This is an optimization exercise on Yosys and OpenROAD, whose aim is small area, not a production implementation.
At most, simulation tests tie the RTL to the original design; equivalence was not proved.
The series may have gaps, and a smaller design here may also do less where the tests do not look.
The RTL of runs 2, 3, 7 and 8 was laid out without a check of its function.

==> flow/design.v <==
`timescale 1ns / 100ps
module P1_Reg_8_bit (DataIn, DataOut, en, rst, clk);
    input [7:0] DataIn;
    output [7:0] DataOut;
    input en;
    input rst;
    input clk;
    reg [7:0] DataReg;
    always @(posedge clk or posedge rst)
        if(rst)
            DataReg <= 8'b0;
        else if(en)
            DataReg <= DataIn;
    assign DataOut = DataReg;
endmodule
module P1_Reg_5_bit (DataIn, DataOut, en, rst, clk);
    input [4:0] DataIn;
    output [4:0] DataOut;
    input en;
    input rst;
    input clk;
    reg [4:0] DataReg;
    always @(posedge clk or posedge rst)
        if(rst)
            DataReg <= 5'b0;
        else if(en)
            DataReg <= DataIn;
    assign DataOut = DataReg;
endmodule
module P1_Reg_4_bit (DataIn, DataOut, en, rst, clk);
    input [3:0] DataIn;
    output [3:0] DataOut;
    input en;
    input rst;
    input clk;
    reg [3:0] DataReg;
    always @(posedge clk or posedge rst)
        if(rst)
            DataReg <= 4'b0;
        else if(en)
            DataReg <= DataIn;
    assign DataOut = DataReg;
endmodule
module M216A_TopModule(
    clk_i,
    width_i,
    height_i,
    index_x_o,
    index_y_o,
    strike_o,
    rst_i
);
input clk_i;
input [4:0] width_i;
input [4:0] height_i;
output [7:0] index_x_o;
output [7:0] index_y_o;
output [3:0] strike_o;
input rst_i;
wire [4:0] width;
wire [4:0] height;
wire en1;
wire en2;
wire en3;
wire en4;
wire [3:0] strip_ID_addr;
wire [3:0] Id1;
wire [3:0] Id2;
wire [3:0] Id3;
wire [7:0] Width1;
wire [7:0] Width2;
wire [7:0] Width3;
wire [3:0] Id_optimal;
wire [7:0] Width_optimal;
wire strike;
wire [7:0] index_x_o_w;
wire [7:0] index_y_o_w;
wire [3:0] strike_o_w;
reg [4:0] width_reg;
controller controller_inst(
    .height(height_i),
    .clk(clk_i),
    .rst(rst_i),
    .en1(en1),
    .en2(en2),
    .en3(en3),
    .en4(en4)
);
P1_Reg_5_bit input_height_reg_5(
    .DataIn(height_i),
    .DataOut(height),
    .en(en1),
    .rst(rst_i),
    .clk(clk_i)
);
P1_Reg_5_bit input_width_reg_5(
    .DataIn(width_i),
    .DataOut(width),
    .en(en1),
    .rst(rst_i),
    .clk(clk_i)
);
preprocess p1(
    .clk(clk_i),
    .en(en2),
    .rst(rst_i),
    .height(height),
    .addr(strip_ID_addr)
);
rom_strip_id rom_strip_id_inst(
    .addr(strip_ID_addr), 
    .clk(clk_i),
    .en(en3),
    .Id1(Id1), 
    .Id2(Id2),
    .Id3(Id3),
    .rst(rst_i)
);
ram_occupied_width ram_occupied_width_inst(
    .clk(clk_i),
    .rst(rst_i),
    .en(en4),                
    .we(en3),                
    .write_id(Id_optimal),    
    .write_width(width_reg), 
    .Id1(Id1),         
    .Id2(Id2),
    .Id3(Id3),
    .Width1(Width1),
    .Width2(Width2),
    .Width3(Width3),
    .strike(strike)
);
optimal_strip_calculator optimal_strip_calculator_inst(
    .clk(clk_i),
    .rst(rst_i),
    .en(en1),
    .Id1(Id1),         
    .Id2(Id2),
    .Id3(Id3),
    .Width1(Width1),
    .Width2(Width2),
    .Width3(Width3),
    .Id_optimal(Id_optimal),
    .Width_optimal(Width_optimal)
);
always@(posedge clk_i or posedge rst_i) begin
    if (rst_i) begin
        width_reg <= 5'b0;
    end else if (en1) begin
        width_reg <= width;
    end
end
max_wdith_checker max_wdith_checker_inst(
    .clk(clk_i),
    .en(en2),
    .rst(rst_i),
    .width_i(width_reg),
    .occupied_width(Width_optimal),
    .strike(strike)
);
index_calc index_calc_inst(
    .clk(clk_i),
    .en(en3),
    .rst(rst_i),
    .strike(strike),
    .strip_id(Id_optimal),
    .occupied_width(Width_optimal),
    .index_x_o(index_x_o_w),
    .index_y_o(index_y_o_w),
    .strike_o(strike_o_w)
);
P1_Reg_8_bit output_width_reg_8(
    .DataIn(index_x_o_w),
    .DataOut(index_x_o),
    .en(en4),
    .rst(rst_i),
    .clk(clk_i)
);
P1_Reg_8_bit output_height_reg_8(
    .DataIn(index_y_o_w),
    .DataOut(index_y_o),
    .en(en4),
    .rst(rst_i),
    .clk(clk_i)
);
P1_Reg_4_bit output_strike_reg_4(
    .DataIn(strike_o_w),
    .DataOut(strike_o),
    .en(en4),
    .rst(rst_i),
    .clk(clk_i)
);
endmodule
module controller(
    input [4:0]height,
    input clk,
    input rst,
    output en1,
    output en2,
    output en3,
    output en4
);
wire start1;
assign start1 = (height!=5'b0);
reg start2;
reg [1:0]state;
always@(posedge clk or posedge rst)begin
    if(rst) begin
        state <= 2'b00;
        start2 <= 1'b0;
    end
    else if(start1 || start2) begin
        start2 <= 1'b1;
        case(state)
            2'b00:begin
                state <= 2'b01;
            end
            2'b01:begin
                state <= 2'b10;
            end
            2'b10:begin
                state <= 2'b11;
            end
            2'b11:begin
                state <= 2'b00;
            end
        endcase
    end
end
assign en1 = (state==2'b00) && (start1 || start2);
assign en2 = (state==2'b01);
assign en3 = (state==2'b10);
assign en4 = (state==2'b11);
endmodule
module preprocess(
    input [4:0]height,
    input clk,
    input en,
    input rst,
    output reg [3:0]addr
);
wire [4:0]sub4;
assign sub4 = height - 4;
always@(posedge clk or posedge rst)begin
    if(rst)
        addr <= 4'd0;
    else if(en)
        addr <= (sub4[3:0] >= 9)? 9 : sub4[3:0];
end
endmodule
module rom_strip_id(
    input [3:0] addr, 
    input clk,
    input en,
    input rst,
    output reg[3:0]Id1, 
    output reg[3:0]Id2,
    output reg[3:0]Id3
);
wire [11:0] DataID[9:0];
assign  DataID[0] = 12'h97D; 
assign  DataID[1] = 12'h75D; 
assign  DataID[2] = 12'h53D; 
assign  DataID[3] = 12'h301; 
assign  DataID[4] = 12'h012; 
assign  DataID[5] = 12'h24D; 
assign  DataID[6] = 12'h46D; 
assign  DataID[7] = 12'h68D; 
assign  DataID[8] = 12'h8DD; 
assign  DataID[9] = 12'hCBA; 
always@(posedge clk or posedge rst)begin
    if(rst)begin
        Id1 <= 4'd0;
        Id2 <= 4'd0;
        Id3 <= 4'd0;
    end
    else if(en)
    begin
        Id1 <= DataID[addr][11:8];
        Id2 <= DataID[addr][7:4];
        Id3 <= DataID[addr][3:0];
    end
end
endmodule
module ram_occupied_width(
    input clk,
    input rst,
    input en,                
    input we,                
    input [3:0] write_id,    
    input [4:0] write_width, 
    input [3:0] Id1,         
    input [3:0] Id2,
    input [3:0] Id3,
    input strike,
    output reg [7:0] Width1,
    output reg [7:0] Width2,
    output reg [7:0] Width3
);
    reg [7:0] mem [0:13];
    integer i;
    always @ (posedge clk or posedge rst) begin
        if (rst) begin
            mem[13] <= 8'd255;
            for (i = 0; i <= 12; i = i + 1) begin
                mem[i] <= 8'b0;
            end
        end else if (we) begin
            if(!strike)
                mem[write_id] <= mem[write_id]+ write_width;
        end
    end
    always @(posedge clk or posedge rst) begin
        if (rst) begin
            Width1 <= 8'd0;
            Width2 <= 8'd0;
            Width3 <= 8'd0;
        end
        else if (en) begin
            Width1 <= mem[Id1];
            Width2 <= mem[Id2];
            Width3 <= mem[Id3];
        end
    end
endmodule
module optimal_strip_calculator(
    input clk,
    input rst,
    input en,
    input [3:0] Id1,         
    input [3:0] Id2,
    input [3:0] Id3,
    input [7:0] Width1,
    input [7:0] Width2,
    input [7:0] Width3,
    output reg [3:0] Id_optimal,
    output reg [7:0] Width_optimal
);
    reg [3:0] id;
    reg [7:0] wid;
    always @(*) begin
        wid = Width1;
        id = Id1;
        if (Width2 < wid) begin
            wid = Width2;
            id = Id2;
        end
        if (Width3 < wid) begin
            wid = Width3;
            id = Id3;
        end
    end
    always @(posedge clk or posedge rst) begin
        if (rst) begin
            Id_optimal <= 4'd0;
            Width_optimal <= 8'd0;
        end
        else if (en) begin
            Id_optimal <= id;
            Width_optimal <= wid;
        end
    end
endmodule
module max_wdith_checker(
    input clk,
    input en,
    input rst,
    input [4:0] width_i,
    input [7:0] occupied_width,
    output reg strike
);
wire [7:0] sum_w = width_i + occupied_width;
wire strike_w = (sum_w > 8'd128) ? 1'b1 : 1'b0;
always @(posedge clk or posedge rst) begin
    if (rst) strike <= 1'b0;
    else if (en) strike <= strike_w;
end
endmodule
module rom_y_coord(
    input [3:0] addr,  
    input clk,
    input en,
    input rst,
    output reg[6:0] index_y  
);
wire [6:0] DataReg[13:0];
assign  DataReg[0]  = 7'd0;
assign  DataReg[1]  = 7'd8;
assign  DataReg[2]  = 7'd16;
assign  DataReg[3]  = 7'd25;
assign  DataReg[4]  = 7'd32;
assign  DataReg[5]  = 7'd42;
assign  DataReg[6]  = 7'd48;
assign  DataReg[7]  = 7'd59;
assign  DataReg[8]  = 7'd64;
assign  DataReg[9]  = 7'd76;
assign  DataReg[10] = 7'd80;
assign  DataReg[11] = 7'd96;
assign  DataReg[12] = 7'd112;
assign  DataReg[13] = 7'd0;
always@(posedge clk or posedge rst)begin
    if(rst)
        index_y <= 7'd0;
    else if(en)
        index_y <= DataReg[addr];
end
endmodule
module index_calc(
    input clk,
    input en,
    input rst,
    input strike,
    input [3:0] strip_id,
    input [7:0] occupied_width,
    output [7:0] index_x_o,
    output [7:0] index_y_o,
    output [3:0] strike_o
);
wire rom_en = (~strike && en);
reg [3:0] strike_count;
wire [6:0] index_y;
rom_y_coord ROM_Y (.clk(clk),
                    .en(rom_en),
                    .addr(strip_id),
                    .index_y(index_y),
                    .rst(rst));
assign index_y_o = (strike == 1'b1) ? 8'd128 : {1'b0, index_y};
assign index_x_o = (strike == 1'b1) ? 8'd128 : occupied_width;
assign strike_o = strike_count;
always@(posedge clk or posedge rst) begin
    if (rst) begin
        strike_count <= 4'b0;
    end
    else if (en) begin
        if (strike) begin
            strike_count <= strike_count + 4'b1;
        end
    end
end
endmodule
==> flow/run.sh <==
#!/bin/bash
# synth_recipe.tcl (not shown) runs the flow's synth.tcl, then flattens the netlist and writes it again
# the make line also repeats each setting of config.mk as NAME=value (left out here)
make -C /OpenROAD-flow-scripts/flow DESIGN_CONFIG=/design/flow/config.mk WORK_HOME=/design/flow/orfs CLKGATE_MAP_FILE= SYNTH_SCRIPT=/design/flow/synth_recipe.tcl finish
==> flow/config.mk <==
export PLATFORM = sky130hd
export DESIGN_NAME = M216A_TopModule
export DESIGN_NICKNAME = M216A_TopModule
export VERILOG_FILES = /design/flow/design.v
export SDC_FILE = /design/flow/constraint.sdc
export NUM_CORES = 4
export LEC_CHECK = 0
export CAP_MARGIN = 20
export CORE_MARGIN = 2
export CORE_UTILIZATION = 40
export SLEW_MARGIN = 20
==> flow/constraint.sdc <==
create_clock -name core_clock -period 6.0 [get_ports {clk_i}]
set_input_delay 1.2000 -clock core_clock [delete_from_list [all_inputs] [get_ports {clk_i}]]
set_output_delay 1.2000 -clock core_clock [all_outputs]
set_load 0.01 [all_outputs]
==> run_1/met2.png <==
Scale: 3 px per µm.
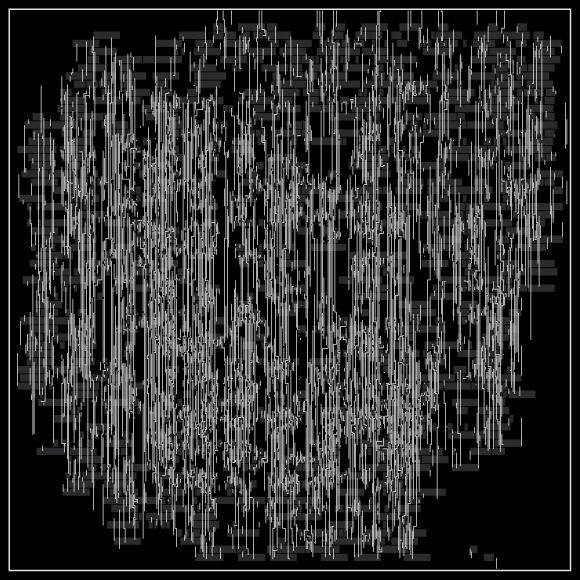
nets with wire on the layer = 1169
main direction = vertical
share of all routed wire = 41%
longest straight run = 101 µm
wire length on this layer = 23.7 mm

==> run_1/pdn.png <==
Scale: 2 px per µm. Pins as bars on the die edge.
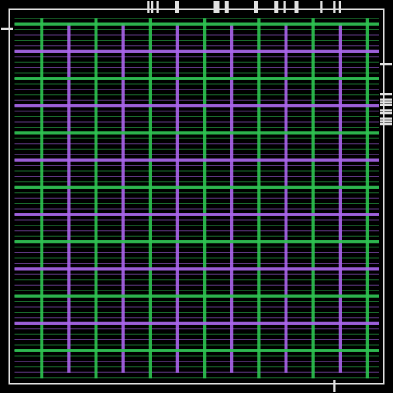
purple -> VDD
green -> VSS
met4 straps = 13
rows = 66
signal pins = 32
met1 rails = 67
Die W: 187 µm
core box area: 0.0327 mm²
Die Y: 187 µm

==> flow_metrics.env, run 1 <==
export IMPL_status="complete, no violations"
export IMPL_synth_ff_type="dfrtp_1"
export IMPL_row_count=66
export IMPL_arrival_ns=4.61
export IMPL_min_period_ns=4.23
export IMPL_initial_utilization_pct=40.8
export IMPL_htree_levels=1
export IMPL_pre_cts_ws_ns=1.76
export IMPL_cts_buffers=24
export IMPL_crit_type="flop to flop"
export IMPL_r2r_start="optimal_strip_calculator_inst.Id_optimal[1]"
export IMPL_cts_sinks=213
export IMPL_antenna_found_initial=3
export IMPL_dieArea_mm2=0.0348
export IMPL_pin_count=32
export IMPL_synth_most_common_cell="nand2_1"
export IMPL_setup_tns_ns=0
export IMPL_hold_path_cell_count=1
export IMPL_setup_violations=0
export IMPL_netlist_area_mm2=0.0133
export IMPL_place_area_mm2=0.0140
export IMPL_overflow=0
export IMPL_globalplace_congestion=1.06
export IMPL_cts_root_buf="clkbuf_16"
export IMPL_clk_latency_ns=0.55
export IMPL_drcViolationCount=0
export IMPL_cts_repair_resized=0
export IMPL_diodes=0
export IMPL_r2r_setup_slack_ns=1.77
export IMPL_totalWireLength_um=57500
export IMPL_fmax_ghz=0.236
export IMPL_synth_edf_count=0
export IMPL_antenna_left=0
export IMPL_worstSetupEndpoint="ram_occupied_width_inst.mem[8][7]"
export IMPL_cts_root_to_sink_buffers=3
export IMPL_wl_per_cell_um=29.1
export IMPL_dp_final_hpwl_um=40200
export IMPL_synthTopCellsByArea="dfrtp_1 (38%), nand2_1 (6.4%), o21ai_0 (6.3%)"
export IMPL_min_to="index_calc_inst.strike_count[3]"
export IMPL_grt_start_max_net_pins=122
export IMPL_start_kind="flop"
export IMPL_drive_above_1_share_pct=10.9
export IMPL_required_ns=6.38
export IMPL_nets=1565
export IMPL_period_share_pct=70.5
export IMPL_seq_area_frac_synth_pct=40.1
export IMPL_ys_ff_latch=213
export IMPL_synthCells=1546
export IMPL_cp_max_fo=36
export IMPL_maxCapViolations=0
export IMPL_grt_usage_pct=32.6
export IMPL_synth_area_leader_cell="dfrtp_1"
export IMPL_grt_pass1_wl_um=84300
export IMPL_skew_ns=0.0144
export IMPL_synth_nets=1593
export IMPL_viasPerCell=6.52
export IMPL_r2r_end="ram_occupied_width_inst.mem[8][7]"
export IMPL_cts_tree="built"
export IMPL_largest_reg_flops=112
export IMPL_regMostFlops="ram_occupied_width_inst.mem"
export IMPL_dp_cells=1934
export IMPL_drt_pass1_iterations=7
export IMPL_whs_ns=0.462
export IMPL_r2r_cells=14
export IMPL_relSlewSlack_pct=11.2
export IMPL_synth_commonest_cells="nand2_1 (228), dfrtp_1 (205), o21ai_0 (167)"
export IMPL_vias=12900
export IMPL_syn_avg_cell_area_um2=8.62
export IMPL_first_iter_violations=1811
export IMPL_crit_start="optimal_strip_calculator_inst.Id_optimal[1]"
export IMPL_worst_pin_slew_ns=1.33
==> run_1/drive_strength.png <==
Scale: 4 px per µm.
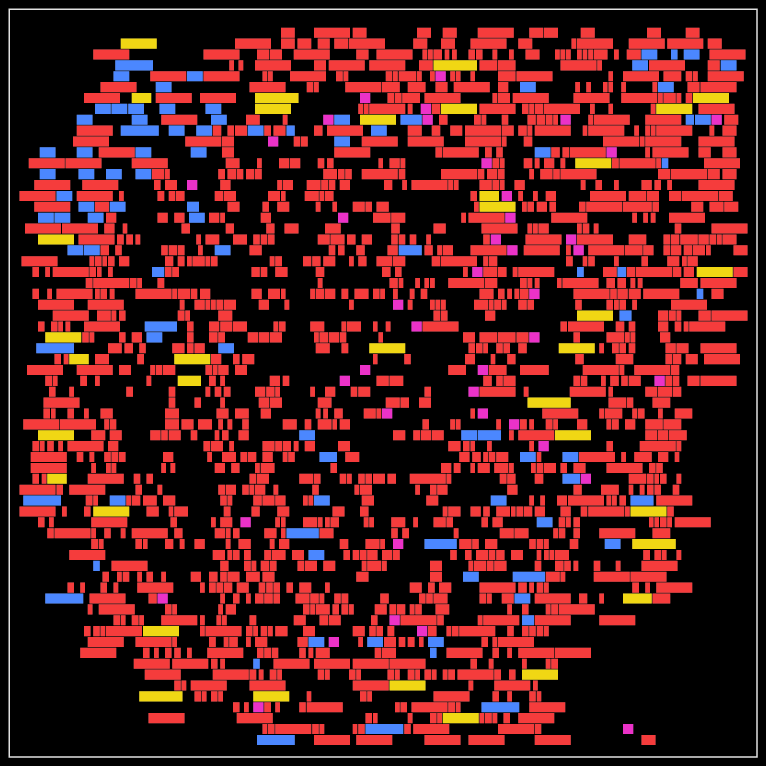
blue -> drive 2  # cells 92, most used mux2_2
yellow -> drive 6 and up  # cells 35, most used clkbuf_16
magenta -> drive 3 to 4  # cells 41, most used buf_4
red -> drive 1 or less  # cells 1368, most used nand2_1
Area Overhead vs Synth: 11.8%
nonclk buf count: 70
Design Area, Final: 0.0149 mm²
PnR worst setup slack: 1.77 ns

==> run_1/zoom.png <==
Window x 120 to 160, y 120 to 160 µm. Cells in grey, sequential cells in the stronger grey; small squares are vias.
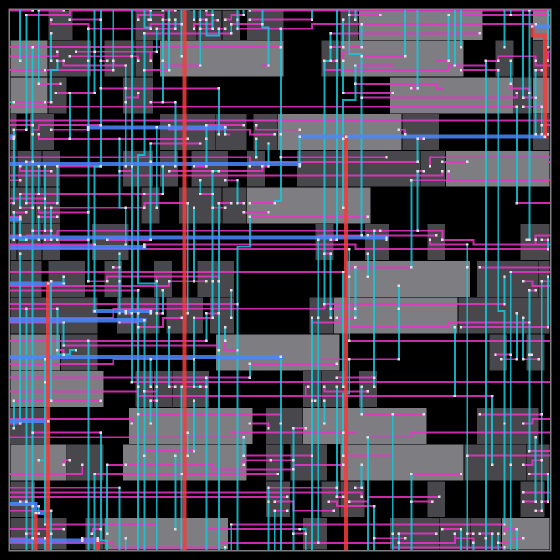
blue -> met3
magenta -> met1
red -> met4
cyan -> met2
cells with their middle in the window = 100
most frequent = dfrtp_1 (16), nor2_1 (11), nand2_1 (10)
netlist names of flops here include = `rom_strip_id_inst.Id1` (3), `rom_strip_id_inst.Id3` (3), `width_reg` (3)
sequential cells in the window = 16

## run 1: cell usage in the layout (no fill, tap or decap), types with 28 or more instances in the layout
cell type	netlist	final
nand2_1	228	228
dfrtp_1	205	205
o21ai_0	167	167
nor2_1	101	100
a21oi_1	96	96
mux2_2	59	59
nand3_1	44	44
inv_1	43	42
mux2i_1	42	42
buf_4	5	38
a22oi_1	36	36
a22o_1	34	34
ha_1	33	32
clkdlybuf4s50_1	0	31
nor2b_1	28	28
## run 1: logic make-up (layout without fill, tap and decap cells)
| logic type | count (synthesis) | count (layout) | share of synthesized area, % |
|---|---|---|---|
| flip-flops | 213 | 213 | 40.1 |
| AND/OR/NAND/NOR | 467 | 467 | 15.4 |
| adder cells (fa/ha/maj) | 35 | 35 | 3.40 |
| AO/OA/AOI/OAI | 541 | 541 | 26.2 |
| XOR/XNOR | 13 | 13 | 0.910 |
| multiplexers | 106 | 106 | 8.90 |
| buffers and inverters | 171 | 161 | 5.13 |
## run 1: worst max-delay path, cell delays in order (launching register included)
cell and delay [ns]:
dfrtp_1 0.32, buf_4 0.36, nor2_1 0.26, a22o_1 0.36, a222oi_1 0.37, nand3b_1 0.15
a221o_1 0.30, ha_1 0.29, a21o_1 0.11, a21oi_1 0.08, o21ai_0 0.49, nand3_1 0.25
xnor2_1 0.34, buf_4 0.26, o21ai_0 0.11
## run 1: area by class of cell
| type | count | area (µm²) |
|---|---|---|
| inverter | 47 | 180 |
| fill | 3271 | 17800 |
| clock buffer | 29 | 659 |
| clock inverter | 15 | 216 |
| sequential | 213 | 5340 |
| multi-input combinational | 1162 | 7330 |
| timing repair buffer | 70 | 616 |
| tap | 442 | 553 |
## run 1: metal layers
metal | share of wire [%] | routed length [µm] | GRT usage [%]
met1 | 41 | 23600 | 44.3
met2 | 41 | 23700 | 47.5
met3 | 11 | 6340 | 8.86
met4 | 6.6 | 3800 | 16.8
met5 | 0.042 | 24 | 0
==> run_1/final_congestion.png <==
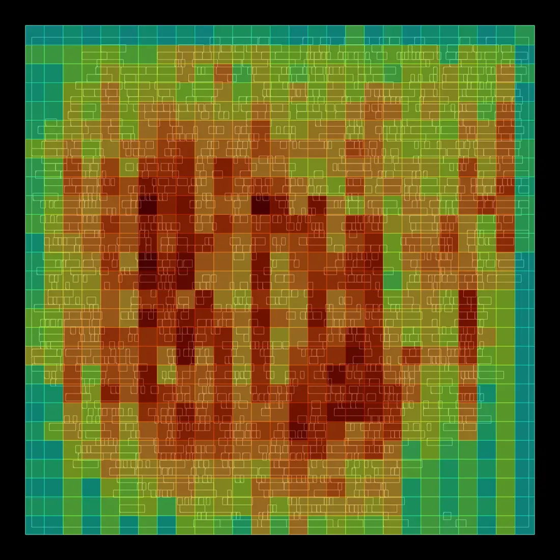

==> run 1 -> run 2 <==
==> flow/design.v (replaced) <==
module M216A_TopModule(
    input        clk_i,
    input  [4:0] width_i,
    input  [4:0] height_i,
    output [7:0] index_x_o,
    output [7:0] index_y_o,
    output [3:0] strike_o,
    input        rst_i
);
reg       act;       
reg [1:0] ph;        
reg       v2;        
wire samp  = act ? (ph == 2'd0) : (height_i != 5'd0);
wire shift = act & (ph == 2'd0);
wire fin   = act & (ph == 2'd3) & v2;
always @(posedge clk_i or posedge rst_i) begin
    if (rst_i) begin
        act <= 1'b0;
        ph  <= 2'd0;
        v2  <= 1'b0;
    end else begin
        if (samp) act <= 1'b1;
        if (samp | act) ph <= ph + 2'd1;
        if (shift) v2 <= 1'b1;
    end
end
reg [3:0] h1, h2;
reg [4:0] w1, w2;
always @(posedge clk_i) begin
    if (samp) begin
        h1 <= height_i[3:0];
        w1 <= width_i;
    end
    if (shift) begin
        h2 <= h1;
        w2 <= w1;
    end
end
wire [4:0] w = w2;
reg [6:0] occ [0:12];
wire hA = (h2 == 4'd4), hB = (h2 == 4'd5), hC = (h2 == 4'd6), hD = (h2 == 4'd7),
     hE = (h2 == 4'd8), hF = (h2 == 4'd9), hG = (h2 == 4'd10), hH = (h2 == 4'd11),
     hI = (h2 == 4'd12);
wire hJ = ~(hA | hB | hC | hD | hE | hF | hG | hH | hI);
wire [6:0] u1 = ({7{hA}} & occ[9]) | ({7{hB}} & occ[7]) | ({7{hC}} & occ[5]) |
                ({7{hD}} & occ[3]) | ({7{hE}} & occ[0]) | ({7{hF}} & occ[2]) |
                ({7{hG}} & occ[4]) | ({7{hH}} & occ[6]) | ({7{hI}} & occ[8]) |
                ({7{hJ}} & occ[12]);
wire [6:0] u2 = ({7{hA}} & occ[7]) | ({7{hB}} & occ[5]) | ({7{hC}} & occ[3]) |
                ({7{hD}} & occ[0]) | ({7{hE}} & occ[1]) | ({7{hF}} & occ[4]) |
                ({7{hG}} & occ[6]) | ({7{hH}} & occ[8]) | {7{hI}} |
                ({7{hJ}} & occ[11]);
wire [6:0] u3 = ({7{hD}} & occ[1]) | ({7{hE}} & occ[2]) | ({7{hJ}} & occ[10]) |
                {7{~(hD | hE | hJ)}};
reg l2, l3, strike;
always @(posedge clk_i) begin
    l2 <= u2 < u1;
    l3 <= u3 < (u2 < u1 ? u2 : u1);
end
wire [6:0] u12  = l2 ? u2 : u1;
wire [6:0] umin = l3 ? u3 : u12;
wire       j1   = ~l2 & ~l3;
wire       j2   = l2 & ~l3;
wire       j3   = l3;
wire [12:0] bs;
assign bs[0]  = (hD & j2) | (hE & j1);
assign bs[1]  = (hD & j3) | (hE & j2);
assign bs[2]  = (hE & j3) | (hF & j1);
assign bs[3]  = (hC & j2) | (hD & j1);
assign bs[4]  = (hF & j2) | (hG & j1);
assign bs[5]  = (hB & j2) | (hC & j1);
assign bs[6]  = (hG & j2) | (hH & j1);
assign bs[7]  = (hA & j2) | (hB & j1);
assign bs[8]  = (hH & j2) | hI;
assign bs[9]  = hA & j1;
assign bs[10] = hJ & j3;
assign bs[11] = hJ & j2;
assign bs[12] = hJ & j1;
wire       z      = (umin == 7'd0);
wire [7:0] sum    = (umin | {7{z}}) + w;
always @(posedge clk_i)
    strike <= sum[7] & ~z;
wire [6:0] unew   = sum[6:0];
wire       clr  = ~act;
wire [6:0] wdat = clr ? 7'd0 : unew;
integer i;
always @(posedge clk_i) begin
    for (i = 0; i <= 12; i = i + 1)
        if (clr | (fin & ~strike & bs[i]))
            occ[i] <= wdat;
end
wire [3:0] yc = {bs[8] | bs[9] | bs[10] | bs[11] | bs[12],
                 bs[4] | bs[5] | bs[6] | bs[7] | bs[11] | bs[12],
                 bs[2] | bs[3] | bs[6] | bs[7] | bs[10] | bs[12],
                 bs[1] | bs[3] | bs[5] | bs[7] | bs[9]};
reg [6:0] xo;
reg [3:0] yo;
reg       so;
reg [3:0] cnt;
always @(posedge clk_i or posedge rst_i) begin
    if (rst_i) begin
        xo  <= 7'd0;
        yo  <= 4'd0;
        so  <= 1'b0;
        cnt <= 4'd0;
    end else if (fin) begin
        xo  <= strike ? 7'd0 : umin;
        yo  <= strike ? 4'd0 : yc;
        so  <= strike;
        cnt <= cnt + {3'd0, strike};
    end
end
wire [7:0] xdec = {1'b0, xo} + {7'd0, xo != 7'd0};
assign index_x_o = {so | xdec[7], xdec[6:0]};
assign index_y_o = {so, yo, yo == 4'd9, yo == 4'd5 || yo == 4'd7, yo == 4'd3 || yo == 4'd7};
assign strike_o  = cnt;
endmodule
--- a/flow/config.mk
+++ b/flow/config.mk
@@ -5,6 +5,7 @@
 export SDC_FILE = /design/flow/constraint.sdc
 export NUM_CORES = 4
 export LEC_CHECK = 0
+export ABC_AREA = 1
 export CAP_MARGIN = 20
 export CORE_MARGIN = 2
 export CORE_UTILIZATION = 40
==> run_2/final_congestion.png <==
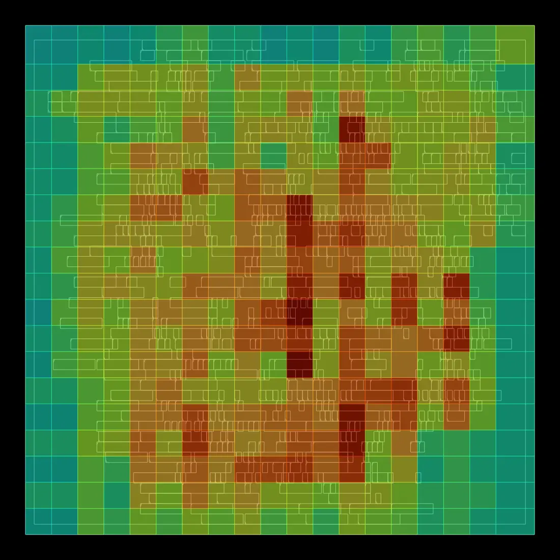
GR met2 Demand/Resource: 32.6%
met1 global-route usage: 31.7%
GRT Max-Usage Layer: met2
GRT Total Usage: 22.1%

==> run_2/zoom.png <==
Window x 81 to 121, y 81 to 121 µm. Cells in grey, sequential cells in the stronger grey; small squares are vias.
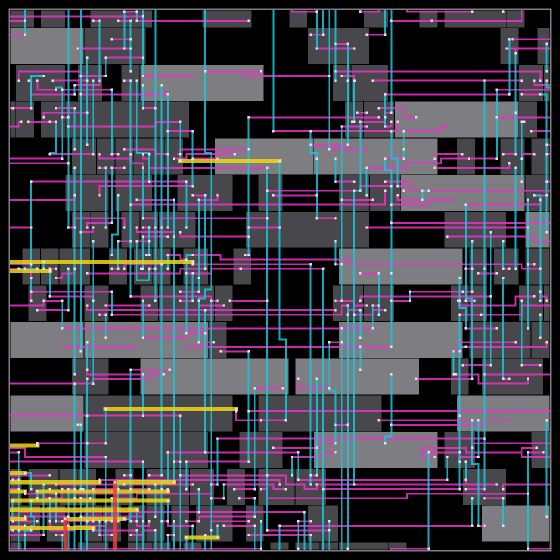
yellow -> met3
magenta -> met1
cyan -> met2
red -> met4
most frequent = nand2_1 (16), inv_1 (14), dfrtp_1 (12)
cells with their middle in the window = 103
sequential cells in the window = 14
netlist names of flops here include = `xo` (7), `yo` (4)

==> flow_metrics.env, run 2 <==
export IMPL_status="complete, no violations"
export IMPL_viasPerCell=5.37
export IMPL_hp_class="flop to flop"
export IMPL_crit_type="flop to flop"
export IMPL_cts_root_buf="clkbuf_16"
export IMPL_min_to="w2[3]"
export IMPL_regMostFlops="occ"
export IMPL_antenna_found_initial=0
export IMPL_dp_final_hpwl_um=13700
export IMPL_grt_pass1_wl_um=29200
export IMPL_synth_yosys_warnings=2
export IMPL_synth_nets=759
export IMPL_port_buffers=31
export IMPL_cts_sinks=132
export IMPL_row_count=47
export IMPL_setup_violations=0
export IMPL_pin_count=32
export IMPL_worstSetupEndpointType="flop"
export IMPL_fmax_ghz=0.203
export IMPL_cts_root_to_sink_buffers=2
export IMPL_hold_viol=0
export IMPL_grt_pass1_vias=5071
export IMPL_cts_repair_resized=0
export IMPL_synth_ff_type="edfxtp_1"
export IMPL_layout_cells_non_filler=998
export IMPL_hold_start="w1[3]"
export IMPL_clkTransAtPathRegs_ns=0.06
export IMPL_drt_pass1_iterations=7
export IMPL_setup_tns_ns=0
export IMPL_synth_most_common_cell="nand2_1"
export IMPL_largestRegisters="occ x91, xo x7"
export IMPL_nets=804
export IMPL_nFillCells=1561
export IMPL_skew_ns=0.00655
export IMPL_r2r_start="h2[3]"
export IMPL_overflow=0
export IMPL_antenna_left=0
export IMPL_synth_edf_count=109
export IMPL_postCtsSetupRepairBufs=0
export IMPL_hold_path_cell_count=0
export IMPL_diodes=0
export IMPL_synth_area_leader_cell="edfxtp_1"
export IMPL_syn_avg_cell_area_um2=9.43
export IMPL_globalplace_congestion=0.918
export IMPL_synth_commonest_cells="nand2_1 (200), edfxtp_1 (109), inv_1 (87)"
export IMPL_synth_top_cell_area_share_pct=48.1
export IMPL_min_period_ns=4.93
export IMPL_first_iter_violations=568
export IMPL_dp_cells=967
export IMPL_r2r_setup_slack_ns=1.07
export IMPL_dieArea_mm2=0.0181
export IMPL_seq_area_mm2=0.00383
export IMPL_relSlewSlack_pct=32.0
export IMPL_slew_violations=0
export IMPL_seq_area_frac_synth_pct=56.4
export IMPL_synthTopCellsByArea="edfxtp_1 (48%), nand2_1 (11%), dfrtp_1 (7.4%)"
export IMPL_period_share_pct=82.2
export IMPL_cts_tree="built"
export IMPL_layout_commonest_cell="nand2_1"
export IMPL_cp_max_fo=14
export IMPL_pre_cts_ws_ns=1.09
export IMPL_drcViolationCount=0
export IMPL_fin_util_pct=48.3
export IMPL_grt_start_max_net_pins=24
export IMPL_largest_reg_flops=91
export IMPL_clk_latency_ns=0.42
export IMPL_r2r_end="occ[0][5]"
export IMPL_worst_pin_slew_ns=1.02
export IMPL_cts_buffers=17
export IMPL_vias=5360
export IMPL_ys_async_sr_fraction_pct=15.2
export IMPL_ys_ff_latch=132
export IMPL_maxCapViolations=0
export IMPL_htree_levels=4
export IMPL_netlist_area_mm2=0.00680
export IMPL_arrival_ns=5.04
export IMPL_totalWireLength_um=19000
export IMPL_required_ns=6.10
export IMPL_drive_above_1_share_pct=9.25
export IMPL_r2r_cells=22
export IMPL_multi_input_area_mm2=0.00253
export IMPL_start_kind="flop"
export IMPL_yosysUniqueCellTypes=45
export IMPL_wl_per_cell_um=19.1
export IMPL_synthCells=721
export IMPL_cts_hold_buf=0
export IMPL_rsz0062_at_grt="false"
export IMPL_initial_utilization_pct=41.0
export IMPL_final_cell_mix="nand2_1 (200), edfxtp_1 (109), inv_1 (87)"
==> run_2/drive_strength.png <==
Scale: 4 px per µm.
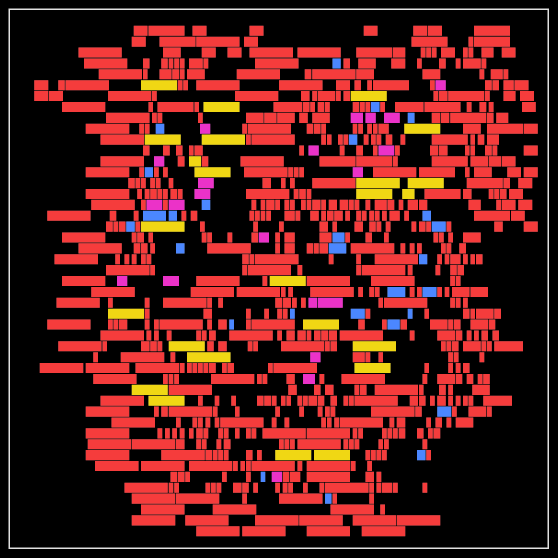
blue -> drive 2  # cells 27, most used nor2_2
magenta -> drive 3 to 4  # cells 21, most used buf_4
red -> drive 1 or less  # cells 706, most used nand2_1
yellow -> drive 6 and up  # cells 24, most used clkbuf_16
Area Overhead vs Synth: 17.8%
PnR worst setup slack: 1.07 ns

==> run_2/pdn.png <==
Scale: 4 px per µm. Pins as bars on the die edge.
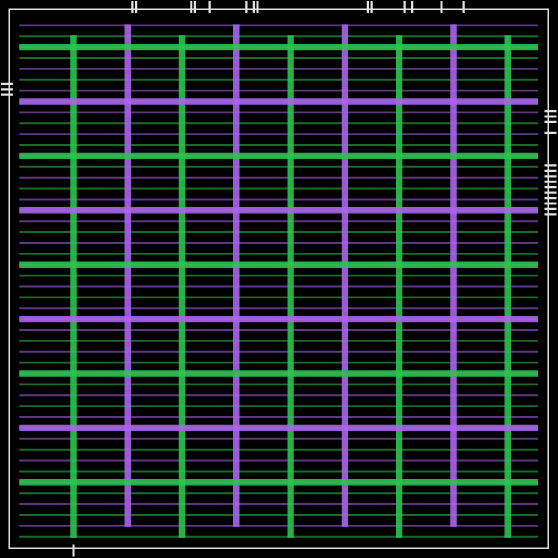
green -> VSS
purple -> VDD
met4 straps = 9
met5 straps = 9
signal pins = 32
rows = 47
met1 rails = 48
core box area: 0.0166 mm²
Die Y: 134 µm
Die W: 134 µm

==> run 2: cell type report <==
class / instances / area share, %
well taps: 220 / 3.44
clock buffers: 18 / 5.36
repair buffers: 40 / 4.72
clock inverters: 13 / 2.58
multi-input cells: 481 / 31.6
inverters: 94 / 4.44
flip-flops and latches: 132 / 47.9
==> run 2: logic make-up after synthesis <==
group           Yosys count  share of synthesized area, %
simple gates            361                          23.5
flops                   132                          56.4
buf+inv                 108                          6.53
compound gates           84                          7.36
fa+ha+maj                26                          4.89
xor+xnor                 10                          1.40
==> run 2: critical path, cell delays in order (launching register included) <==
cell      delay (ns)
edfxtp_1        0.50
inv_1           0.11
nor2_2          0.44
nand2_2         0.33
inv_2           0.33
nand2_1         0.11
nand2_1         0.07
inv_1           0.05
nand4_1         0.06
nand3_1         0.23
nand2_1         0.19
nor2_4          0.05
nand2_4         0.09
nand2_1         0.06
ha_1            0.33
a21oi_1         0.17
inv_1           0.05
a31oi_1         0.22
nor2_1          0.08
a221o_1         0.31
nand2_1         0.10
nand2_1         0.05
nor2_1          0.66
==> run 2: per-layer routing <==
| metal | track usage, % | part of all wire [%] | wire length, µm |
|---|---|---|---|
| met1 | 31.7 | 45 | 8650 |
| met2 | 32.6 | 44 | 8310 |
| met4 | 7.60 | 2.4 | 466 |
| met3 | 5.59 | 8.4 | 1600 |
| met5 | 0 | 0 | 0 |
==> run 2: stage by stage <==
step	cell area, µm²	hold WS [ns]
final	8010	0.414
after floorplan	6800	0.400
after CTS	8010	0.418
after global routing	8010	0.432
after detailed placement	7370	0.406
after global placement	7370	0.404
==> run 2: worst max path at each step <==
stage / from / end / slack [ns]
final: h2[3] / occ[0][5] / 1.07
after global routing: h2[3] / occ[6][5] / 0.62
after CTS: h2[3] / occ[8][5] / 1.05
after detailed placement: h2[3] / occ[1][5] / 1.09
after global placement: h2[1] / occ[11][5] / 1.23
after floorplan: h2[1] / occ[0][5] / 2.42
==> run_2/met2.png <==
Scale: 4 px per µm.
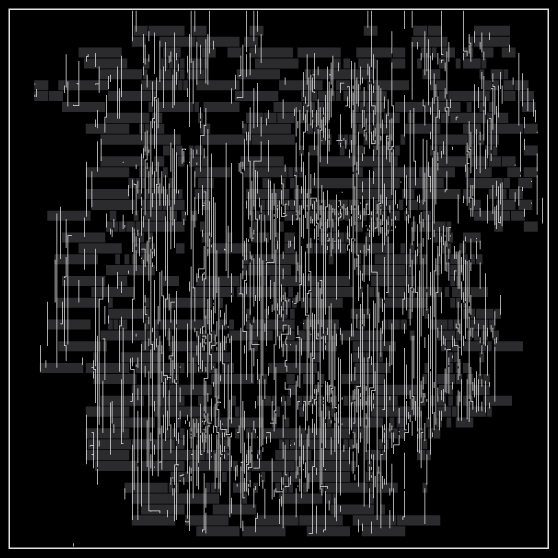

==> run 2 -> run 3 <==
--- a/flow/config.mk
+++ b/flow/config.mk
@@ -9,4 +9,7 @@
 export CAP_MARGIN = 20
 export CORE_MARGIN = 2
 export CORE_UTILIZATION = 40
+export CTS_BUF_LIST = sky130_fd_sc_hd__clkbuf_4
+export CTS_CLUSTER_SIZE = 20
+export GPL_TIMING_DRIVEN = 0
 export SLEW_MARGIN = 20
==> run_3/met2.png <==
Scale: 4 px per µm.
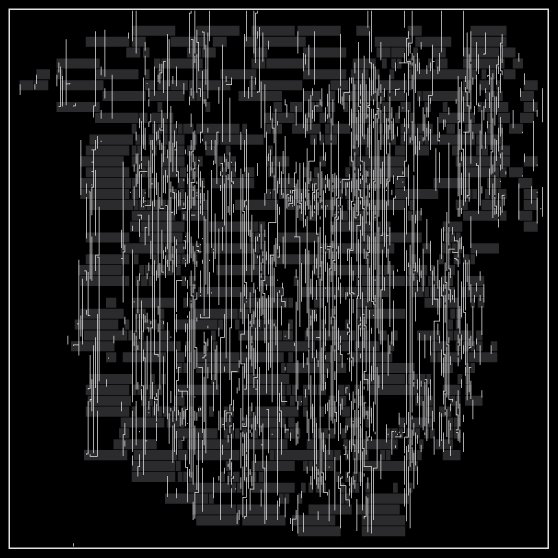
nets with wire on the layer = 648
wire length on this layer = 8380 µm
longest straight run = 55.4 µm
share of all routed wire = 46%

==> run_3/zoom.png <==
Window x 81 to 121, y 81 to 121 µm. Cells in grey, sequential cells in the stronger grey; small squares are vias.
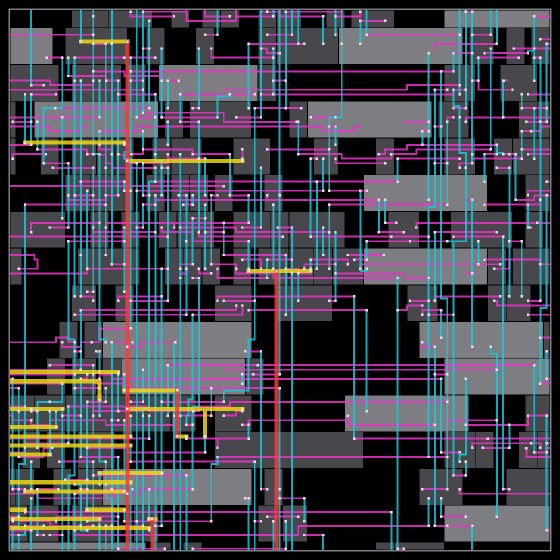
magenta -> met1
yellow -> met3
cyan -> met2
red -> met4
sequential cells in the window = 13
cells with their middle in the window = 115
netlist names of flops here include = `xo` (4), `yo` (4), `cnt` (2)
most frequent = nand2_1 (21), inv_1 (15), dfrtp_1 (10)

==> flow_metrics.env, run 3 <==
export IMPL_status="complete, no violations"
export IMPL_r2r_setup_slack_ns=0.99
export IMPL_whs_ns=0.429
export IMPL_drcViolationCount=0
export IMPL_htree_levels=4
export IMPL_worstSetupEndpointType="flop"
export IMPL_synthMuxAreaShare_pct=0
export IMPL_required_ns=6.25
export IMPL_clkTransAtPathRegs_ns=0.10
export IMPL_use_met1_pct=29.2
export IMPL_grt_start_max_net_pins=21
export IMPL_crit_start="h2[3]"
export IMPL_grt_busiest_layer="met2"
export IMPL_dieArea_mm2=0.0181
export IMPL_r2r_start="h2[3]"
export IMPL_die_y_um=134
export IMPL_syn_avg_cell_area_um2=9.43
export IMPL_synth_yosys_warnings=2
export IMPL_min_period_ns=5.01
export IMPL_synth_top_family_by_area="simple AND/OR/NAND/NOR gates"
export IMPL_r2r_end="occ[3][5]"
export IMPL_ys_ff_latch=132
export IMPL_synth_commonest_cells="nand2_1 (200), edfxtp_1 (109), inv_1 (87)"
export IMPL_row_count=47
export IMPL_synth_ff_type="edfxtp_1"
export IMPL_start_kind="flop"
export IMPL_synth_nets=759
export IMPL_hold_viol=0
export IMPL_nets=811
export IMPL_synth_most_common_cell="nand2_1"
export IMPL_rsz0062_at_grt="false"
export IMPL_period_share_pct=83.6
export IMPL_synthCells=721
export IMPL_port_buffers=31
export IMPL_arrival_ns=5.26
export IMPL_setup_tns_ns=0
export IMPL_slew_violations=0
export IMPL_globalplace_congestion=0.922
export IMPL_crit_slowest_cell="nor2_1"
export IMPL_cts_root_buf="clkbuf_4"
export IMPL_setup_violations=0
export IMPL_ys_async_sr_fraction_pct=15.2
export IMPL_maxCapViolations=0
export IMPL_layout_cells_non_filler=1007
export IMPL_synth_xor_area_share_pct=1.40
export IMPL_synth_simple_area_share_pct=23.5
export IMPL_fmax_ghz=0.199
export IMPL_synth_compound_area_share_pct=7.36
export IMPL_totalWireLength_um=18300
export IMPL_initial_utilization_pct=41.0
export IMPL_synth_area_leader_cell="edfxtp_1"
export IMPL_grt_pass1_wl_um=28300
export IMPL_final_cell_mix="nand2_1 (200), edfxtp_1 (109), inv_1 (87)"
export IMPL_crit_path_frequent_cell="nand2_1"
export IMPL_synthTopCellsByArea="edfxtp_1 (48%), nand2_1 (11%), dfrtp_1 (7.4%)"
export IMPL_layout_commonest_cell="nand2_1"
export IMPL_worstSetupEndpoint="occ[3][5]"
export IMPL_hp_class="flop to flop"
==> run_3/drive_strength.png <==
Scale: 4 px per µm.
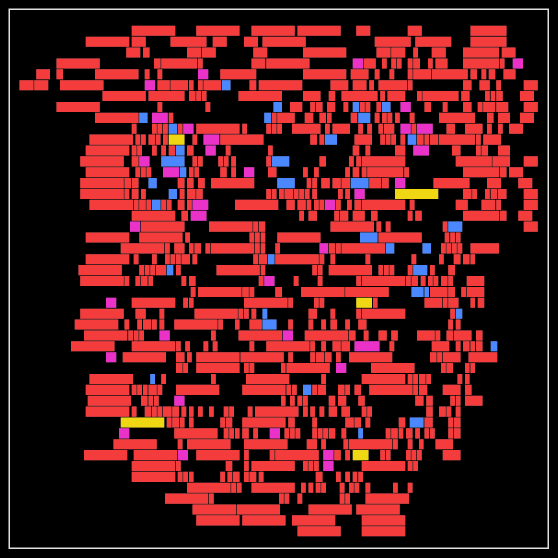
yellow -> drive 6 and up  # cells 5, most used buf_6
blue -> drive 2  # cells 36, most used nor2_2
red -> drive 1 or less  # cells 709, most used nand2_1
magenta -> drive 3 to 4  # cells 35, most used clkbuf_4
Design Area, Final: 0.00769 mm²
PnR worst setup slack: 0.985 ns
nonclk buf count: 47
Area Overhead vs Synth: 13.0%

==> run_3/final_congestion.png <==
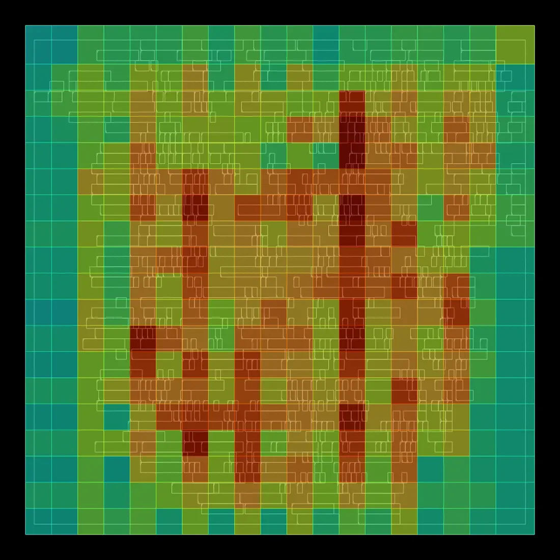
WL/cell: 18.2 µm
GRT Total Usage: 21.5%
met3 Use GR: 5.56%
GR met2 Demand/Resource: 32.9%
Final Util: 46.3%

==> run 3: cell counts after synthesis <==
No cell type changed its count.
==> run 3: metal layers <==
layer,part of all wire [%],vias up
li1,-,2534
met1,44,2535
met2,46,252
met3,7.7,48
met4,2.9,0
met5,0,-
==> run 3: final cells by class <==
type / count / area (µm²) / area share [%]
Clock buffer: 22 / 165 / 2.15
Tap cell: 220 / 275 / 3.58
Sequential cell: 132 / 3830 / 49.9
Inverter: 94 / 355 / 4.62
Timing Repair Buffer: 33 / 325 / 4.23
Antenna cell: 2 / 5.00 / 0.0651
Buffer: 14 / 88.8 / 1.16
Multi-Input combinational cell: 481 / 2550 / 33.2
Clock inverter: 9 / 88.8 / 1.16
==> run 3: logic make-up (layout without fill, tap and decap cells) <==
group	Yosys count	after routing
flip-flops	132	132
adder cells (fa/ha/maj)	26	26
other	0	2
AO/OA/AOI/OAI	84	84
AND/OR/NAND/NOR	361	361
buffers and inverters	108	172
XOR/XNOR	10	10
==> run 3: how the worst min path moves through the flow <==
stage,endpoint,start,depth (start not counted)
global route,h2[2],h1[2],0
detailed placement,w2[2],w1[2],0
finish,h2[1],h1[1],0
CTS,h2[0],h1[0],0
floorplan,h2[0],h1[0],0
global placement,h2[1],h1[1],0
==> run 3: worst max-delay path: cells and delay by family (launching register included) <==
| kind | cells | cell delay (ns) |
|---|---|---|
| adder cells (fa/ha/maj) | 1 | 0.34 |
| flip-flops | 1 | 0.53 |
| AND/OR/NAND/NOR | 14 | 2.38 |
| buffers and inverters | 3 | 0.57 |
| AO/OA/AOI/OAI | 4 | 0.86 |
==> run 3: per-stage QoR <==
step | utilization (%) | setup WS (ns) | area, µm²
after detailed placement | 44.7 | 1.11 | 7410
after floorplan | - | 2.42 | 6800
after global placement | 44.5 | 1.18 | 7390
after CTS | 46.2 | 1.09 | 7670
after global routing | 46.3 | 0.513 | 7680
final | 46.3 | 0.985 | 7690
==> run 3 -> run 4 <==
==> flow/design.v (replaced) <==
module M216A_TopModule(
    input        clk_i,
    input  [4:0] width_i,
    input  [4:0] height_i,
    output [7:0] index_x_o,
    output [7:0] index_y_o,
    output [3:0] strike_o,
    input        rst_i
);
reg       act;       
reg [1:0] ph;        
reg       v2;        
wire samp  = act ? (ph == 2'd0) : (height_i != 5'd0);
wire shift = act & (ph == 2'd0);
wire fin   = act & (ph == 2'd3) & v2;
always @(posedge clk_i or posedge rst_i) begin
    if (rst_i) begin
        act <= 1'b0;
        ph  <= 2'd0;
        v2  <= 1'b0;
    end else begin
        if (samp) act <= 1'b1;
        if (samp | act) ph <= ph + 2'd1;
        if (shift) v2 <= 1'b1;
    end
end
reg [3:0] h1, h2;
reg [4:0] w1, w2;
always @(posedge clk_i) begin
    if (samp) begin
        h1 <= height_i[3:0];
        w1 <= width_i;
    end
    if (shift) begin
        h2 <= h1;
        w2 <= w1;
    end
end
wire [4:0] w = w2;
reg [6:0] occ [0:12];
reg [3:0] c1, c2, c3;
always @(*) begin
    case (h2)
        4'd4:  begin c1 = 4'd9;  c2 = 4'd7;  c3 = 4'd13; end
        4'd5:  begin c1 = 4'd7;  c2 = 4'd5;  c3 = 4'd13; end
        4'd6:  begin c1 = 4'd5;  c2 = 4'd3;  c3 = 4'd13; end
        4'd7:  begin c1 = 4'd3;  c2 = 4'd0;  c3 = 4'd1;  end
        4'd8:  begin c1 = 4'd0;  c2 = 4'd1;  c3 = 4'd2;  end
        4'd9:  begin c1 = 4'd2;  c2 = 4'd4;  c3 = 4'd13; end
        4'd10: begin c1 = 4'd4;  c2 = 4'd6;  c3 = 4'd13; end
        4'd11: begin c1 = 4'd6;  c2 = 4'd8;  c3 = 4'd13; end
        4'd12: begin c1 = 4'd8;  c2 = 4'd13; c3 = 4'd13; end
        default: begin c1 = 4'd12; c2 = 4'd11; c3 = 4'd10; end
    endcase
end
function [6:0] rd(input [3:0] s);
    rd = (s <= 4'd12) ? occ[s] : 7'd127;
endfunction
wire [6:0] u1 = rd(c1);
wire [6:0] u2 = rd(c2);
wire [6:0] u3 = rd(c3);
reg [6:0] umin;
reg [3:0] b;
always @(*) begin
    umin = u1; b = c1;
    if (u2 < umin) begin umin = u2; b = c2; end
    if (u3 < umin) begin umin = u3; b = c3; end
end
wire       z      = (umin == 7'd0);
wire [7:0] sum    = (umin | {7{z}}) + w;
wire       strike = sum[7] & ~z;
wire [6:0] unew   = sum[6:0];
wire       clr  = ~act;
wire [6:0] wdat = clr ? 7'd0 : unew;
integer i;
always @(posedge clk_i) begin
    for (i = 0; i <= 12; i = i + 1)
        if (clr | (fin & ~strike & (b == i)))
            occ[i] <= wdat;
end
reg [3:0] yc;
always @(*) begin
    case (b)
        4'd0:  yc = 4'd0;
        4'd1:  yc = 4'd1;
        4'd2:  yc = 4'd2;
        4'd3:  yc = 4'd3;
        4'd4:  yc = 4'd4;
        4'd5:  yc = 4'd5;
        4'd6:  yc = 4'd6;
        4'd7:  yc = 4'd7;
        4'd8:  yc = 4'd8;
        4'd9:  yc = 4'd9;
        4'd10: yc = 4'd10;
        4'd11: yc = 4'd12;
        default: yc = 4'd14;
    endcase
end
reg [6:0] xo;
reg [3:0] yo;
reg       so;
reg [3:0] cnt;
always @(posedge clk_i or posedge rst_i) begin
    if (rst_i) begin
        xo  <= 7'd0;
        yo  <= 4'd0;
        so  <= 1'b0;
        cnt <= 4'd0;
    end else if (fin) begin
        xo  <= strike ? 7'd0 : umin;
        yo  <= strike ? 4'd0 : yc;
        so  <= strike;
        cnt <= cnt + {3'd0, strike};
    end
end
wire [7:0] xdec = {1'b0, xo} + {7'd0, xo != 7'd0};
assign index_x_o = {so | xdec[7], xdec[6:0]};
assign index_y_o = {so, yo, yo == 4'd9, yo == 4'd5 || yo == 4'd7, yo == 4'd3 || yo == 4'd7};
assign strike_o  = cnt;
endmodule
--- a/flow/config.mk
+++ b/flow/config.mk
@@ -9,7 +9,4 @@
 export CAP_MARGIN = 20
 export CORE_MARGIN = 2
 export CORE_UTILIZATION = 40
-export CTS_BUF_LIST = sky130_fd_sc_hd__clkbuf_4
-export CTS_CLUSTER_SIZE = 20
-export GPL_TIMING_DRIVEN = 0
 export SLEW_MARGIN = 20
==> run_4/final_congestion.png <==
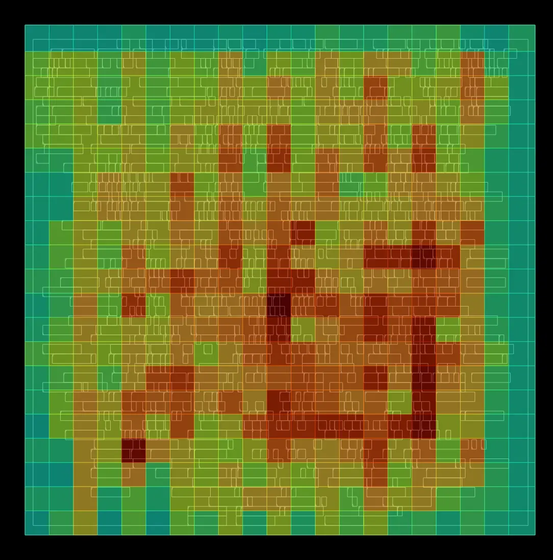
WL/cell: 19.6 µm
met1 global-route usage: 36.2%
GR met2 Demand/Resource: 37.2%
GRT Total Usage: 25.0%

==> run_4/drive_strength.png <==
Scale: 4 px per µm.
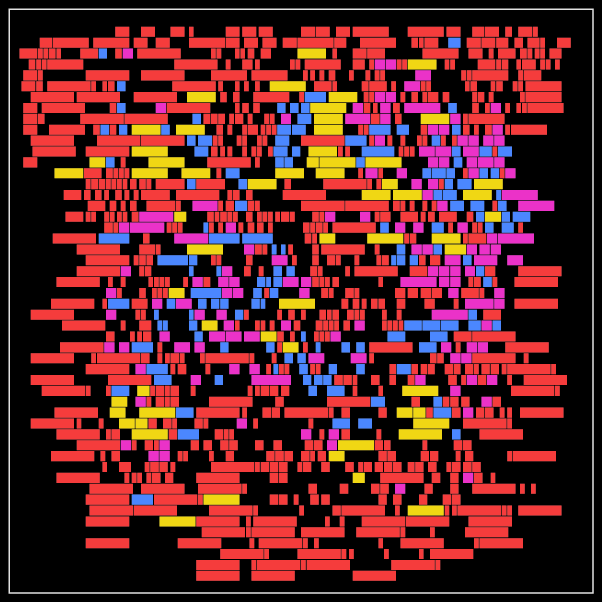
red -> drive 1 or less  # cells 776, most used inv_1
blue -> drive 2  # cells 141, most used nand2_2
magenta -> drive 3 to 4  # cells 135, most used buf_4
yellow -> drive 6 and up  # cells 59, most used clkbuf_16

==> run_4/met2.png <==
Scale: 4 px per µm.
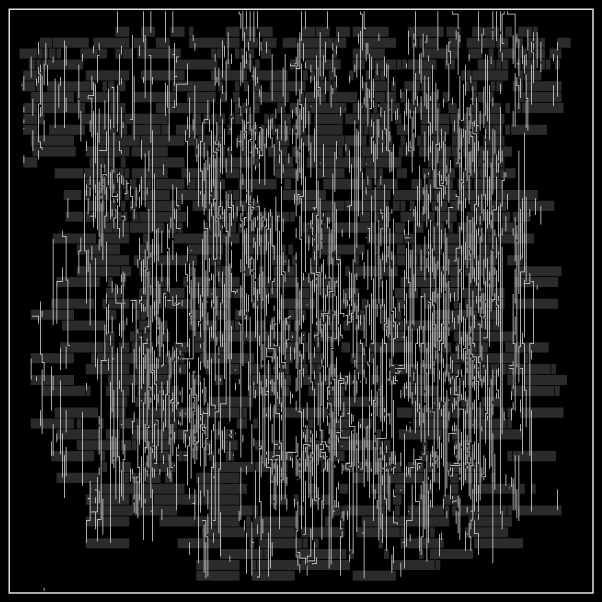
main direction = vertical
nets with wire on the layer = 918
wire length on this layer = 12000 µm
longest straight run = 77.5 µm

==> run_4/pdn.png <==
Scale: 3 px per µm. Pins as bars on the die edge.
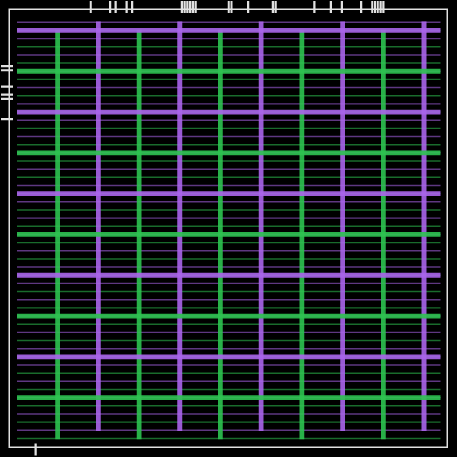
purple -> VDD
green -> VSS
met5 straps = 10
met1 rails = 52
Die Y: 146 µm
core box area: 0.0196 mm²

==> flow_metrics.env, run 4 <==
export IMPL_r2r_cells=40
export IMPL_layout_cells_non_filler=1376
export IMPL_netlist_area_mm2=0.00801
export IMPL_cp_top_family="simple AND/OR/NAND/NOR gates"
export IMPL_skew_ns=0.0100
export IMPL_worst_pin_slew_ns=1.01
export IMPL_hold_viol=0
export IMPL_dp_final_hpwl_um=19800
export IMPL_r2r_setup_slack_ns=0.16
export IMPL_antenna_left=0
export IMPL_cts_root_buf="clkbuf_16"
export IMPL_synth_most_common_cell="nand2_1"
export IMPL_fin_util_pct=56.3
export IMPL_synth_top_cell_area_share_pct=40.8
export IMPL_nets=1139
export IMPL_htree_levels=4
export IMPL_pre_cts_ws_ns=-0.338
export IMPL_cp_max_fo=8
export IMPL_row_count=51
export IMPL_vias=7466
export IMPL_place_area_mm2=0.00956
export IMPL_drcViolationCount=0
export IMPL_largest_reg_flops=91
export IMPL_viasPerCell=5.43
export IMPL_regMostFlops="occ"
export IMPL_dieArea_mm2=0.0212
export IMPL_hp_class="flop to flop"
export IMPL_cts_tree="built"
export IMPL_min_period_ns=5.84
export IMPL_slew_violations=0
export IMPL_die_x_um=146
export IMPL_layout_commonest_cell="inv_1"
export IMPL_synthTopCellsByArea="edfxtp_1 (41%), nand2_1 (8.9%), o22ai_1 (7.9%)"
export IMPL_initial_utilization_pct=40.9
export IMPL_setup_violations=0
export IMPL_first_iter_violations=678
export IMPL_grt_pass1_vias=6955
export IMPL_synthToLayoutAreaGrowth_pct=37.7
export IMPL_arrival_ns=5.98
export IMPL_fmax_ghz=0.171
export IMPL_hold_path_cell_count=0
export IMPL_grt_pass1_wl_um=40400
export IMPL_grt_start_max_net_pins=28
export IMPL_cts_buffers=17
export IMPL_crit_slowest_cell="a2111oi_4"
export IMPL_diodes=0
export IMPL_cts_sinks=141
export IMPL_yosysUniqueCellTypes=42
export IMPL_drt_pass1_iterations=5
export IMPL_ys_ff_latch=141
export IMPL_overflow=0
export IMPL_dp_cells=1315
export IMPL_final_area_mm2=0.0110
export IMPL_pin_count=32
export IMPL_synth_area_leader_cell="edfxtp_1"
export IMPL_globalplace_congestion=1.02
export IMPL_synth_nets=969
export IMPL_relSlewSlack_pct=32.4
export IMPL_synth_yosys_warnings=2
export IMPL_largestRegisters="occ x91, xo x7"
export IMPL_crit_cells=40
export IMPL_synth_ff_type="edfxtp_1"
export IMPL_totalWireLength_um=26900
export IMPL_clk_latency_ns=0.43
export IMPL_period_share_pct=97.4
export IMPL_whs_ns=0.418
export IMPL_cp_slowest_stage_delay_ns=0.41
export IMPL_port_buffers=31
export IMPL_maxCapViolations=0
export IMPL_status="complete, no violations"
export IMPL_synth_edf_count=109
export IMPL_synthCells=928
export IMPL_syn_avg_cell_area_um2=8.63
export IMPL_clkTransAtPathRegs_ns=0.06
export IMPL_seq_area_frac_synth_pct=50.1
export IMPL_antenna_found_initial=0
export IMPL_crit_type="flop to flop"
export IMPL_final_cell_mix="inv_1 (139), nand2_1 (135), edfxtp_1 (109)"
export IMPL_crit_path_frequent_cell="nand2_2"
export IMPL_worstSetupEndpointType="flop"
export IMPL_path_buf_inv=9
export IMPL_setup_tns_ns=0
export IMPL_synth_commonest_cells="nand2_1 (189), inv_1 (149), edfxtp_1 (109)"
export IMPL_layout_setup_ws_ns=0.159
export IMPL_required_ns=6.14
export IMPL_cts_hold_buf=0
export IMPL_drive_above_1_share_pct=30.2
export IMPL_cts_root_to_sink_buffers=2
export IMPL_ys_async_sr_fraction_pct=14.2
export IMPL_start_kind="flop"
-- run 4: worst paths after layout --
check,end,from
worst max-delay path,occ[1][5],c2[3]
worst min-delay path,w2[1],w1[1]
worst max register to register,occ[1][5],c2[3]
worst min register to register,w2[1],w1[1]
max in group asynchronous,xo[4],rst_i
min in group asynchronous,v2,rst_i
-- run 4: repair_timing --
| item | 4_1_cts | 5_1_grt |
|---|---|---|
| buffers inserted | 2 | 24 |
| gates cloned | 0 | 3 |
| gates resized for setup | 8 | 167 |
| endpoints found under the setup margin | 141 | 185 |
| pin swaps | 2 | 53 |
-- run 4: cells by family after synthesis --
| group | after synthesis | share of synthesized area (%) |
|---|---|---|
| AO/OA/AOI/OAI | 185 | 14.4 |
| adder cells (fa/ha/maj) | 29 | 4.62 |
| flip-flops | 141 | 50.1 |
| buffers and inverters | 167 | 8.17 |
| XOR/XNOR | 7 | 0.765 |
| AND/OR/NAND/NOR | 399 | 22.0 |
-- run 4: final cells by class --
| cell class | count | area [µm²] |
|---|---|---|
| timing repair buffer | 160 | 1550 |
| tap | 265 | 332 |
| clock inverter | 14 | 148 |
| multi-input combinational | 622 | 3960 |
| clock buffer | 18 | 429 |
| fill | 1731 | 8550 |
| sequential | 141 | 4030 |
| inverter | 156 | 586 |
-- run 4: metal layers --
| metal | wire, µm | global-route usage [%] | part of all wire (%) | vias up |
|---|---|---|---|---|
| met1 | 12100 | 36.2 | 45 | 3550 |
| met3 | 2280 | 5.64 | 8.5 | 49 |
| met2 | 12000 | 37.2 | 44 | 285 |
| met4 | 604 | 7.79 | 2.2 | 0 |
| li1 | - | - | - | 3582 |
| met5 | 0 | 0 | 0 | - |
==> run_4/zoom.png <==
Window x 89 to 129, y 89 to 129 µm. Cells in grey, sequential cells in the stronger grey; small squares are vias.
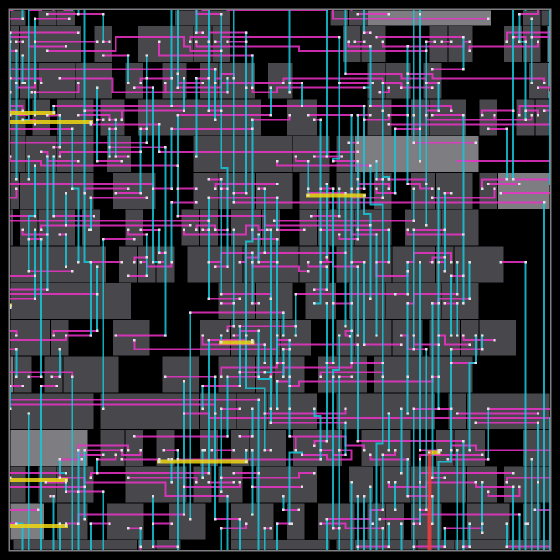

==> run 4 -> run 5 <==
==> flow/design.v (replaced) <==
module M216A_TopModule(
    input        clk_i,
    input  [4:0] width_i,
    input  [4:0] height_i,
    output [7:0] index_x_o,
    output [7:0] index_y_o,
    output [3:0] strike_o,
    input        rst_i
);
reg       act;       
reg [1:0] ph;        
reg       v2;        
wire samp  = act ? (ph == 2'd0) : (height_i != 5'd0);
wire shift = act & (ph == 2'd0);
wire fin   = act & (ph == 2'd3) & v2;
always @(posedge clk_i or posedge rst_i) begin
    if (rst_i) begin
        act <= 1'b0;
        ph  <= 2'd0;
        v2  <= 1'b0;
    end else begin
        if (samp) act <= 1'b1;
        if (samp | act) ph <= ph + 2'd1;
        if (shift) v2 <= 1'b1;
    end
end
reg [3:0] h1;
reg [4:0] w1, w2;
always @(posedge clk_i) begin
    if (samp) begin
        h1 <= height_i[3:0];
        w1 <= width_i;
    end
    if (shift)
        w2 <= w1;
end
reg [6:0] occ [0:12];
reg [6:0] ru;
reg [3:0] rid;
reg       rf;
wire [12:0] rs;      
genvar g;
generate
    for (g = 0; g <= 12; g = g + 1) begin : dec
        assign rs[g] = (rid == g);
    end
endgenerate
wire hA = (h1 == 4'd4), hB = (h1 == 4'd5), hC = (h1 == 4'd6), hD = (h1 == 4'd7),
     hE = (h1 == 4'd8), hF = (h1 == 4'd9), hG = (h1 == 4'd10), hH = (h1 == 4'd11),
     hI = (h1 == 4'd12);
wire hJ = ~(hA | hB | hC | hD | hE | hF | hG | hH | hI);
wire [12:0] s1 = {hJ, 1'b0, 1'b0, hA, hI, hB, hH, hC, hG, hD, hF, 1'b0, hE};
wire [12:0] s2 = {1'b0, rs[12], 1'b0, 1'b0, rs[6], rs[9], rs[4], rs[7], rs[2],
                  rs[5], 1'b0, rs[0], rs[3]};
wire [12:0] s3 = {1'b0, 1'b0, (rs[12] & ~rf) | (rs[11] & rf), 7'd0,
                  (rs[0] & ~rf) | (rs[1] & rf), (rs[3] & ~rf) | (rs[0] & rf), 1'b0};
wire rd1 = (ph == 2'd0);
wire rd2 = (ph == 2'd1);
wire rd3 = (ph == 2'd2);
wire [12:0] sel = rd1 ? s1 : rd2 ? s2 : rd3 ? s3 : 13'd0;
reg [6:0] cu;
reg [3:0] cid;
integer i;
always @(*) begin
    cu  = 7'd0;
    cid = 4'd0;
    for (i = 0; i <= 12; i = i + 1) begin
        cu  = cu  | ({7{sel[i]}} & occ[i]);
        cid = cid | ({4{sel[i]}} & i[3:0]);
    end
end
wire take = rd1 | ((sel != 13'd0) & (cu < ru));
always @(posedge clk_i) begin
    if (take) begin
        ru  <= cu;
        rid <= cid;
        rf  <= rd2;
    end
end
wire       z      = (ru == 7'd0);
wire [7:0] sum    = (ru | {7{z}}) + w2;
wire       strike = sum[7] & ~z;
wire       clr  = ~act;
wire [6:0] wdat = clr ? 7'd0 : sum[6:0];
always @(posedge clk_i) begin
    for (i = 0; i <= 12; i = i + 1)
        if (clr | (fin & ~strike & rs[i]))
            occ[i] <= wdat;
end
wire [3:0] yc = (rid == 4'd11) ? 4'd12 : (rid == 4'd12) ? 4'd14 : rid;
reg [6:0] xo;
reg [3:0] yo;
reg       so;
reg [3:0] cnt;
always @(posedge clk_i or posedge rst_i) begin
    if (rst_i) begin
        xo  <= 7'd0;
        yo  <= 4'd0;
        so  <= 1'b0;
        cnt <= 4'd0;
    end else if (fin) begin
        xo  <= strike ? 7'd0 : ru;
        yo  <= strike ? 4'd0 : yc;
        so  <= strike;
        cnt <= cnt + {3'd0, strike};
    end
end
wire [7:0] xdec = {1'b0, xo} + {7'd0, xo != 7'd0};
assign index_x_o = {so | xdec[7], xdec[6:0]};
assign index_y_o = {so, yo, yo == 4'd9, yo == 4'd5 || yo == 4'd7, yo == 4'd3 || yo == 4'd7};
assign strike_o  = cnt;
endmodule
--- a/flow/config.mk
+++ b/flow/config.mk
@@ -8,5 +8,9 @@
 export ABC_AREA = 1
 export CAP_MARGIN = 20
 export CORE_MARGIN = 2
-export CORE_UTILIZATION = 40
+export CORE_UTILIZATION = 60
+export CTS_BUF_LIST = sky130_fd_sc_hd__clkbuf_8
+export CTS_CLUSTER_DIAMETER = 200
+export CTS_CLUSTER_SIZE = 50
+export GPL_TIMING_DRIVEN = 0
 export SLEW_MARGIN = 20
==> run_5/zoom.png <==
Window x 59 to 99, y 59 to 99 µm. Cells in grey, sequential cells in the stronger grey; small squares are vias.
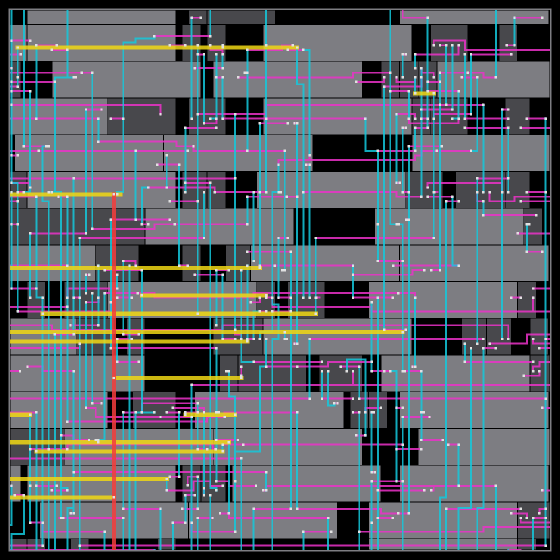
yellow -> met3
cyan -> met2
magenta -> met1
red -> met4
cells with their middle in the window = 78
netlist names of flops here include = `occ` (34)
sequential cells in the window = 34
most frequent = edfxtp_1 (34), nand2_1 (10), inv_1 (8)

==> run_5/pdn.png <==
Scale: 4 px per µm. Pins as bars on the die edge.
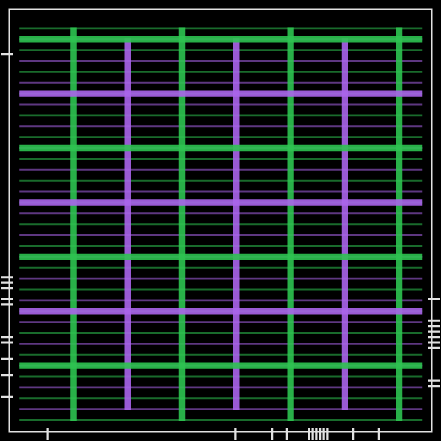
purple -> VDD
green -> VSS
rows = 36
met5 straps = 7
met1 rails = 37
signal pins = 32
met4 straps = 7

==> run_5/final_congestion.png <==
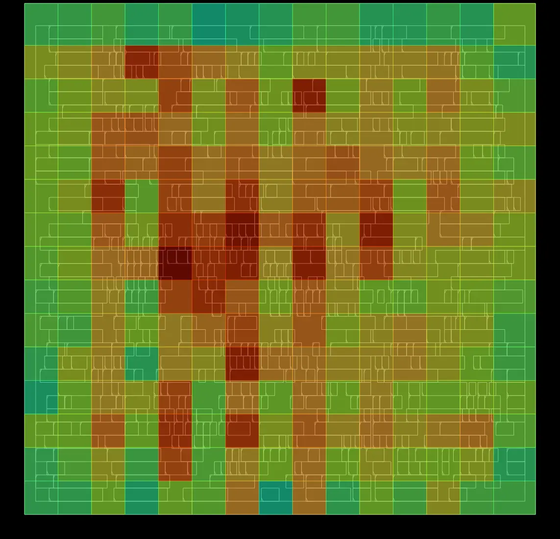
met1 global-route usage: 36.7%
GRT Total Usage: 25.9%
WL/cell: 18.3 µm
GR met2 Demand/Resource: 39.6%

==> run_5/drive_strength.png <==
Scale: 6 px per µm.
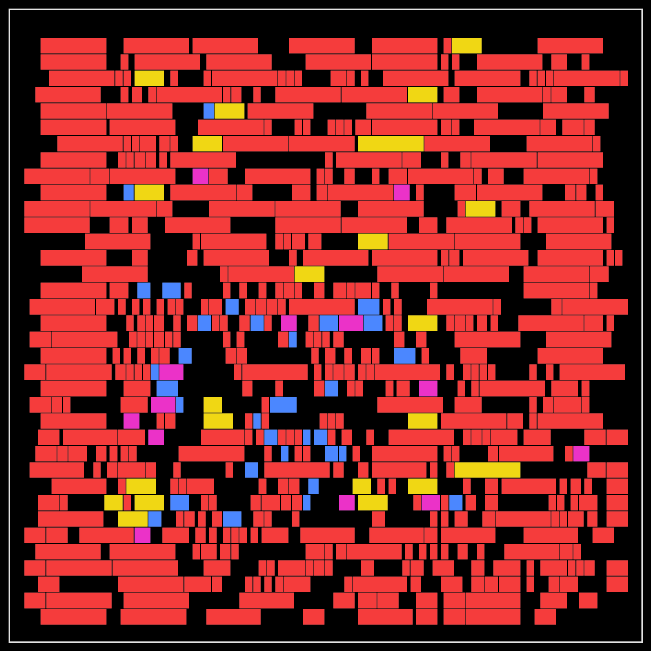
yellow -> drive 6 and up  # cells 22, most used clkbuf_8
blue -> drive 2  # cells 32, most used inv_2
magenta -> drive 3 to 4  # cells 13
red -> drive 1 or less  # cells 541, most used edfxtp_1

==> flow_metrics.env, run 5 <==
export IMPL_seq_area_mm2=0.00401
export IMPL_die_x_um=105
export IMPL_port_buffers=31
export IMPL_fmax_ghz=0.247
export IMPL_synth_yosys_warnings=2
export IMPL_period_share_pct=67.4
export IMPL_globalplace_congestion=0.869
export IMPL_cts_buffers=17
export IMPL_final_cell_mix="edfxtp_1 (117), nand2_1 (116), inv_1 (65)"
export IMPL_dp_final_hpwl_um=9670
export IMPL_setup_tns_ns=0
export IMPL_place_area_mm2=0.00663
export IMPL_postCtsSetupRepairBufs=0
export IMPL_grt_start_max_net_pins=21
export IMPL_fin_util_pct=71.3
export IMPL_grt_pass1_wl_um=21100
export IMPL_pin_count=32
export IMPL_setup_violations=0
export IMPL_synth_top_cell_area_share_pct=57.1
export IMPL_status="complete, no violations"
export IMPL_synth_edf_count=117
export IMPL_skew_ns=0.0126
export IMPL_start_kind="flop"
export IMPL_largest_reg_flops=91
export IMPL_drcViolationCount=0
export IMPL_seq_area_frac_synth_pct=65.3
export IMPL_r2r_cells=16
export IMPL_dieArea_mm2=0.0111
export IMPL_arrival_ns=4.12
export IMPL_cts_hold_buf=0
export IMPL_multi_input_area_mm2=0.00184
export IMPL_required_ns=6.08
export IMPL_antenna_left=0
export IMPL_hold_viol=0
export IMPL_cts_tree="built"
export IMPL_clk_latency_ns=0.44
export IMPL_cts_sinks=137
export IMPL_overflow=0
export IMPL_viasPerCell=5.66
export IMPL_worst_pin_slew_ns=1.03
export IMPL_slew_violations=0
export IMPL_synth_nets=577
export IMPL_syn_avg_cell_area_um2=11.3
export IMPL_synthCells=544
export IMPL_r2r_start="ph[0]"
export IMPL_ys_ff_latch=137
export IMPL_nFillCells=708
export IMPL_diodes=0
export IMPL_largestRegisters="occ x91, ru x7, xo x7"
export IMPL_htree_levels=4
export IMPL_totalWireLength_um=13600
export IMPL_cts_repair_resized=0
export IMPL_r2r_setup_slack_ns=1.95
export IMPL_hp_class="flop to flop"
export IMPL_drt_pass1_iterations=6
export IMPL_maxCapViolations=0
export IMPL_vias=4192
export IMPL_netlist_area_mm2=0.00615
export IMPL_layout_setup_ws_ns=1.95
export IMPL_dr_wl_met3_um=1040
export IMPL_synthToLayoutAreaGrowth_pct=14.4
export IMPL_cp_max_fo=12
export IMPL_nets=628
export IMPL_min_period_ns=4.05
export IMPL_yosysUniqueCellTypes=41
export IMPL_relSlewSlack_pct=31.1
==> run 5: kinds of logic after synthesis <==
kind of cell / share of synthesized area [%]
simple gates: 16.2
flops: 65.3
buf+inv: 4.97
compound gates: 8.06
fa+ha+maj: 4.40
xor+xnor: 1.14
==> run 5: worst max-delay path, stage by stage, from the launching register on <==
cell      delay, ns
dfrtp_1        0.42
inv_1          0.09
ha_1           0.24
buf_4          0.18
nand3_1        0.11
nand2_1        0.23
a22o_1         0.29
a211oi_1       0.48
nand3_1        0.25
ha_1           0.34
nand2_1        0.08
nor2_1         0.05
a211oi_1       0.24
o21ai_1        0.11
inv_1          0.06
nand2_1        0.08
nand2_1        0.44
==> run 5: stage by stage <==
stage               instances
global placement          708
floorplan                 544
CTS                       740
detailed placement        708
global route              741
finish                    741
==> run 5: final cells by class <==
cell class	instances	share of cell area, %
plain buffers	7	0.552
clock buffers	17	3.33
inverters	71	3.79
repair buffers	32	4.52
multi-input cells	329	26.2
well taps	133	2.37
clock inverters	15	2.15
flip-flops and latches	137	57.1
==> run 5: worst min path at each step <==
stage	cells after the start	start	slack, ns	endpoint
after floorplan	0	w1[0]	0.40	w2[0]
after global placement	0	w1[0]	0.40	w2[0]
after detailed placement	0	w1[4]	0.41	w2[4]
after CTS	0	w1[4]	0.43	w2[4]
after global routing	0	w1[2]	0.43	w2[2]
final	0	w1[2]	0.42	w2[2]
==> run 5: per-layer routing <==
metal | GRT usage, % | up-vias
met5 | 0 | -
met4 | 10.9 | 0
met3 | 5.07 | 28
met2 | 39.6 | 169
met1 | 36.7 | 1999
li1 | - | 1996
==> run 5 -> run 6 <==
--- a/flow/config.mk
+++ b/flow/config.mk
@@ -10,7 +10,6 @@
 export CORE_MARGIN = 2
 export CORE_UTILIZATION = 60
 export CTS_BUF_LIST = sky130_fd_sc_hd__clkbuf_8
-export CTS_CLUSTER_DIAMETER = 200
-export CTS_CLUSTER_SIZE = 50
+export CTS_CLUSTER_SIZE = 30
 export GPL_TIMING_DRIVEN = 0
 export SLEW_MARGIN = 20
==> run_6/met2.png <==
Scale: 6 px per µm.
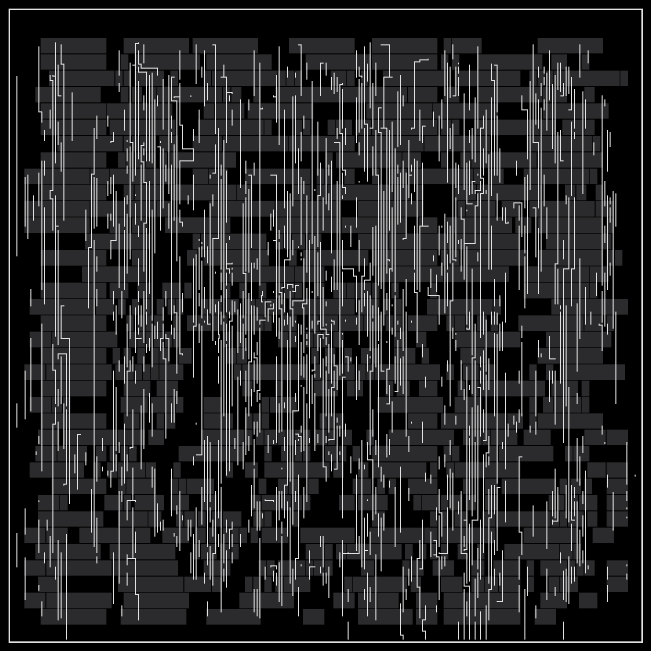
longest straight run = 51.0 µm
main direction = vertical
nets with wire on the layer = 506
share of all routed wire = 47%
wire length on this layer = 6330 µm

==> flow_metrics.env, run 6 <==
export IMPL_dieArea_mm2=0.0111
export IMPL_synth_area_leader_cell="edfxtp_1"
export IMPL_cp_slowest_stage_delay_ns=0.48
export IMPL_postCtsSetupRepairBufs=0
export IMPL_totalWireLength_um=13600
export IMPL_cts_tree="built"
export IMPL_min_period_ns=4.05
export IMPL_synth_top_cell_area_share_pct=57.1
export IMPL_core_area_mm2=0.00986
export IMPL_rsz0062_at_grt="false"
export IMPL_synth_nets=577
export IMPL_synthTopCellsByArea="edfxtp_1 (57%), dfrtp_1 (8.1%), nand2_1 (7.1%)"
export IMPL_synth_simple_area_share_pct=16.2
export IMPL_relSlewSlack_pct=31.1
export IMPL_synth_adder_area_share_pct=4.40
export IMPL_synth_xor_area_share_pct=1.14
export IMPL_port_buffers=31
export IMPL_ys_ff_latch=137
export IMPL_die_x_um=105
export IMPL_status="complete, no violations"
export IMPL_globalplace_congestion=0.869
export IMPL_drive_above_1_share_pct=11.0
export IMPL_setup_violations=0
export IMPL_worst_pin_slew_ns=1.03
export IMPL_largest_reg_flops=91
export IMPL_diodes=0
export IMPL_grt_usage_pct=25.9
export IMPL_syn_avg_cell_area_um2=11.3
export IMPL_arrival_ns=4.12
export IMPL_htree_levels=4
export IMPL_regMostFlops="occ"
export IMPL_required_ns=6.08
export IMPL_wl_per_cell_um=18.3
export IMPL_fmax_ghz=0.247
export IMPL_viasPerCell=5.66
export IMPL_synthMuxAreaShare_pct=0
export IMPL_maxCapViolations=0
export IMPL_antenna_left=0
export IMPL_cts_hold_buf=0
export IMPL_whs_ns=0.423
export IMPL_drcViolationCount=0
export IMPL_grt_start_max_net_pins=21
export IMPL_hp_class="flop to flop"
export IMPL_seq_area_frac_synth_pct=65.3
export IMPL_r2r_setup_slack_ns=1.95
export IMPL_first_iter_violations=409
export IMPL_layout_setup_ws_ns=1.95
export IMPL_period_share_pct=67.4
export IMPL_synth_commonest_cells="edfxtp_1 (117), nand2_1 (116), inv_1 (63)"
export IMPL_cts_sinks=137
export IMPL_cp_max_fo=12
export IMPL_drt_pass1_iterations=6
export IMPL_cts_buffers=17
export IMPL_overflow=0
export IMPL_grt_pass1_wl_um=21100
export IMPL_clk_latency_ns=0.44
export IMPL_dp_final_hpwl_um=9670
export IMPL_synth_compound_area_share_pct=8.06
export IMPL_setup_tns_ns=0
export IMPL_synth_yosys_warnings=2
export IMPL_synthToLayoutAreaGrowth_pct=14.4
export IMPL_synth_edf_count=117
export IMPL_pin_count=32
export IMPL_netlist_area_mm2=0.00615
export IMPL_nets=628
export IMPL_synth_ff_type="edfxtp_1"
export IMPL_fin_util_pct=71.3
export IMPL_nFillCells=708
export IMPL_yosysUniqueCellTypes=41
export IMPL_pre_cts_ws_ns=2.03
export IMPL_row_count=36
export IMPL_layout_commonest_cell="edfxtp_1"
export IMPL_cts_repair_resized=0
export IMPL_synth_top_family_by_area="simple AND/OR/NAND/NOR gates"
export IMPL_hold_viol=0
export IMPL_slew_violations=0
export IMPL_synthCells=544
export IMPL_skew_ns=0.0126
export IMPL_path_cells="inv_1, ha_1, buf_4, nand3_1, nand2_1, a22o_1, a211oi_1, nand3_1, ha_1, nand2_1, nor2_1, a211oi_1, o21ai_1, inv_1, nand2_1, nand2_1"
export IMPL_crit_path_frequent_cell="nand2_1"
export IMPL_start_kind="flop"
export IMPL_crit_slowest_cell="a211oi_1"
export IMPL_largestRegisters="occ x91, ru x7, xo x7"
export IMPL_vias=4192
export IMPL_final_cell_mix="edfxtp_1 (117), nand2_1 (116), inv_1 (65)"
[run 6: cell counts after synthesis]
No cell type changed its count.
[run 6: area by class of cell]
class | count | area (µm²) | share of cell area [%]
tap | 133 | 166 | 2.37
inverter | 71 | 267 | 3.79
buffer | 7 | 38.8 | 0.552
timing repair buffer | 32 | 318 | 4.52
clock buffer | 17 | 234 | 3.33
sequential | 137 | 4010 | 57.1
clock inverter | 15 | 151 | 2.15
multi-input combinational | 329 | 1840 | 26.2
[run 6: logic make-up (layout without fill, tap and decap cells)]
logic type,after synthesis,after routing
flops,137,137
xor+xnor,8,8
simple gates,225,225
compound gates,75,75
buf+inv,78,142
fa+ha+maj,21,21
[run 6: path summary, 6_finish.rpt]
kind                        from  endpoint  cells past startpoint
max                        ph[0]     ru[4]                     16
min                        w1[2]     w2[2]                      0
max reg2reg                ph[0]     ru[4]                     16
min reg2reg                w1[2]     w2[2]                      0
max in group asynchronous  rst_i     yo[3]                      2
min in group asynchronous  rst_i     yo[1]                      2
[run 6: critical path: cells and delay by family, from the launching register on]
kind,cells,cell delay [ns]
AOI/OAI and AO/OA,4,1.12
adders and majority gates,2,0.58
buffers and inverters,3,0.33
DFF,1,0.42
and+or+nand+nor,7,1.24
[run 6: routing by layer]
metal  share of wire (%)  global-route usage (%)
met2                  47                    39.6
met5                   0                       0
met4                 2.2                    10.9
met1                  43                    36.7
met3                 7.7                    5.07
[run 6: metrics by stage]
stage	std cells	cell area (µm²)
after global placement	708	6630
after CTS	740	7020
after floorplan	544	6150
after global routing	741	7030
final	741	7030
after detailed placement	708	6630
## Run 7: files that changed since run 6, shown whole
removed: flow/run.sh
==> flow/design.v <==
module M216A_TopModule(
    input        clk_i,
    input  [4:0] width_i,
    input  [4:0] height_i,
    output [7:0] index_x_o,
    output [7:0] index_y_o,
    output [3:0] strike_o,
    input        rst_i
);
reg [2:0] c;
wire idle  = (c == 3'd0);
wire samp  = idle ? (height_i != 5'd0) : (c == 3'd4);
wire shift = (c == 3'd4);
wire fin   = (c == 3'd7);
always @(posedge clk_i or posedge rst_i) begin
    if (rst_i)
        c <= 3'd0;
    else if (fin)
        c <= 3'd4;
    else if (!idle || samp)
        c <= c + 3'd1;
end
reg [3:0] h1;
reg [4:0] w1, w2;
always @(posedge clk_i) begin
    if (samp) begin
        h1 <= height_i[3:0];
        w1 <= width_i;
    end
    if (shift)
        w2 <= w1;
end
reg [6:0] occ [0:12];
reg [6:0] ru;
reg [3:0] rid;
reg       rf;
wire [12:0] rs;      
genvar g;
generate
    for (g = 0; g <= 12; g = g + 1) begin : dec
        assign rs[g] = (rid == g);
    end
endgenerate
wire hA = (h1 == 4'd4), hB = (h1 == 4'd5), hC = (h1 == 4'd6), hD = (h1 == 4'd7),
     hE = (h1 == 4'd8), hF = (h1 == 4'd9), hG = (h1 == 4'd10), hH = (h1 == 4'd11),
     hI = (h1 == 4'd12);
wire hJ = ~(hA | hB | hC | hD | hE | hF | hG | hH | hI);
wire [12:0] s1 = {hJ, 1'b0, 1'b0, hA, hI, hB, hH, hC, hG, hD, hF, 1'b0, hE};
wire [12:0] s2 = {1'b0, rs[12], 1'b0, 1'b0, rs[6], rs[9], rs[4], rs[7], rs[2],
                  rs[5], 1'b0, rs[0], rs[3]};
wire [12:0] s3 = {1'b0, 1'b0, (rs[12] & ~rf) | (rs[11] & rf), 7'd0,
                  (rs[0] & ~rf) | (rs[1] & rf), (rs[3] & ~rf) | (rs[0] & rf), 1'b0};
wire rd1 = (c == 3'd4);
wire rd2 = (c == 3'd5);
wire rd3 = (c == 3'd6);
wire [12:0] sel = rd1 ? s1 : rd2 ? s2 : rd3 ? s3 : 13'd0;
reg [6:0] cu;
reg [3:0] cid;
integer i;
always @(*) begin
    cu  = 7'd0;
    cid = 4'd0;
    for (i = 0; i <= 12; i = i + 1) begin
        cu  = cu  | ({7{sel[i]}} & occ[i]);
        cid = cid | ({4{sel[i]}} & i[3:0]);
    end
end
wire take = rd1 | ((sel != 13'd0) & (cu < ru));
always @(posedge clk_i) begin
    if (take) begin
        ru  <= cu;
        rid <= cid;
        rf  <= rd2;
    end
end
wire       z      = (ru == 7'd0);
wire [7:0] sum    = (ru | {7{z}}) + w2;
wire       strike = sum[7] & ~z;
wire       clr  = idle;
wire [6:0] wdat = clr ? 7'd0 : sum[6:0];
always @(posedge clk_i) begin
    for (i = 0; i <= 12; i = i + 1)
        if (clr | (fin & ~strike & rs[i]))
            occ[i] <= wdat;
end
wire [3:0] yc = (rid == 4'd11) ? 4'd12 : (rid == 4'd12) ? 4'd14 : rid;
reg [6:0] xo;
reg [3:0] yo;
reg       so;
reg [3:0] cnt;
always @(posedge clk_i or posedge rst_i) begin
    if (rst_i) begin
        xo  <= 7'd0;
        yo  <= 4'd0;
        so  <= 1'b0;
        cnt <= 4'd0;
    end else if (fin) begin
        xo  <= strike ? 7'd0 : ru;
        yo  <= strike ? 4'd0 : yc;
        so  <= strike;
        cnt <= cnt + {3'd0, strike};
    end
end
wire [7:0] xdec = {1'b0, xo} + {7'd0, xo != 7'd0};
assign index_x_o = {so | xdec[7], xdec[6:0]};
assign index_y_o = {so, yo, yo == 4'd9, yo == 4'd5 || yo == 4'd7, yo == 4'd3 || yo == 4'd7};
assign strike_o  = cnt;
endmodule
==> flow/flow/run.sh <==
#!/bin/bash
# Layout flow: the standard synthesis, then its combinational logic is
# mapped again for area with ABC (every register instance is kept as it is,
# same name and cell), then the standard layout steps from floorplan on.
# Each tool's output goes to a log of its own in the work folder.
set -euo pipefail
W=$(pwd)
R=$W/orfs/results/$FLOW_PLATFORM/M216A_TopModule/base
LIB=$FLOW_HOME/platforms/$FLOW_PLATFORM/lib/sky130_fd_sc_hd__tt_025C_1v80.lib
YOSYS=$(dirname "$FLOW_HOME")/tools/install/yosys/bin/yosys

bash standard.sh synth > "$W/flow_synth.log" 2>&1
cp "$R/1_2_yosys.v" "$W/std_synth.v"

# register cell types in the standard netlist
FFS=$(grep -o 'sky130_fd_sc_hd__[a-z]*df[a-z0-9_]*\|sky130_fd_sc_hd__dl[a-z0-9_]*' "$W/std_synth.v" | sort -u | tr '\n' ' ')
DONT=$(sed -n '/DONT_USE_CELLS += /,/^$/p' "$FLOW_HOME/platforms/$FLOW_PLATFORM/config.mk" \
       | grep -o 'sky130_fd_sc_hd__[a-z0-9_]*' | sed 's/^/-dont_use /' | tr '\n' ' ')

# 1: combinational cells as logic, register cells kept as instances; map again
cat > "$W/remap1.ys" <<EOT
read_liberty -ignore_miss_func $LIB
read_verilog $W/std_synth.v
hierarchy -top $FLOW_TOP
setattr -mod -set keep_hierarchy 1 $FFS
flatten
opt -purge $FLOW_TOP
abc -liberty $LIB $DONT -script $W/flow/remap.abc $FLOW_TOP
cd $FLOW_TOP
select -set ports i:* o:* %u
rename -hide w:* @ports %d
opt_clean -purge
cd
select $FLOW_TOP
write_verilog -noattr -nohex -nodec -selected $W/remap1.v
EOT
"$YOSYS" -s "$W/remap1.ys" > "$W/flow_remap1.log" 2>&1

# 2: clean up as ORFS's synthesis does, with the cells as black boxes
cat > "$W/remap2.ys" <<EOT
read_liberty -lib $LIB
read_verilog $W/remap1.v
hierarchy -check -top $FLOW_TOP
splitnets
opt_clean -purge
hilomap -singleton -hicell sky130_fd_sc_hd__conb_1 HI -locell sky130_fd_sc_hd__conb_1 LO
insbuf -buf sky130_fd_sc_hd__buf_4 A X
check -assert -mapped
stat -liberty $LIB
write_verilog -noattr -nohex -nodec $W/remap.v
EOT
"$YOSYS" -s "$W/remap2.ys" > "$W/flow_remap2.log" 2>&1
cp "$W/remap.v" "$R/1_2_yosys.v"

bash standard.sh finish > "$W/flow_layout.log" 2>&1
==> flow/flow/remap.abc <==
strash
dc2
irw
dch -f
amap
topo
stime -c
==> flow/standard.sh <==
#!/bin/bash
# synth_recipe.tcl (not shown) runs the flow's synth.tcl, then flattens the netlist and writes it again
# the make line also repeats each setting of config.mk as NAME=value (left out here)
make -C /OpenROAD-flow-scripts/flow DESIGN_CONFIG=/design/flow/config.mk WORK_HOME=/design/flow/orfs CLKGATE_MAP_FILE= SYNTH_SCRIPT=/design/flow/synth_recipe.tcl "${@:-finish}"
==> run_7/met2.png <==
Scale: 6 px per µm.
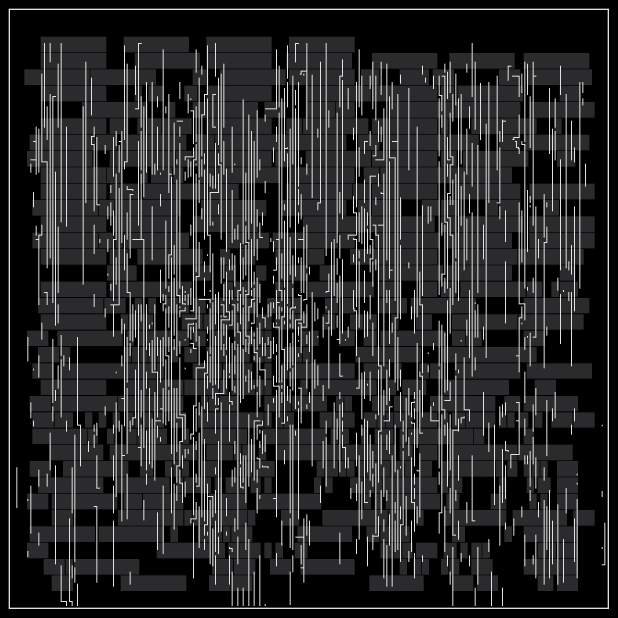
longest straight run = 38.9 µm
share of all routed wire = 46%
nets with wire on the layer = 437
main direction = vertical
Via Count: 3885
final WL: 12900 µm
GR met2 Demand/Resource: 41.4%

==> run_7/final_congestion.png <==
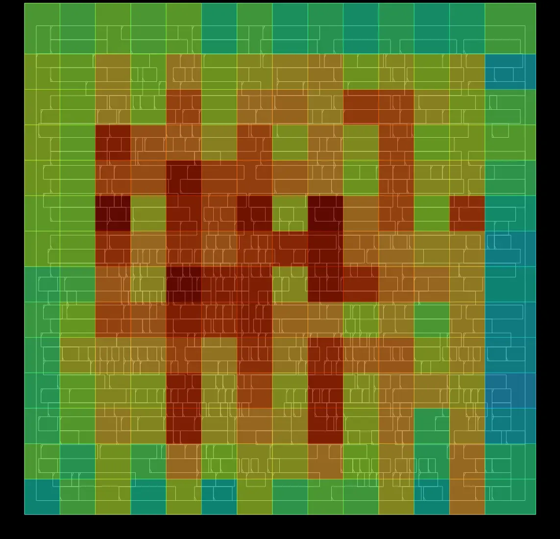
GRT Total Usage: 27.6%
WL/cell: 21.6 µm
Final Util: 73.3%
met3 Use GR: 8.64%

==> flow_metrics.env, run 7 <==
export IMPL_slew_violations=0
export IMPL_synth_yosys_warnings=2
export IMPL_drt_pass1_iterations=7
export IMPL_clkTransAtPathRegs_ns=0.08
export IMPL_crit_start="ru[5]"
export IMPL_drive_above_1_share_pct=11.0
export IMPL_r2r_end="occ[8][3]"
export IMPL_cts_root_to_sink_buffers=2
export IMPL_dieArea_mm2=0.00992
export IMPL_worstSetupEndpoint="occ[8][3]"
export IMPL_min_period_ns=4.74
export IMPL_antenna_found_initial=0
export IMPL_arrival_ns=4.96
export IMPL_skew_ns=0.00865
export IMPL_relSlewSlack_pct=19.9
export IMPL_dp_final_hpwl_um=8960
export IMPL_cts_hold_buf=0
export IMPL_dp_cells=566
export IMPL_worstSetupEndpointType="flop"
export IMPL_grt_pass1_vias=3734
export IMPL_layout_cells_non_filler=598
export IMPL_clk_latency_ns=0.45
export IMPL_syn_avg_cell_area_um2=13.2
export IMPL_layout_commonest_cell="edfxtp_1"
export IMPL_status="complete, no violations"
export IMPL_cts_tree="built"
export IMPL_worst_pin_slew_ns=1.20
export IMPL_largestRegisters="occ x91, ru x7, xo x7"
export IMPL_htree_levels=4
export IMPL_pin_count=32
export IMPL_regMostFlops="occ"
export IMPL_fmax_ghz=0.211
export IMPL_largest_reg_flops=91
export IMPL_row_count=34
export IMPL_period_share_pct=79.0
export IMPL_antenna_left=0
export IMPL_postCtsSetupRepairBufs=0
export IMPL_hp_class="flop to flop"
export IMPL_crit_type="flop to flop"
export IMPL_cp_max_fo=13
export IMPL_r2r_start="ru[5]"
export IMPL_r2r_cells=19
export IMPL_layout_setup_ws_ns=1.26
export IMPL_start_kind="flop"
export IMPL_grt_pass1_wl_um=19700
export IMPL_drcViolationCount=0
export IMPL_synth_nets=427
export IMPL_maxCapViolations=0
export IMPL_pre_cts_ws_ns=1.47
export IMPL_globalplace_congestion=0.912
export IMPL_cts_buffers=17
export IMPL_setup_violations=0
export IMPL_cts_root_buf="clkbuf_8"
export IMPL_viasPerCell=6.50
export IMPL_cts_sinks=136
export IMPL_rsz0062_at_grt="false"
export IMPL_netlist_area_mm2=0.00548
export IMPL_r2r_setup_slack_ns=1.26
export IMPL_required_ns=6.22
export IMPL_hold_viol=0
export IMPL_overflow=0
export IMPL_grt_start_max_net_pins=20
export IMPL_initial_utilization_pct=62.3
export IMPL_final_cell_mix="edfxtp_1 (117), clkinv_1 (54), nor2_1 (41)"
export IMPL_diodes=0
export IMPL_port_buffers=31
export IMPL_synthCells=415
export IMPL_first_iter_violations=478
export IMPL_cts_repair_resized=0
export IMPL_nets=489
==> run_7/drive_strength.png <==
Scale: 6 px per µm.
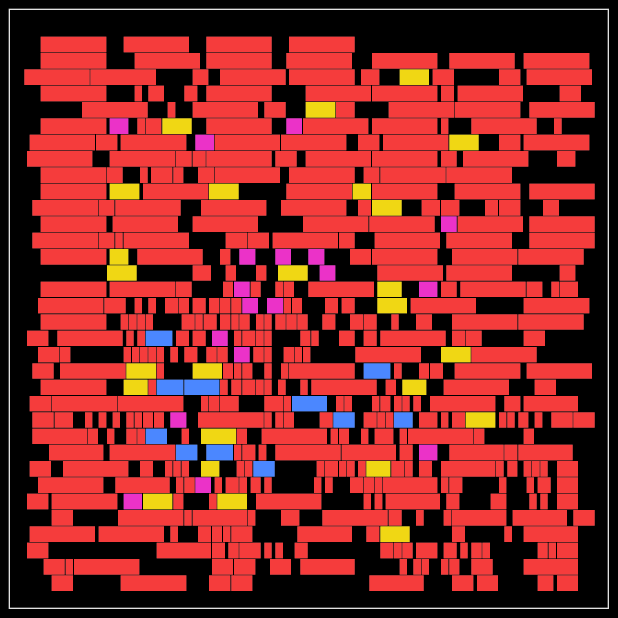
magenta -> drive 3 to 4  # cells 18, most used buf_4
red -> drive 1 or less  # cells 436, most used edfxtp_1
yellow -> drive 6 and up  # cells 25, most used clkbuf_8
blue -> drive 2  # cells 11, most used nor3_2
Area Overhead vs Synth: 17.7%
Design Area, Final: 0.00646 mm²
nonclk buf count: 43

==> run_7/pdn.png <==
Scale: 4 px per µm. Pins as bars on the die edge.
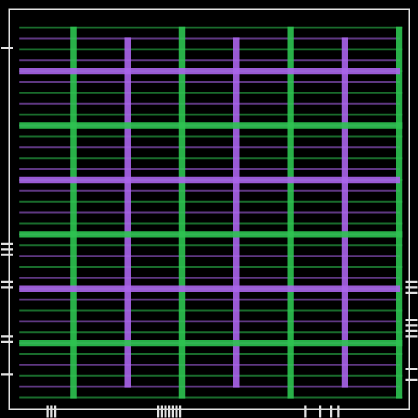
purple -> VDD
green -> VSS
signal pins = 32
met1 rails = 35
met4 straps = 7
Die W: 99.6 µm
Die Y: 99.6 µm
core box area: 0.00881 mm²

==> run 7: changes by cell type in the layout (fill, tap and decap cells not counted), moves of 8 or more <==
| cell | before | now |
|---|---|---|
| nand2_1 | 116 | 28 |
| a222oi_1 | 0 | 14 |
| clkinv_1 | 0 | 54 |
| o22ai_1 | 8 | 21 |
| a22oi_1 | 2 | 16 |
| nand3_1 | 36 | 8 |
| inv_2 | 8 | 0 |
| ha_1 | 20 | 0 |
| inv_1 | 65 | 0 |
==> run 7: area by class of cell <==
type                       count  area [µm²]
timing repair buffer          43         404
inverter                      53         199
clock inverter                15         139
sequential                   136        3990
fill                         625        2350
tap                          108         135
clock buffer                  17         234
multi-input combinational    226        1360
==> run 7: metal layers <==
| metal | vias to the layer above | wire [µm] | global-route usage, % |
|---|---|---|---|
| met5 | - | 0 | 0 |
| met3 | 53 | 1470 | 8.64 |
| li1 | 1749 | - | - |
| met4 | 0 | 466 | 11.6 |
| met2 | 236 | 5890 | 41.4 |
| met1 | 1847 | 5090 | 38.0 |
==> run 7: metrics by stage <==
stage          TNS (ns)  hold WS, ns  cell area, µm²
6_report              0        0.423            6460
5_1_grt               0        0.435            6460
4_1_cts               0        0.425            6450
3_5_place_dp          0        0.405            6070
3_3_place_gp     -18.63        0.404            5930
2_1_floorplan         0        0.400            5480
==> run 7: critical path, cell delays in order, from the launching register on <==
cell	delay [ns]
edfxtp_1	0.42
clkinv_1	0.12
nand4_1	0.11
nor4_1	0.67
or2_0	0.29
nand2_1	0.15
clkinv_1	0.09
nand2_1	0.05
o21ai_0	0.10
and2_0	0.22
nor2_1	0.09
o22ai_1	0.17
and2_0	0.21
nor2_1	0.08
nor2_1	0.25
clkinv_1	0.18
o21ai_2	0.50
buf_6	0.25
o21ai_1	0.27
buf_4	0.27
==> run 7: worst min path at each step <==
stage	slack (ns)	startpoint	to	cells after the start
6_report	0.42	w1[1]	w2[1]	0
3_5_place_dp	0.41	w1[1]	w2[1]	0
4_1_cts	0.43	w1[1]	w2[1]	0
2_1_floorplan	0.40	w1[0]	w2[0]	0
3_3_place_gp	0.40	w1[0]	w2[0]	0
5_1_grt	0.43	w1[1]	w2[1]	0
==> run_7/zoom.png <==
Window x 55 to 95, y 55 to 95 µm. Cells in grey, sequential cells in the stronger grey; small squares are vias.
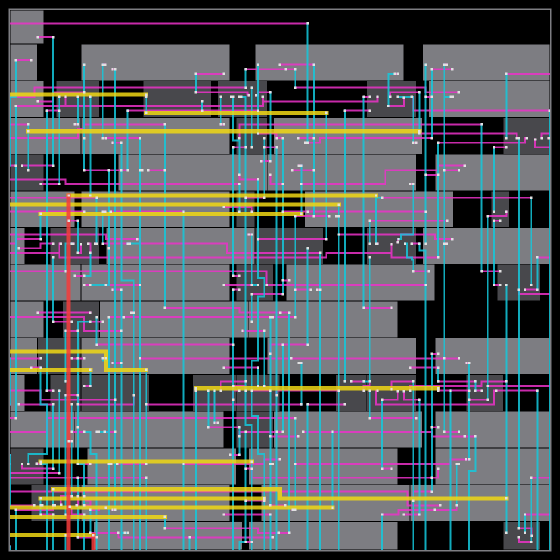

==> run 7 -> run 8 <==
--- a/flow/flow/run.sh
+++ b/flow/flow/run.sh
@@ -52,4 +52,8 @@
 "$YOSYS" -s "$W/remap2.ys" > "$W/flow_remap2.log" 2>&1
 cp "$W/remap.v" "$R/1_2_yosys.v"
 
-bash standard.sh finish > "$W/flow_layout.log" 2>&1
+# Clock tree as the standard flow builds it, without the dummy loads it adds
+# to balance the tree.
+CTS_ARGS="-sink_clustering_enable -repair_clock_nets -sink_clustering_size 30"
+CTS_ARGS="$CTS_ARGS -buf_list ${CTS_BUF:-sky130_fd_sc_hd__clkbuf_8} -dont_use_dummy_load"
+bash standard.sh CTS_ARGS="$CTS_ARGS" finish > "$W/flow_layout.log" 2>&1
==> run_8/zoom.png <==
Window x 55 to 95, y 55 to 95 µm. Cells in grey, sequential cells in the stronger grey; small squares are vias.
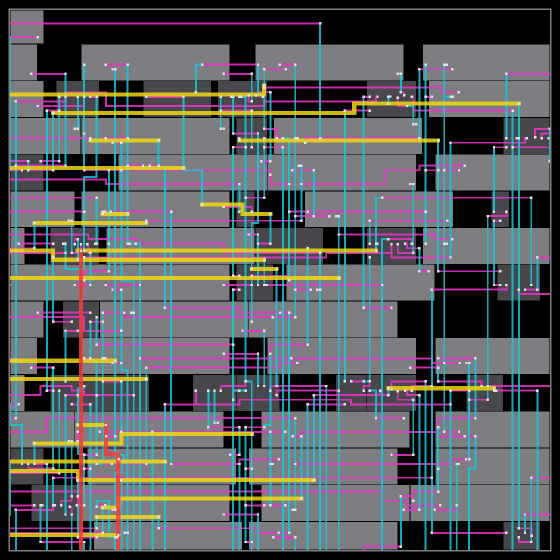
magenta -> met1
red -> met4
yellow -> met3
cyan -> met2
cells with their middle in the window = 56
most frequent = edfxtp_1 (31), a222oi_1 (7), a22oi_1 (4)
netlist names of flops here include = `occ` (31)
sequential cells in the window = 31

==> run_8/met2.png <==
Scale: 6 px per µm.
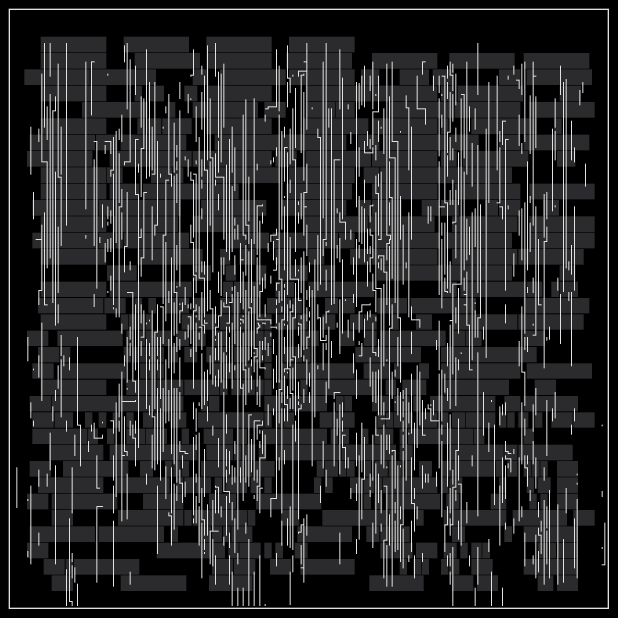
wire length on this layer = 5900 µm
longest straight run = 42.2 µm
nets with wire on the layer = 436

==> flow_metrics.env, run 8 <==
export IMPL_clkTransAtPathRegs_ns=0.06
export IMPL_path_cells="clkinv_1, nand4_1, nor4_1, or2_0, nand2_1, clkinv_1, nand2_1, o21ai_0, and2_0, nor2_1, o22ai_1, and2_0, nor2_1, nor2_1, clkinv_1, o21ai_2, buf_6, o21ai_1, buf_4"
export IMPL_final_cell_mix="edfxtp_1 (117), clkinv_1 (53), nor2_1 (41)"
export IMPL_status="complete, no violations"
export IMPL_synth_nets=427
export IMPL_syn_avg_cell_area_um2=13.2
export IMPL_cp_top_family="simple AND/OR/NAND/NOR gates"
export IMPL_netlist_area_mm2=0.00548
export IMPL_die_y_um=99.6
export IMPL_drcViolationCount=0
export IMPL_path_buf_inv=5
export IMPL_relSlewSlack_pct=19.1
export IMPL_overflow=0
export IMPL_core_area_mm2=0.00881
export IMPL_multi_input_area_mm2=0.00136
export IMPL_cp_max_fo=13
export IMPL_totalWireLength_um=12800
export IMPL_nets=489
export IMPL_rsz0062_at_grt="false"
export IMPL_htree_levels=4
export IMPL_hp_class="flop to flop"
export IMPL_grt_pass1_vias=3696
export IMPL_worst_pin_slew_ns=1.21
export IMPL_synthCells=415
export IMPL_die_x_um=99.6
export IMPL_seq_area_mm2=0.00399
export IMPL_cts_buffers=17
export IMPL_slew_violations=0
export IMPL_row_count=34
export IMPL_grt_start_max_net_pins=20
export IMPL_postCtsSetupRepairBufs=0
export IMPL_crit_slowest_cell="nor4_1"
export IMPL_nFillCells=643
export IMPL_clk_latency_ns=0.45
export IMPL_start_kind="flop"
export IMPL_cts_root_buf="clkbuf_8"
export IMPL_arrival_ns=4.95
export IMPL_min_period_ns=4.75
export IMPL_pre_cts_ws_ns=1.47
export IMPL_layout_commonest_cell="edfxtp_1"
export IMPL_cts_sinks=136
export IMPL_worstSetupEndpointType="flop"
export IMPL_hold_viol=0
export IMPL_drive_above_1_share_pct=8.42
export IMPL_dp_final_hpwl_um=8960
==> run_8/drive_strength.png <==
Scale: 6 px per µm.
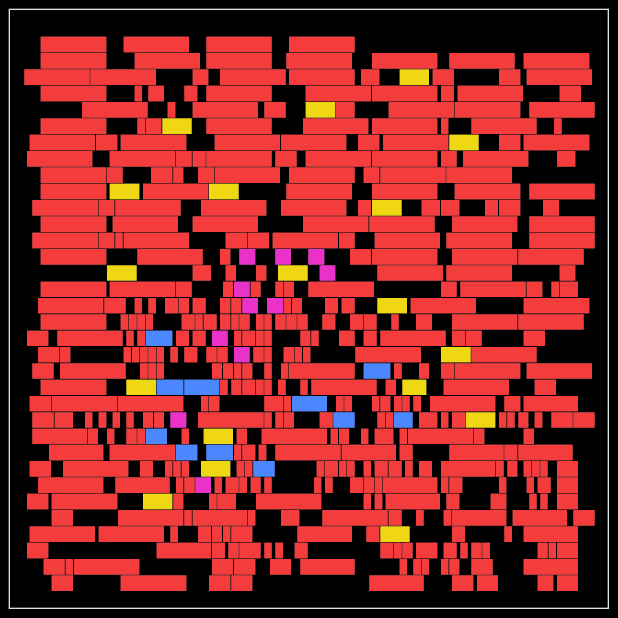
blue -> drive 2  # cells 11, most used nor3_2
yellow -> drive 6 and up  # cells 18, most used clkbuf_8
magenta -> drive 3 to 4  # cells 11, most used buf_4
red -> drive 1 or less  # cells 435, most used edfxtp_1

==> run_8/final_congestion.png <==
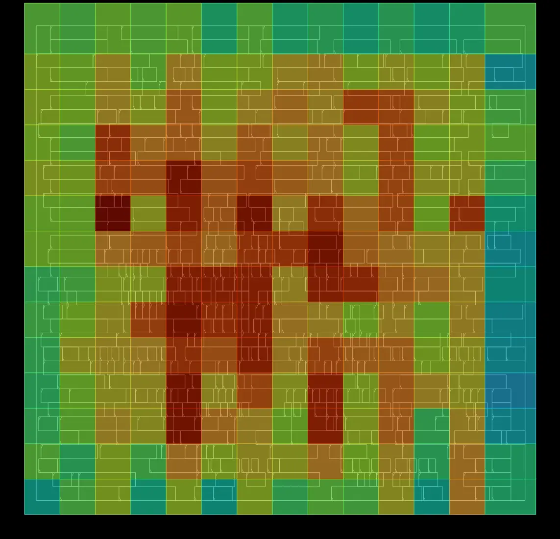
WL/cell: 22.0 µm
GRT Total Usage: 27.4%
met3 Use GR: 8.43%

==> run 8: metrics by stage <==
step | setup TNS (ns) | util (%) | cell area [µm²] | instances
after floorplan | 0 | - | 5480 | 415
after detailed placement | 0 | 69.0 | 6070 | 566
final | 0 | 71.7 | 6320 | 583
after global routing | 0 | 71.7 | 6320 | 583
after global placement | -18.63 | 67.3 | 5930 | 554
after CTS | 0 | 71.6 | 6310 | 583
==> run 8: final timing paths <==
| path | cells past startpoint | startpoint | end |
|---|---|---|---|
| max | 19 | ru[5] | occ[8][3] |
| min | 0 | w1[1] | w2[1] |
| max reg2reg | 19 | ru[5] | occ[8][3] |
| min reg2reg | 0 | w1[1] | w2[1] |
| max in group asynchronous | 2 | rst_i | xo[5] |
| min in group asynchronous | 2 | rst_i | c[0] |
==> run 8: per-layer routing <==
metal,wire length [µm],vias to the layer above,GRT usage [%]
li1,-,1735,-
met1,5190,1826,38.0
met2,5900,232,41.1
met3,1390,41,8.43
met4,349,0,11.1
met5,0,-,0
==> run 8: final cells by class <==
| class | instances | area share [%] |
|---|---|---|
| inverter | 53 | 3.15 |
| multi-input combinational | 226 | 21.5 |
| clock buffer | 17 | 3.70 |
| timing repair buffer | 43 | 6.40 |
| sequential | 136 | 63.1 |
| tap | 108 | 2.14 |
==> run 8: worst register-to-register path, stage by stage (launching register included) <==
cell	delay, ns
edfxtp_1	0.41
clkinv_1	0.12
nand4_1	0.10
nor4_1	0.68
or2_0	0.29
nand2_1	0.15
clkinv_1	0.09
nand2_1	0.05
o21ai_0	0.10
and2_0	0.23
nor2_1	0.10
o22ai_1	0.19
and2_0	0.21
nor2_1	0.08
nor2_1	0.25
clkinv_1	0.18
o21ai_2	0.49
buf_6	0.24
o21ai_1	0.27
buf_4	0.27
==> run 8 -> run 9 <==
--- a/flow/design.v
+++ b/flow/design.v
@@ -31,6 +31,9 @@
         w2 <= w1;
 end
 reg [6:0] occ [0:12];
+function [3:0] yc(input integer s);
+    yc = (s == 11) ? 4'd12 : (s == 12) ? 4'd14 : s[3:0];
+endfunction
 reg [6:0] ru;
 reg [3:0] rid;
 reg       rf;
@@ -38,7 +41,7 @@
 genvar g;
 generate
     for (g = 0; g <= 12; g = g + 1) begin : dec
-        assign rs[g] = (rid == g);
+        assign rs[g] = (rid == yc(g));
     end
 endgenerate
 wire hA = (h1 == 4'd4), hB = (h1 == 4'd5), hC = (h1 == 4'd6), hD = (h1 == 4'd7),
@@ -62,10 +65,10 @@
     cid = 4'd0;
     for (i = 0; i <= 12; i = i + 1) begin
         cu  = cu  | ({7{sel[i]}} & occ[i]);
-        cid = cid | ({4{sel[i]}} & i[3:0]);
+        cid = cid | ({4{sel[i]}} & yc(i));
     end
 end
-wire take = rd1 | ((sel != 13'd0) & (cu < ru));
+wire take = rd1 | ((sel != 13'd0) & ({cu == 7'd1, cu} < {ru == 7'd1, ru}));
 always @(posedge clk_i) begin
     if (take) begin
         ru  <= cu;
@@ -73,36 +76,32 @@
         rf  <= rd2;
     end
 end
-wire       z      = (ru == 7'd0);
-wire [7:0] sum    = (ru | {7{z}}) + w2;
-wire       strike = sum[7] & ~z;
+wire [7:0] sum    = ru + w2;
+wire       strike = (ru == 7'd1) ? (w2 != 5'd0) : (sum[7] & (sum[6:0] != 7'd0));
 wire       clr  = idle;
-wire [6:0] wdat = clr ? 7'd0 : sum[6:0];
+wire [6:0] wdat = clr ? 7'd0 : {sum[6:1], sum[0] | sum[7]};
 always @(posedge clk_i) begin
     for (i = 0; i <= 12; i = i + 1)
         if (clr | (fin & ~strike & rs[i]))
             occ[i] <= wdat;
 end
-wire [3:0] yc = (rid == 4'd11) ? 4'd12 : (rid == 4'd12) ? 4'd14 : rid;
 reg [6:0] xo;
 reg [3:0] yo;
-reg       so;
 reg [3:0] cnt;
 always @(posedge clk_i or posedge rst_i) begin
     if (rst_i) begin
         xo  <= 7'd0;
         yo  <= 4'd0;
-        so  <= 1'b0;
         cnt <= 4'd0;
     end else if (fin) begin
-        xo  <= strike ? 7'd0 : ru;
-        yo  <= strike ? 4'd0 : yc;
-        so  <= strike;
+        xo  <= strike ? 7'd2 : ru;
+        yo  <= strike ? 4'd0 : rid;
         cnt <= cnt + {3'd0, strike};
     end
 end
-wire [7:0] xdec = {1'b0, xo} + {7'd0, xo != 7'd0};
-assign index_x_o = {so | xdec[7], xdec[6:0]};
+wire       so   = (xo == 7'd2);
+wire       x128 = (xo[6:2] == 5'd0) & (xo[1] ^ xo[0]);
+assign index_x_o = x128 ? 8'd128 : {1'b0, xo};
 assign index_y_o = {so, yo, yo == 4'd9, yo == 4'd5 || yo == 4'd7, yo == 4'd3 || yo == 4'd7};
 assign strike_o  = cnt;
 endmodule
==> run_9/pdn.png <==
Scale: 4 px per µm. Pins as bars on the die edge.
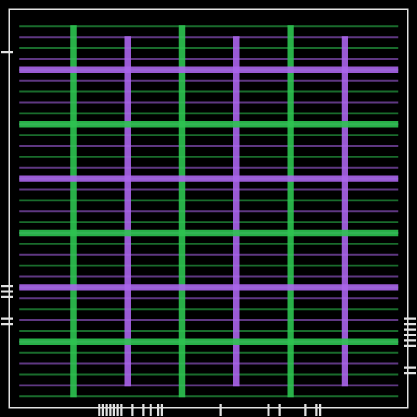
purple -> VDD
green -> VSS
signal pins = 32
met5 straps = 6
met4 straps = 6

==> run_9/zoom.png <==
Window x 54 to 94, y 54 to 94 µm. Cells in grey, sequential cells in the stronger grey; small squares are vias.
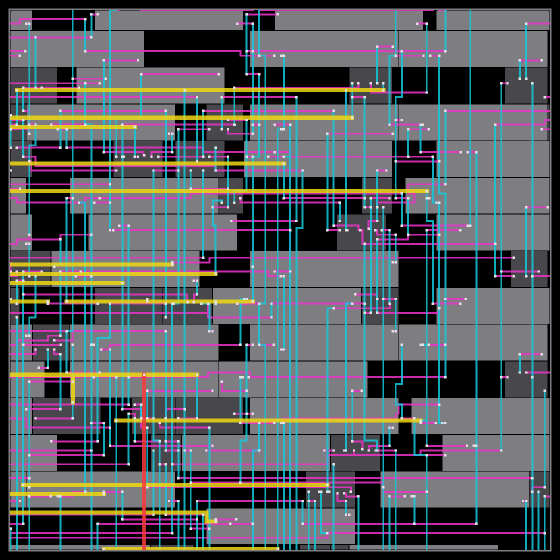
red -> met4
magenta -> met1
cyan -> met2
yellow -> met3
sequential cells in the window = 32
cells with their middle in the window = 55
netlist names of flops here include = `occ` (32)
most frequent = edfxtp_1 (32), a222oi_1 (5)

==> flow_metrics.env, run 9 <==
export IMPL_row_count=34
export IMPL_min_to="w2[1]"
export IMPL_cts_sinks=135
export IMPL_overflow=0
export IMPL_grt_pass1_vias=3561
export IMPL_hold_start="w1[1]"
export IMPL_layout_commonest_cell="edfxtp_1"
export IMPL_clkTransAtPathRegs_ns=0.06
export IMPL_path_cells="clkinv_1, nor3_1, o21ai_0, o21ai_0, clkinv_1, a222oi_1, nand4_1, a221oi_1, clkinv_1, o22ai_1, o21ai_0, o221ai_1, o221ai_1, o21ai_0, a221oi_1, nor2_1, or2_0"
export IMPL_crit_slowest_cell="or2_0"
export IMPL_start_kind="flop"
export IMPL_final_cell_mix="edfxtp_1 (117), clkinv_1 (49), clkdlybuf4s50_1 (31)"
export IMPL_cts_buffers=17
export IMPL_relSlewSlack_pct=30.4
export IMPL_syn_avg_cell_area_um2=13.6
export IMPL_dp_final_hpwl_um=9070
export IMPL_drcViolationCount=0
export IMPL_setup_tns_ns=0
export IMPL_hold_path_cell_count=0
export IMPL_worstSetupEndpointType="flop"
export IMPL_r2r_cells=17
export IMPL_status="complete, no violations"
export IMPL_totalWireLength_um=12700
export IMPL_hold_viol=0
export IMPL_regMostFlops="occ"
export IMPL_diodes=0
export IMPL_crit_path_frequent_cell="o21ai_0"
export IMPL_antenna_found_initial=0
export IMPL_postCtsSetupRepairBufs=0
export IMPL_r2r_start="c[0]"
export IMPL_clk_latency_ns=0.44
export IMPL_r2r_end="rid[1]"
export IMPL_nets=468
export IMPL_die_y_um=99.3
export IMPL_netlist_area_mm2=0.00545
export IMPL_crit_start="c[0]"
export IMPL_htree_levels=4
export IMPL_cts_root_buf="clkbuf_8"
export IMPL_core_area_mm2=0.00876
export IMPL_slew_violations=0
export IMPL_worst_pin_slew_ns=1.04
export IMPL_nFillCells=627
export IMPL_min_period_ns=5.24
==> run_9/drive_strength.png <==
Scale: 6 px per µm.
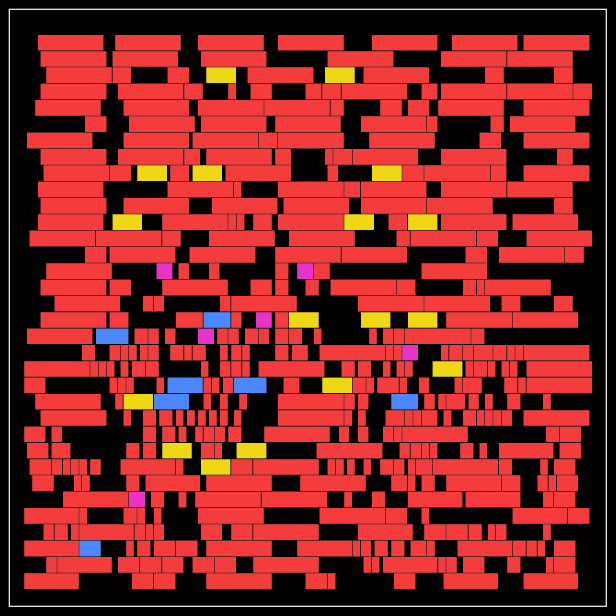
yellow -> drive 6 and up  # cells 17, most used clkbuf_8
magenta -> drive 3 to 4  # cells 6, most used buf_4
blue -> drive 2  # cells 7, most used o32ai_2
red -> drive 1 or less  # cells 424, most used edfxtp_1

==> run_9/final_congestion.png <==
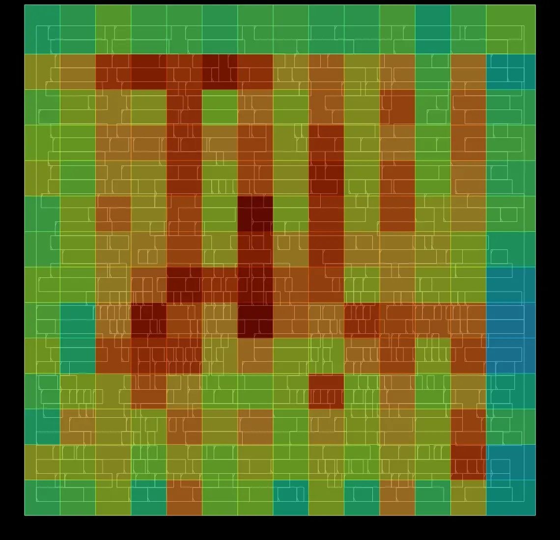
Final Util: 70.9%
met1 global-route usage: 39.3%
WL/cell: 22.7 µm
GR met2 Demand/Resource: 41.7%
GRT Total Usage: 27.6%

-- run 9: worst max-delay path: cells and delay by family (launching register included) --
kind	cells	cell delay, ns
AO/OA/AOI/OAI	10	2.11
AND/OR/NAND/NOR	4	1.59
buffers and inverters	3	0.76
flip-flops	1	0.40
-- run 9: cell type report --
cell class / instances / area [µm²] / area share (%)
plain buffers: 1 / 12.5 / 0.201
clock buffers: 17 / 234 / 3.76
inverters: 49 / 184 / 2.96
multi-input cells: 215 / 1330 / 21.4
flip-flops and latches: 135 / 3960 / 63.8
well taps: 108 / 135 / 2.17
repair buffers: 37 / 355 / 5.72
-- run 9: per-layer routing --
metal  vias to the layer above  GRT usage (%)  part of all wire (%)
li1                       1681              -                     -
met1                      1806           39.3                    41
met2                       199           41.7                    46
met3                        22           8.29                    11
met4                         0           8.85                   1.9
met5                         -              0                     0
-- run 9: through the flow --
| step | instances | instance area, µm² | util [%] | worst slack [ns] |
|---|---|---|---|---|
| final | 562 | 6210 | 70.9 | 0.758 |
| after global routing | 562 | 6210 | 70.9 | 0.305 |
| after CTS | 562 | 6210 | 70.9 | 0.868 |
| after detailed placement | 545 | 5980 | 68.2 | 0.904 |
| after global placement | 539 | 5890 | 67.2 | 0.549 |
| after floorplan | 400 | 5450 | - | 2.15 |
-- run 9: worst max path at each step --
| stage | endpoint |
|---|---|
| after floorplan | rf |
| after global placement | ru[6] |
| after detailed placement | ru[6] |
| after CTS | rid[1] |
| after global routing | ru[1] |
| final | rid[1] |

## afterwards: timing with drivers on the ports
Ports are ideal in the flow. The routed layouts listed here were re-timed in OpenROAD.
Step 1 (the two cells are an assumption about what drives the block):
set clk [get_ports {clk_i}]
set_driving_cell -lib_cell sky130_fd_sc_hd__clkbuf_16 $clk
set_driving_cell -lib_cell sky130_fd_sc_hd__buf_2 [delete_from_list [all_inputs] $clk]
Step 2 also shifts input and output timing later by t, the mid clock arrival at the registers, as if the neighbouring blocks saw the same clock.
a / b / c = ideal / step 1 / step 2; a / b = the first two.
run | t, ns | slack for setup (ns) | hold WS [ns] | worst data-port slew with drivers (ns)
run 1 | 0.589 | 1.770 / 1.770 / 1.770 | 0.462 / 0.462 / 0.462 | 0.03
run 2 | 0.456 | 1.066 / 1.066 / 1.066 | 0.414 / 0.414 / 0.414 | 0.03
run 3 | 0.603 | 0.985 / 0.985 / 0.985 | 0.429 / 0.429 / 0.429 | 0.03
run 4 | 0.469 | 0.159 / 0.159 / 0.159 | 0.418 / 0.418 / 0.418 | 0.03
run 5 | 0.459 | 1.954 / 1.954 / 1.954 | 0.423 / 0.423 / 0.423 | 0.04
run 6 | 0.459 | 1.954 / 1.954 / 1.954 | 0.423 / 0.423 / 0.423 | 0.04
run 7 | 0.485 | 1.259 / 1.259 / 1.259 | 0.423 / 0.423 / 0.423 | 0.03
run 8 | 0.471 | 1.250 / 1.250 / 1.250 | 0.420 / 0.420 / 0.420 | 0.03
run 9 | 0.454 | 0.758 / 0.758 / 0.758 | 0.424 / 0.424 / 0.424 | 0.04
After both steps setup and hold are still met in every run listed.
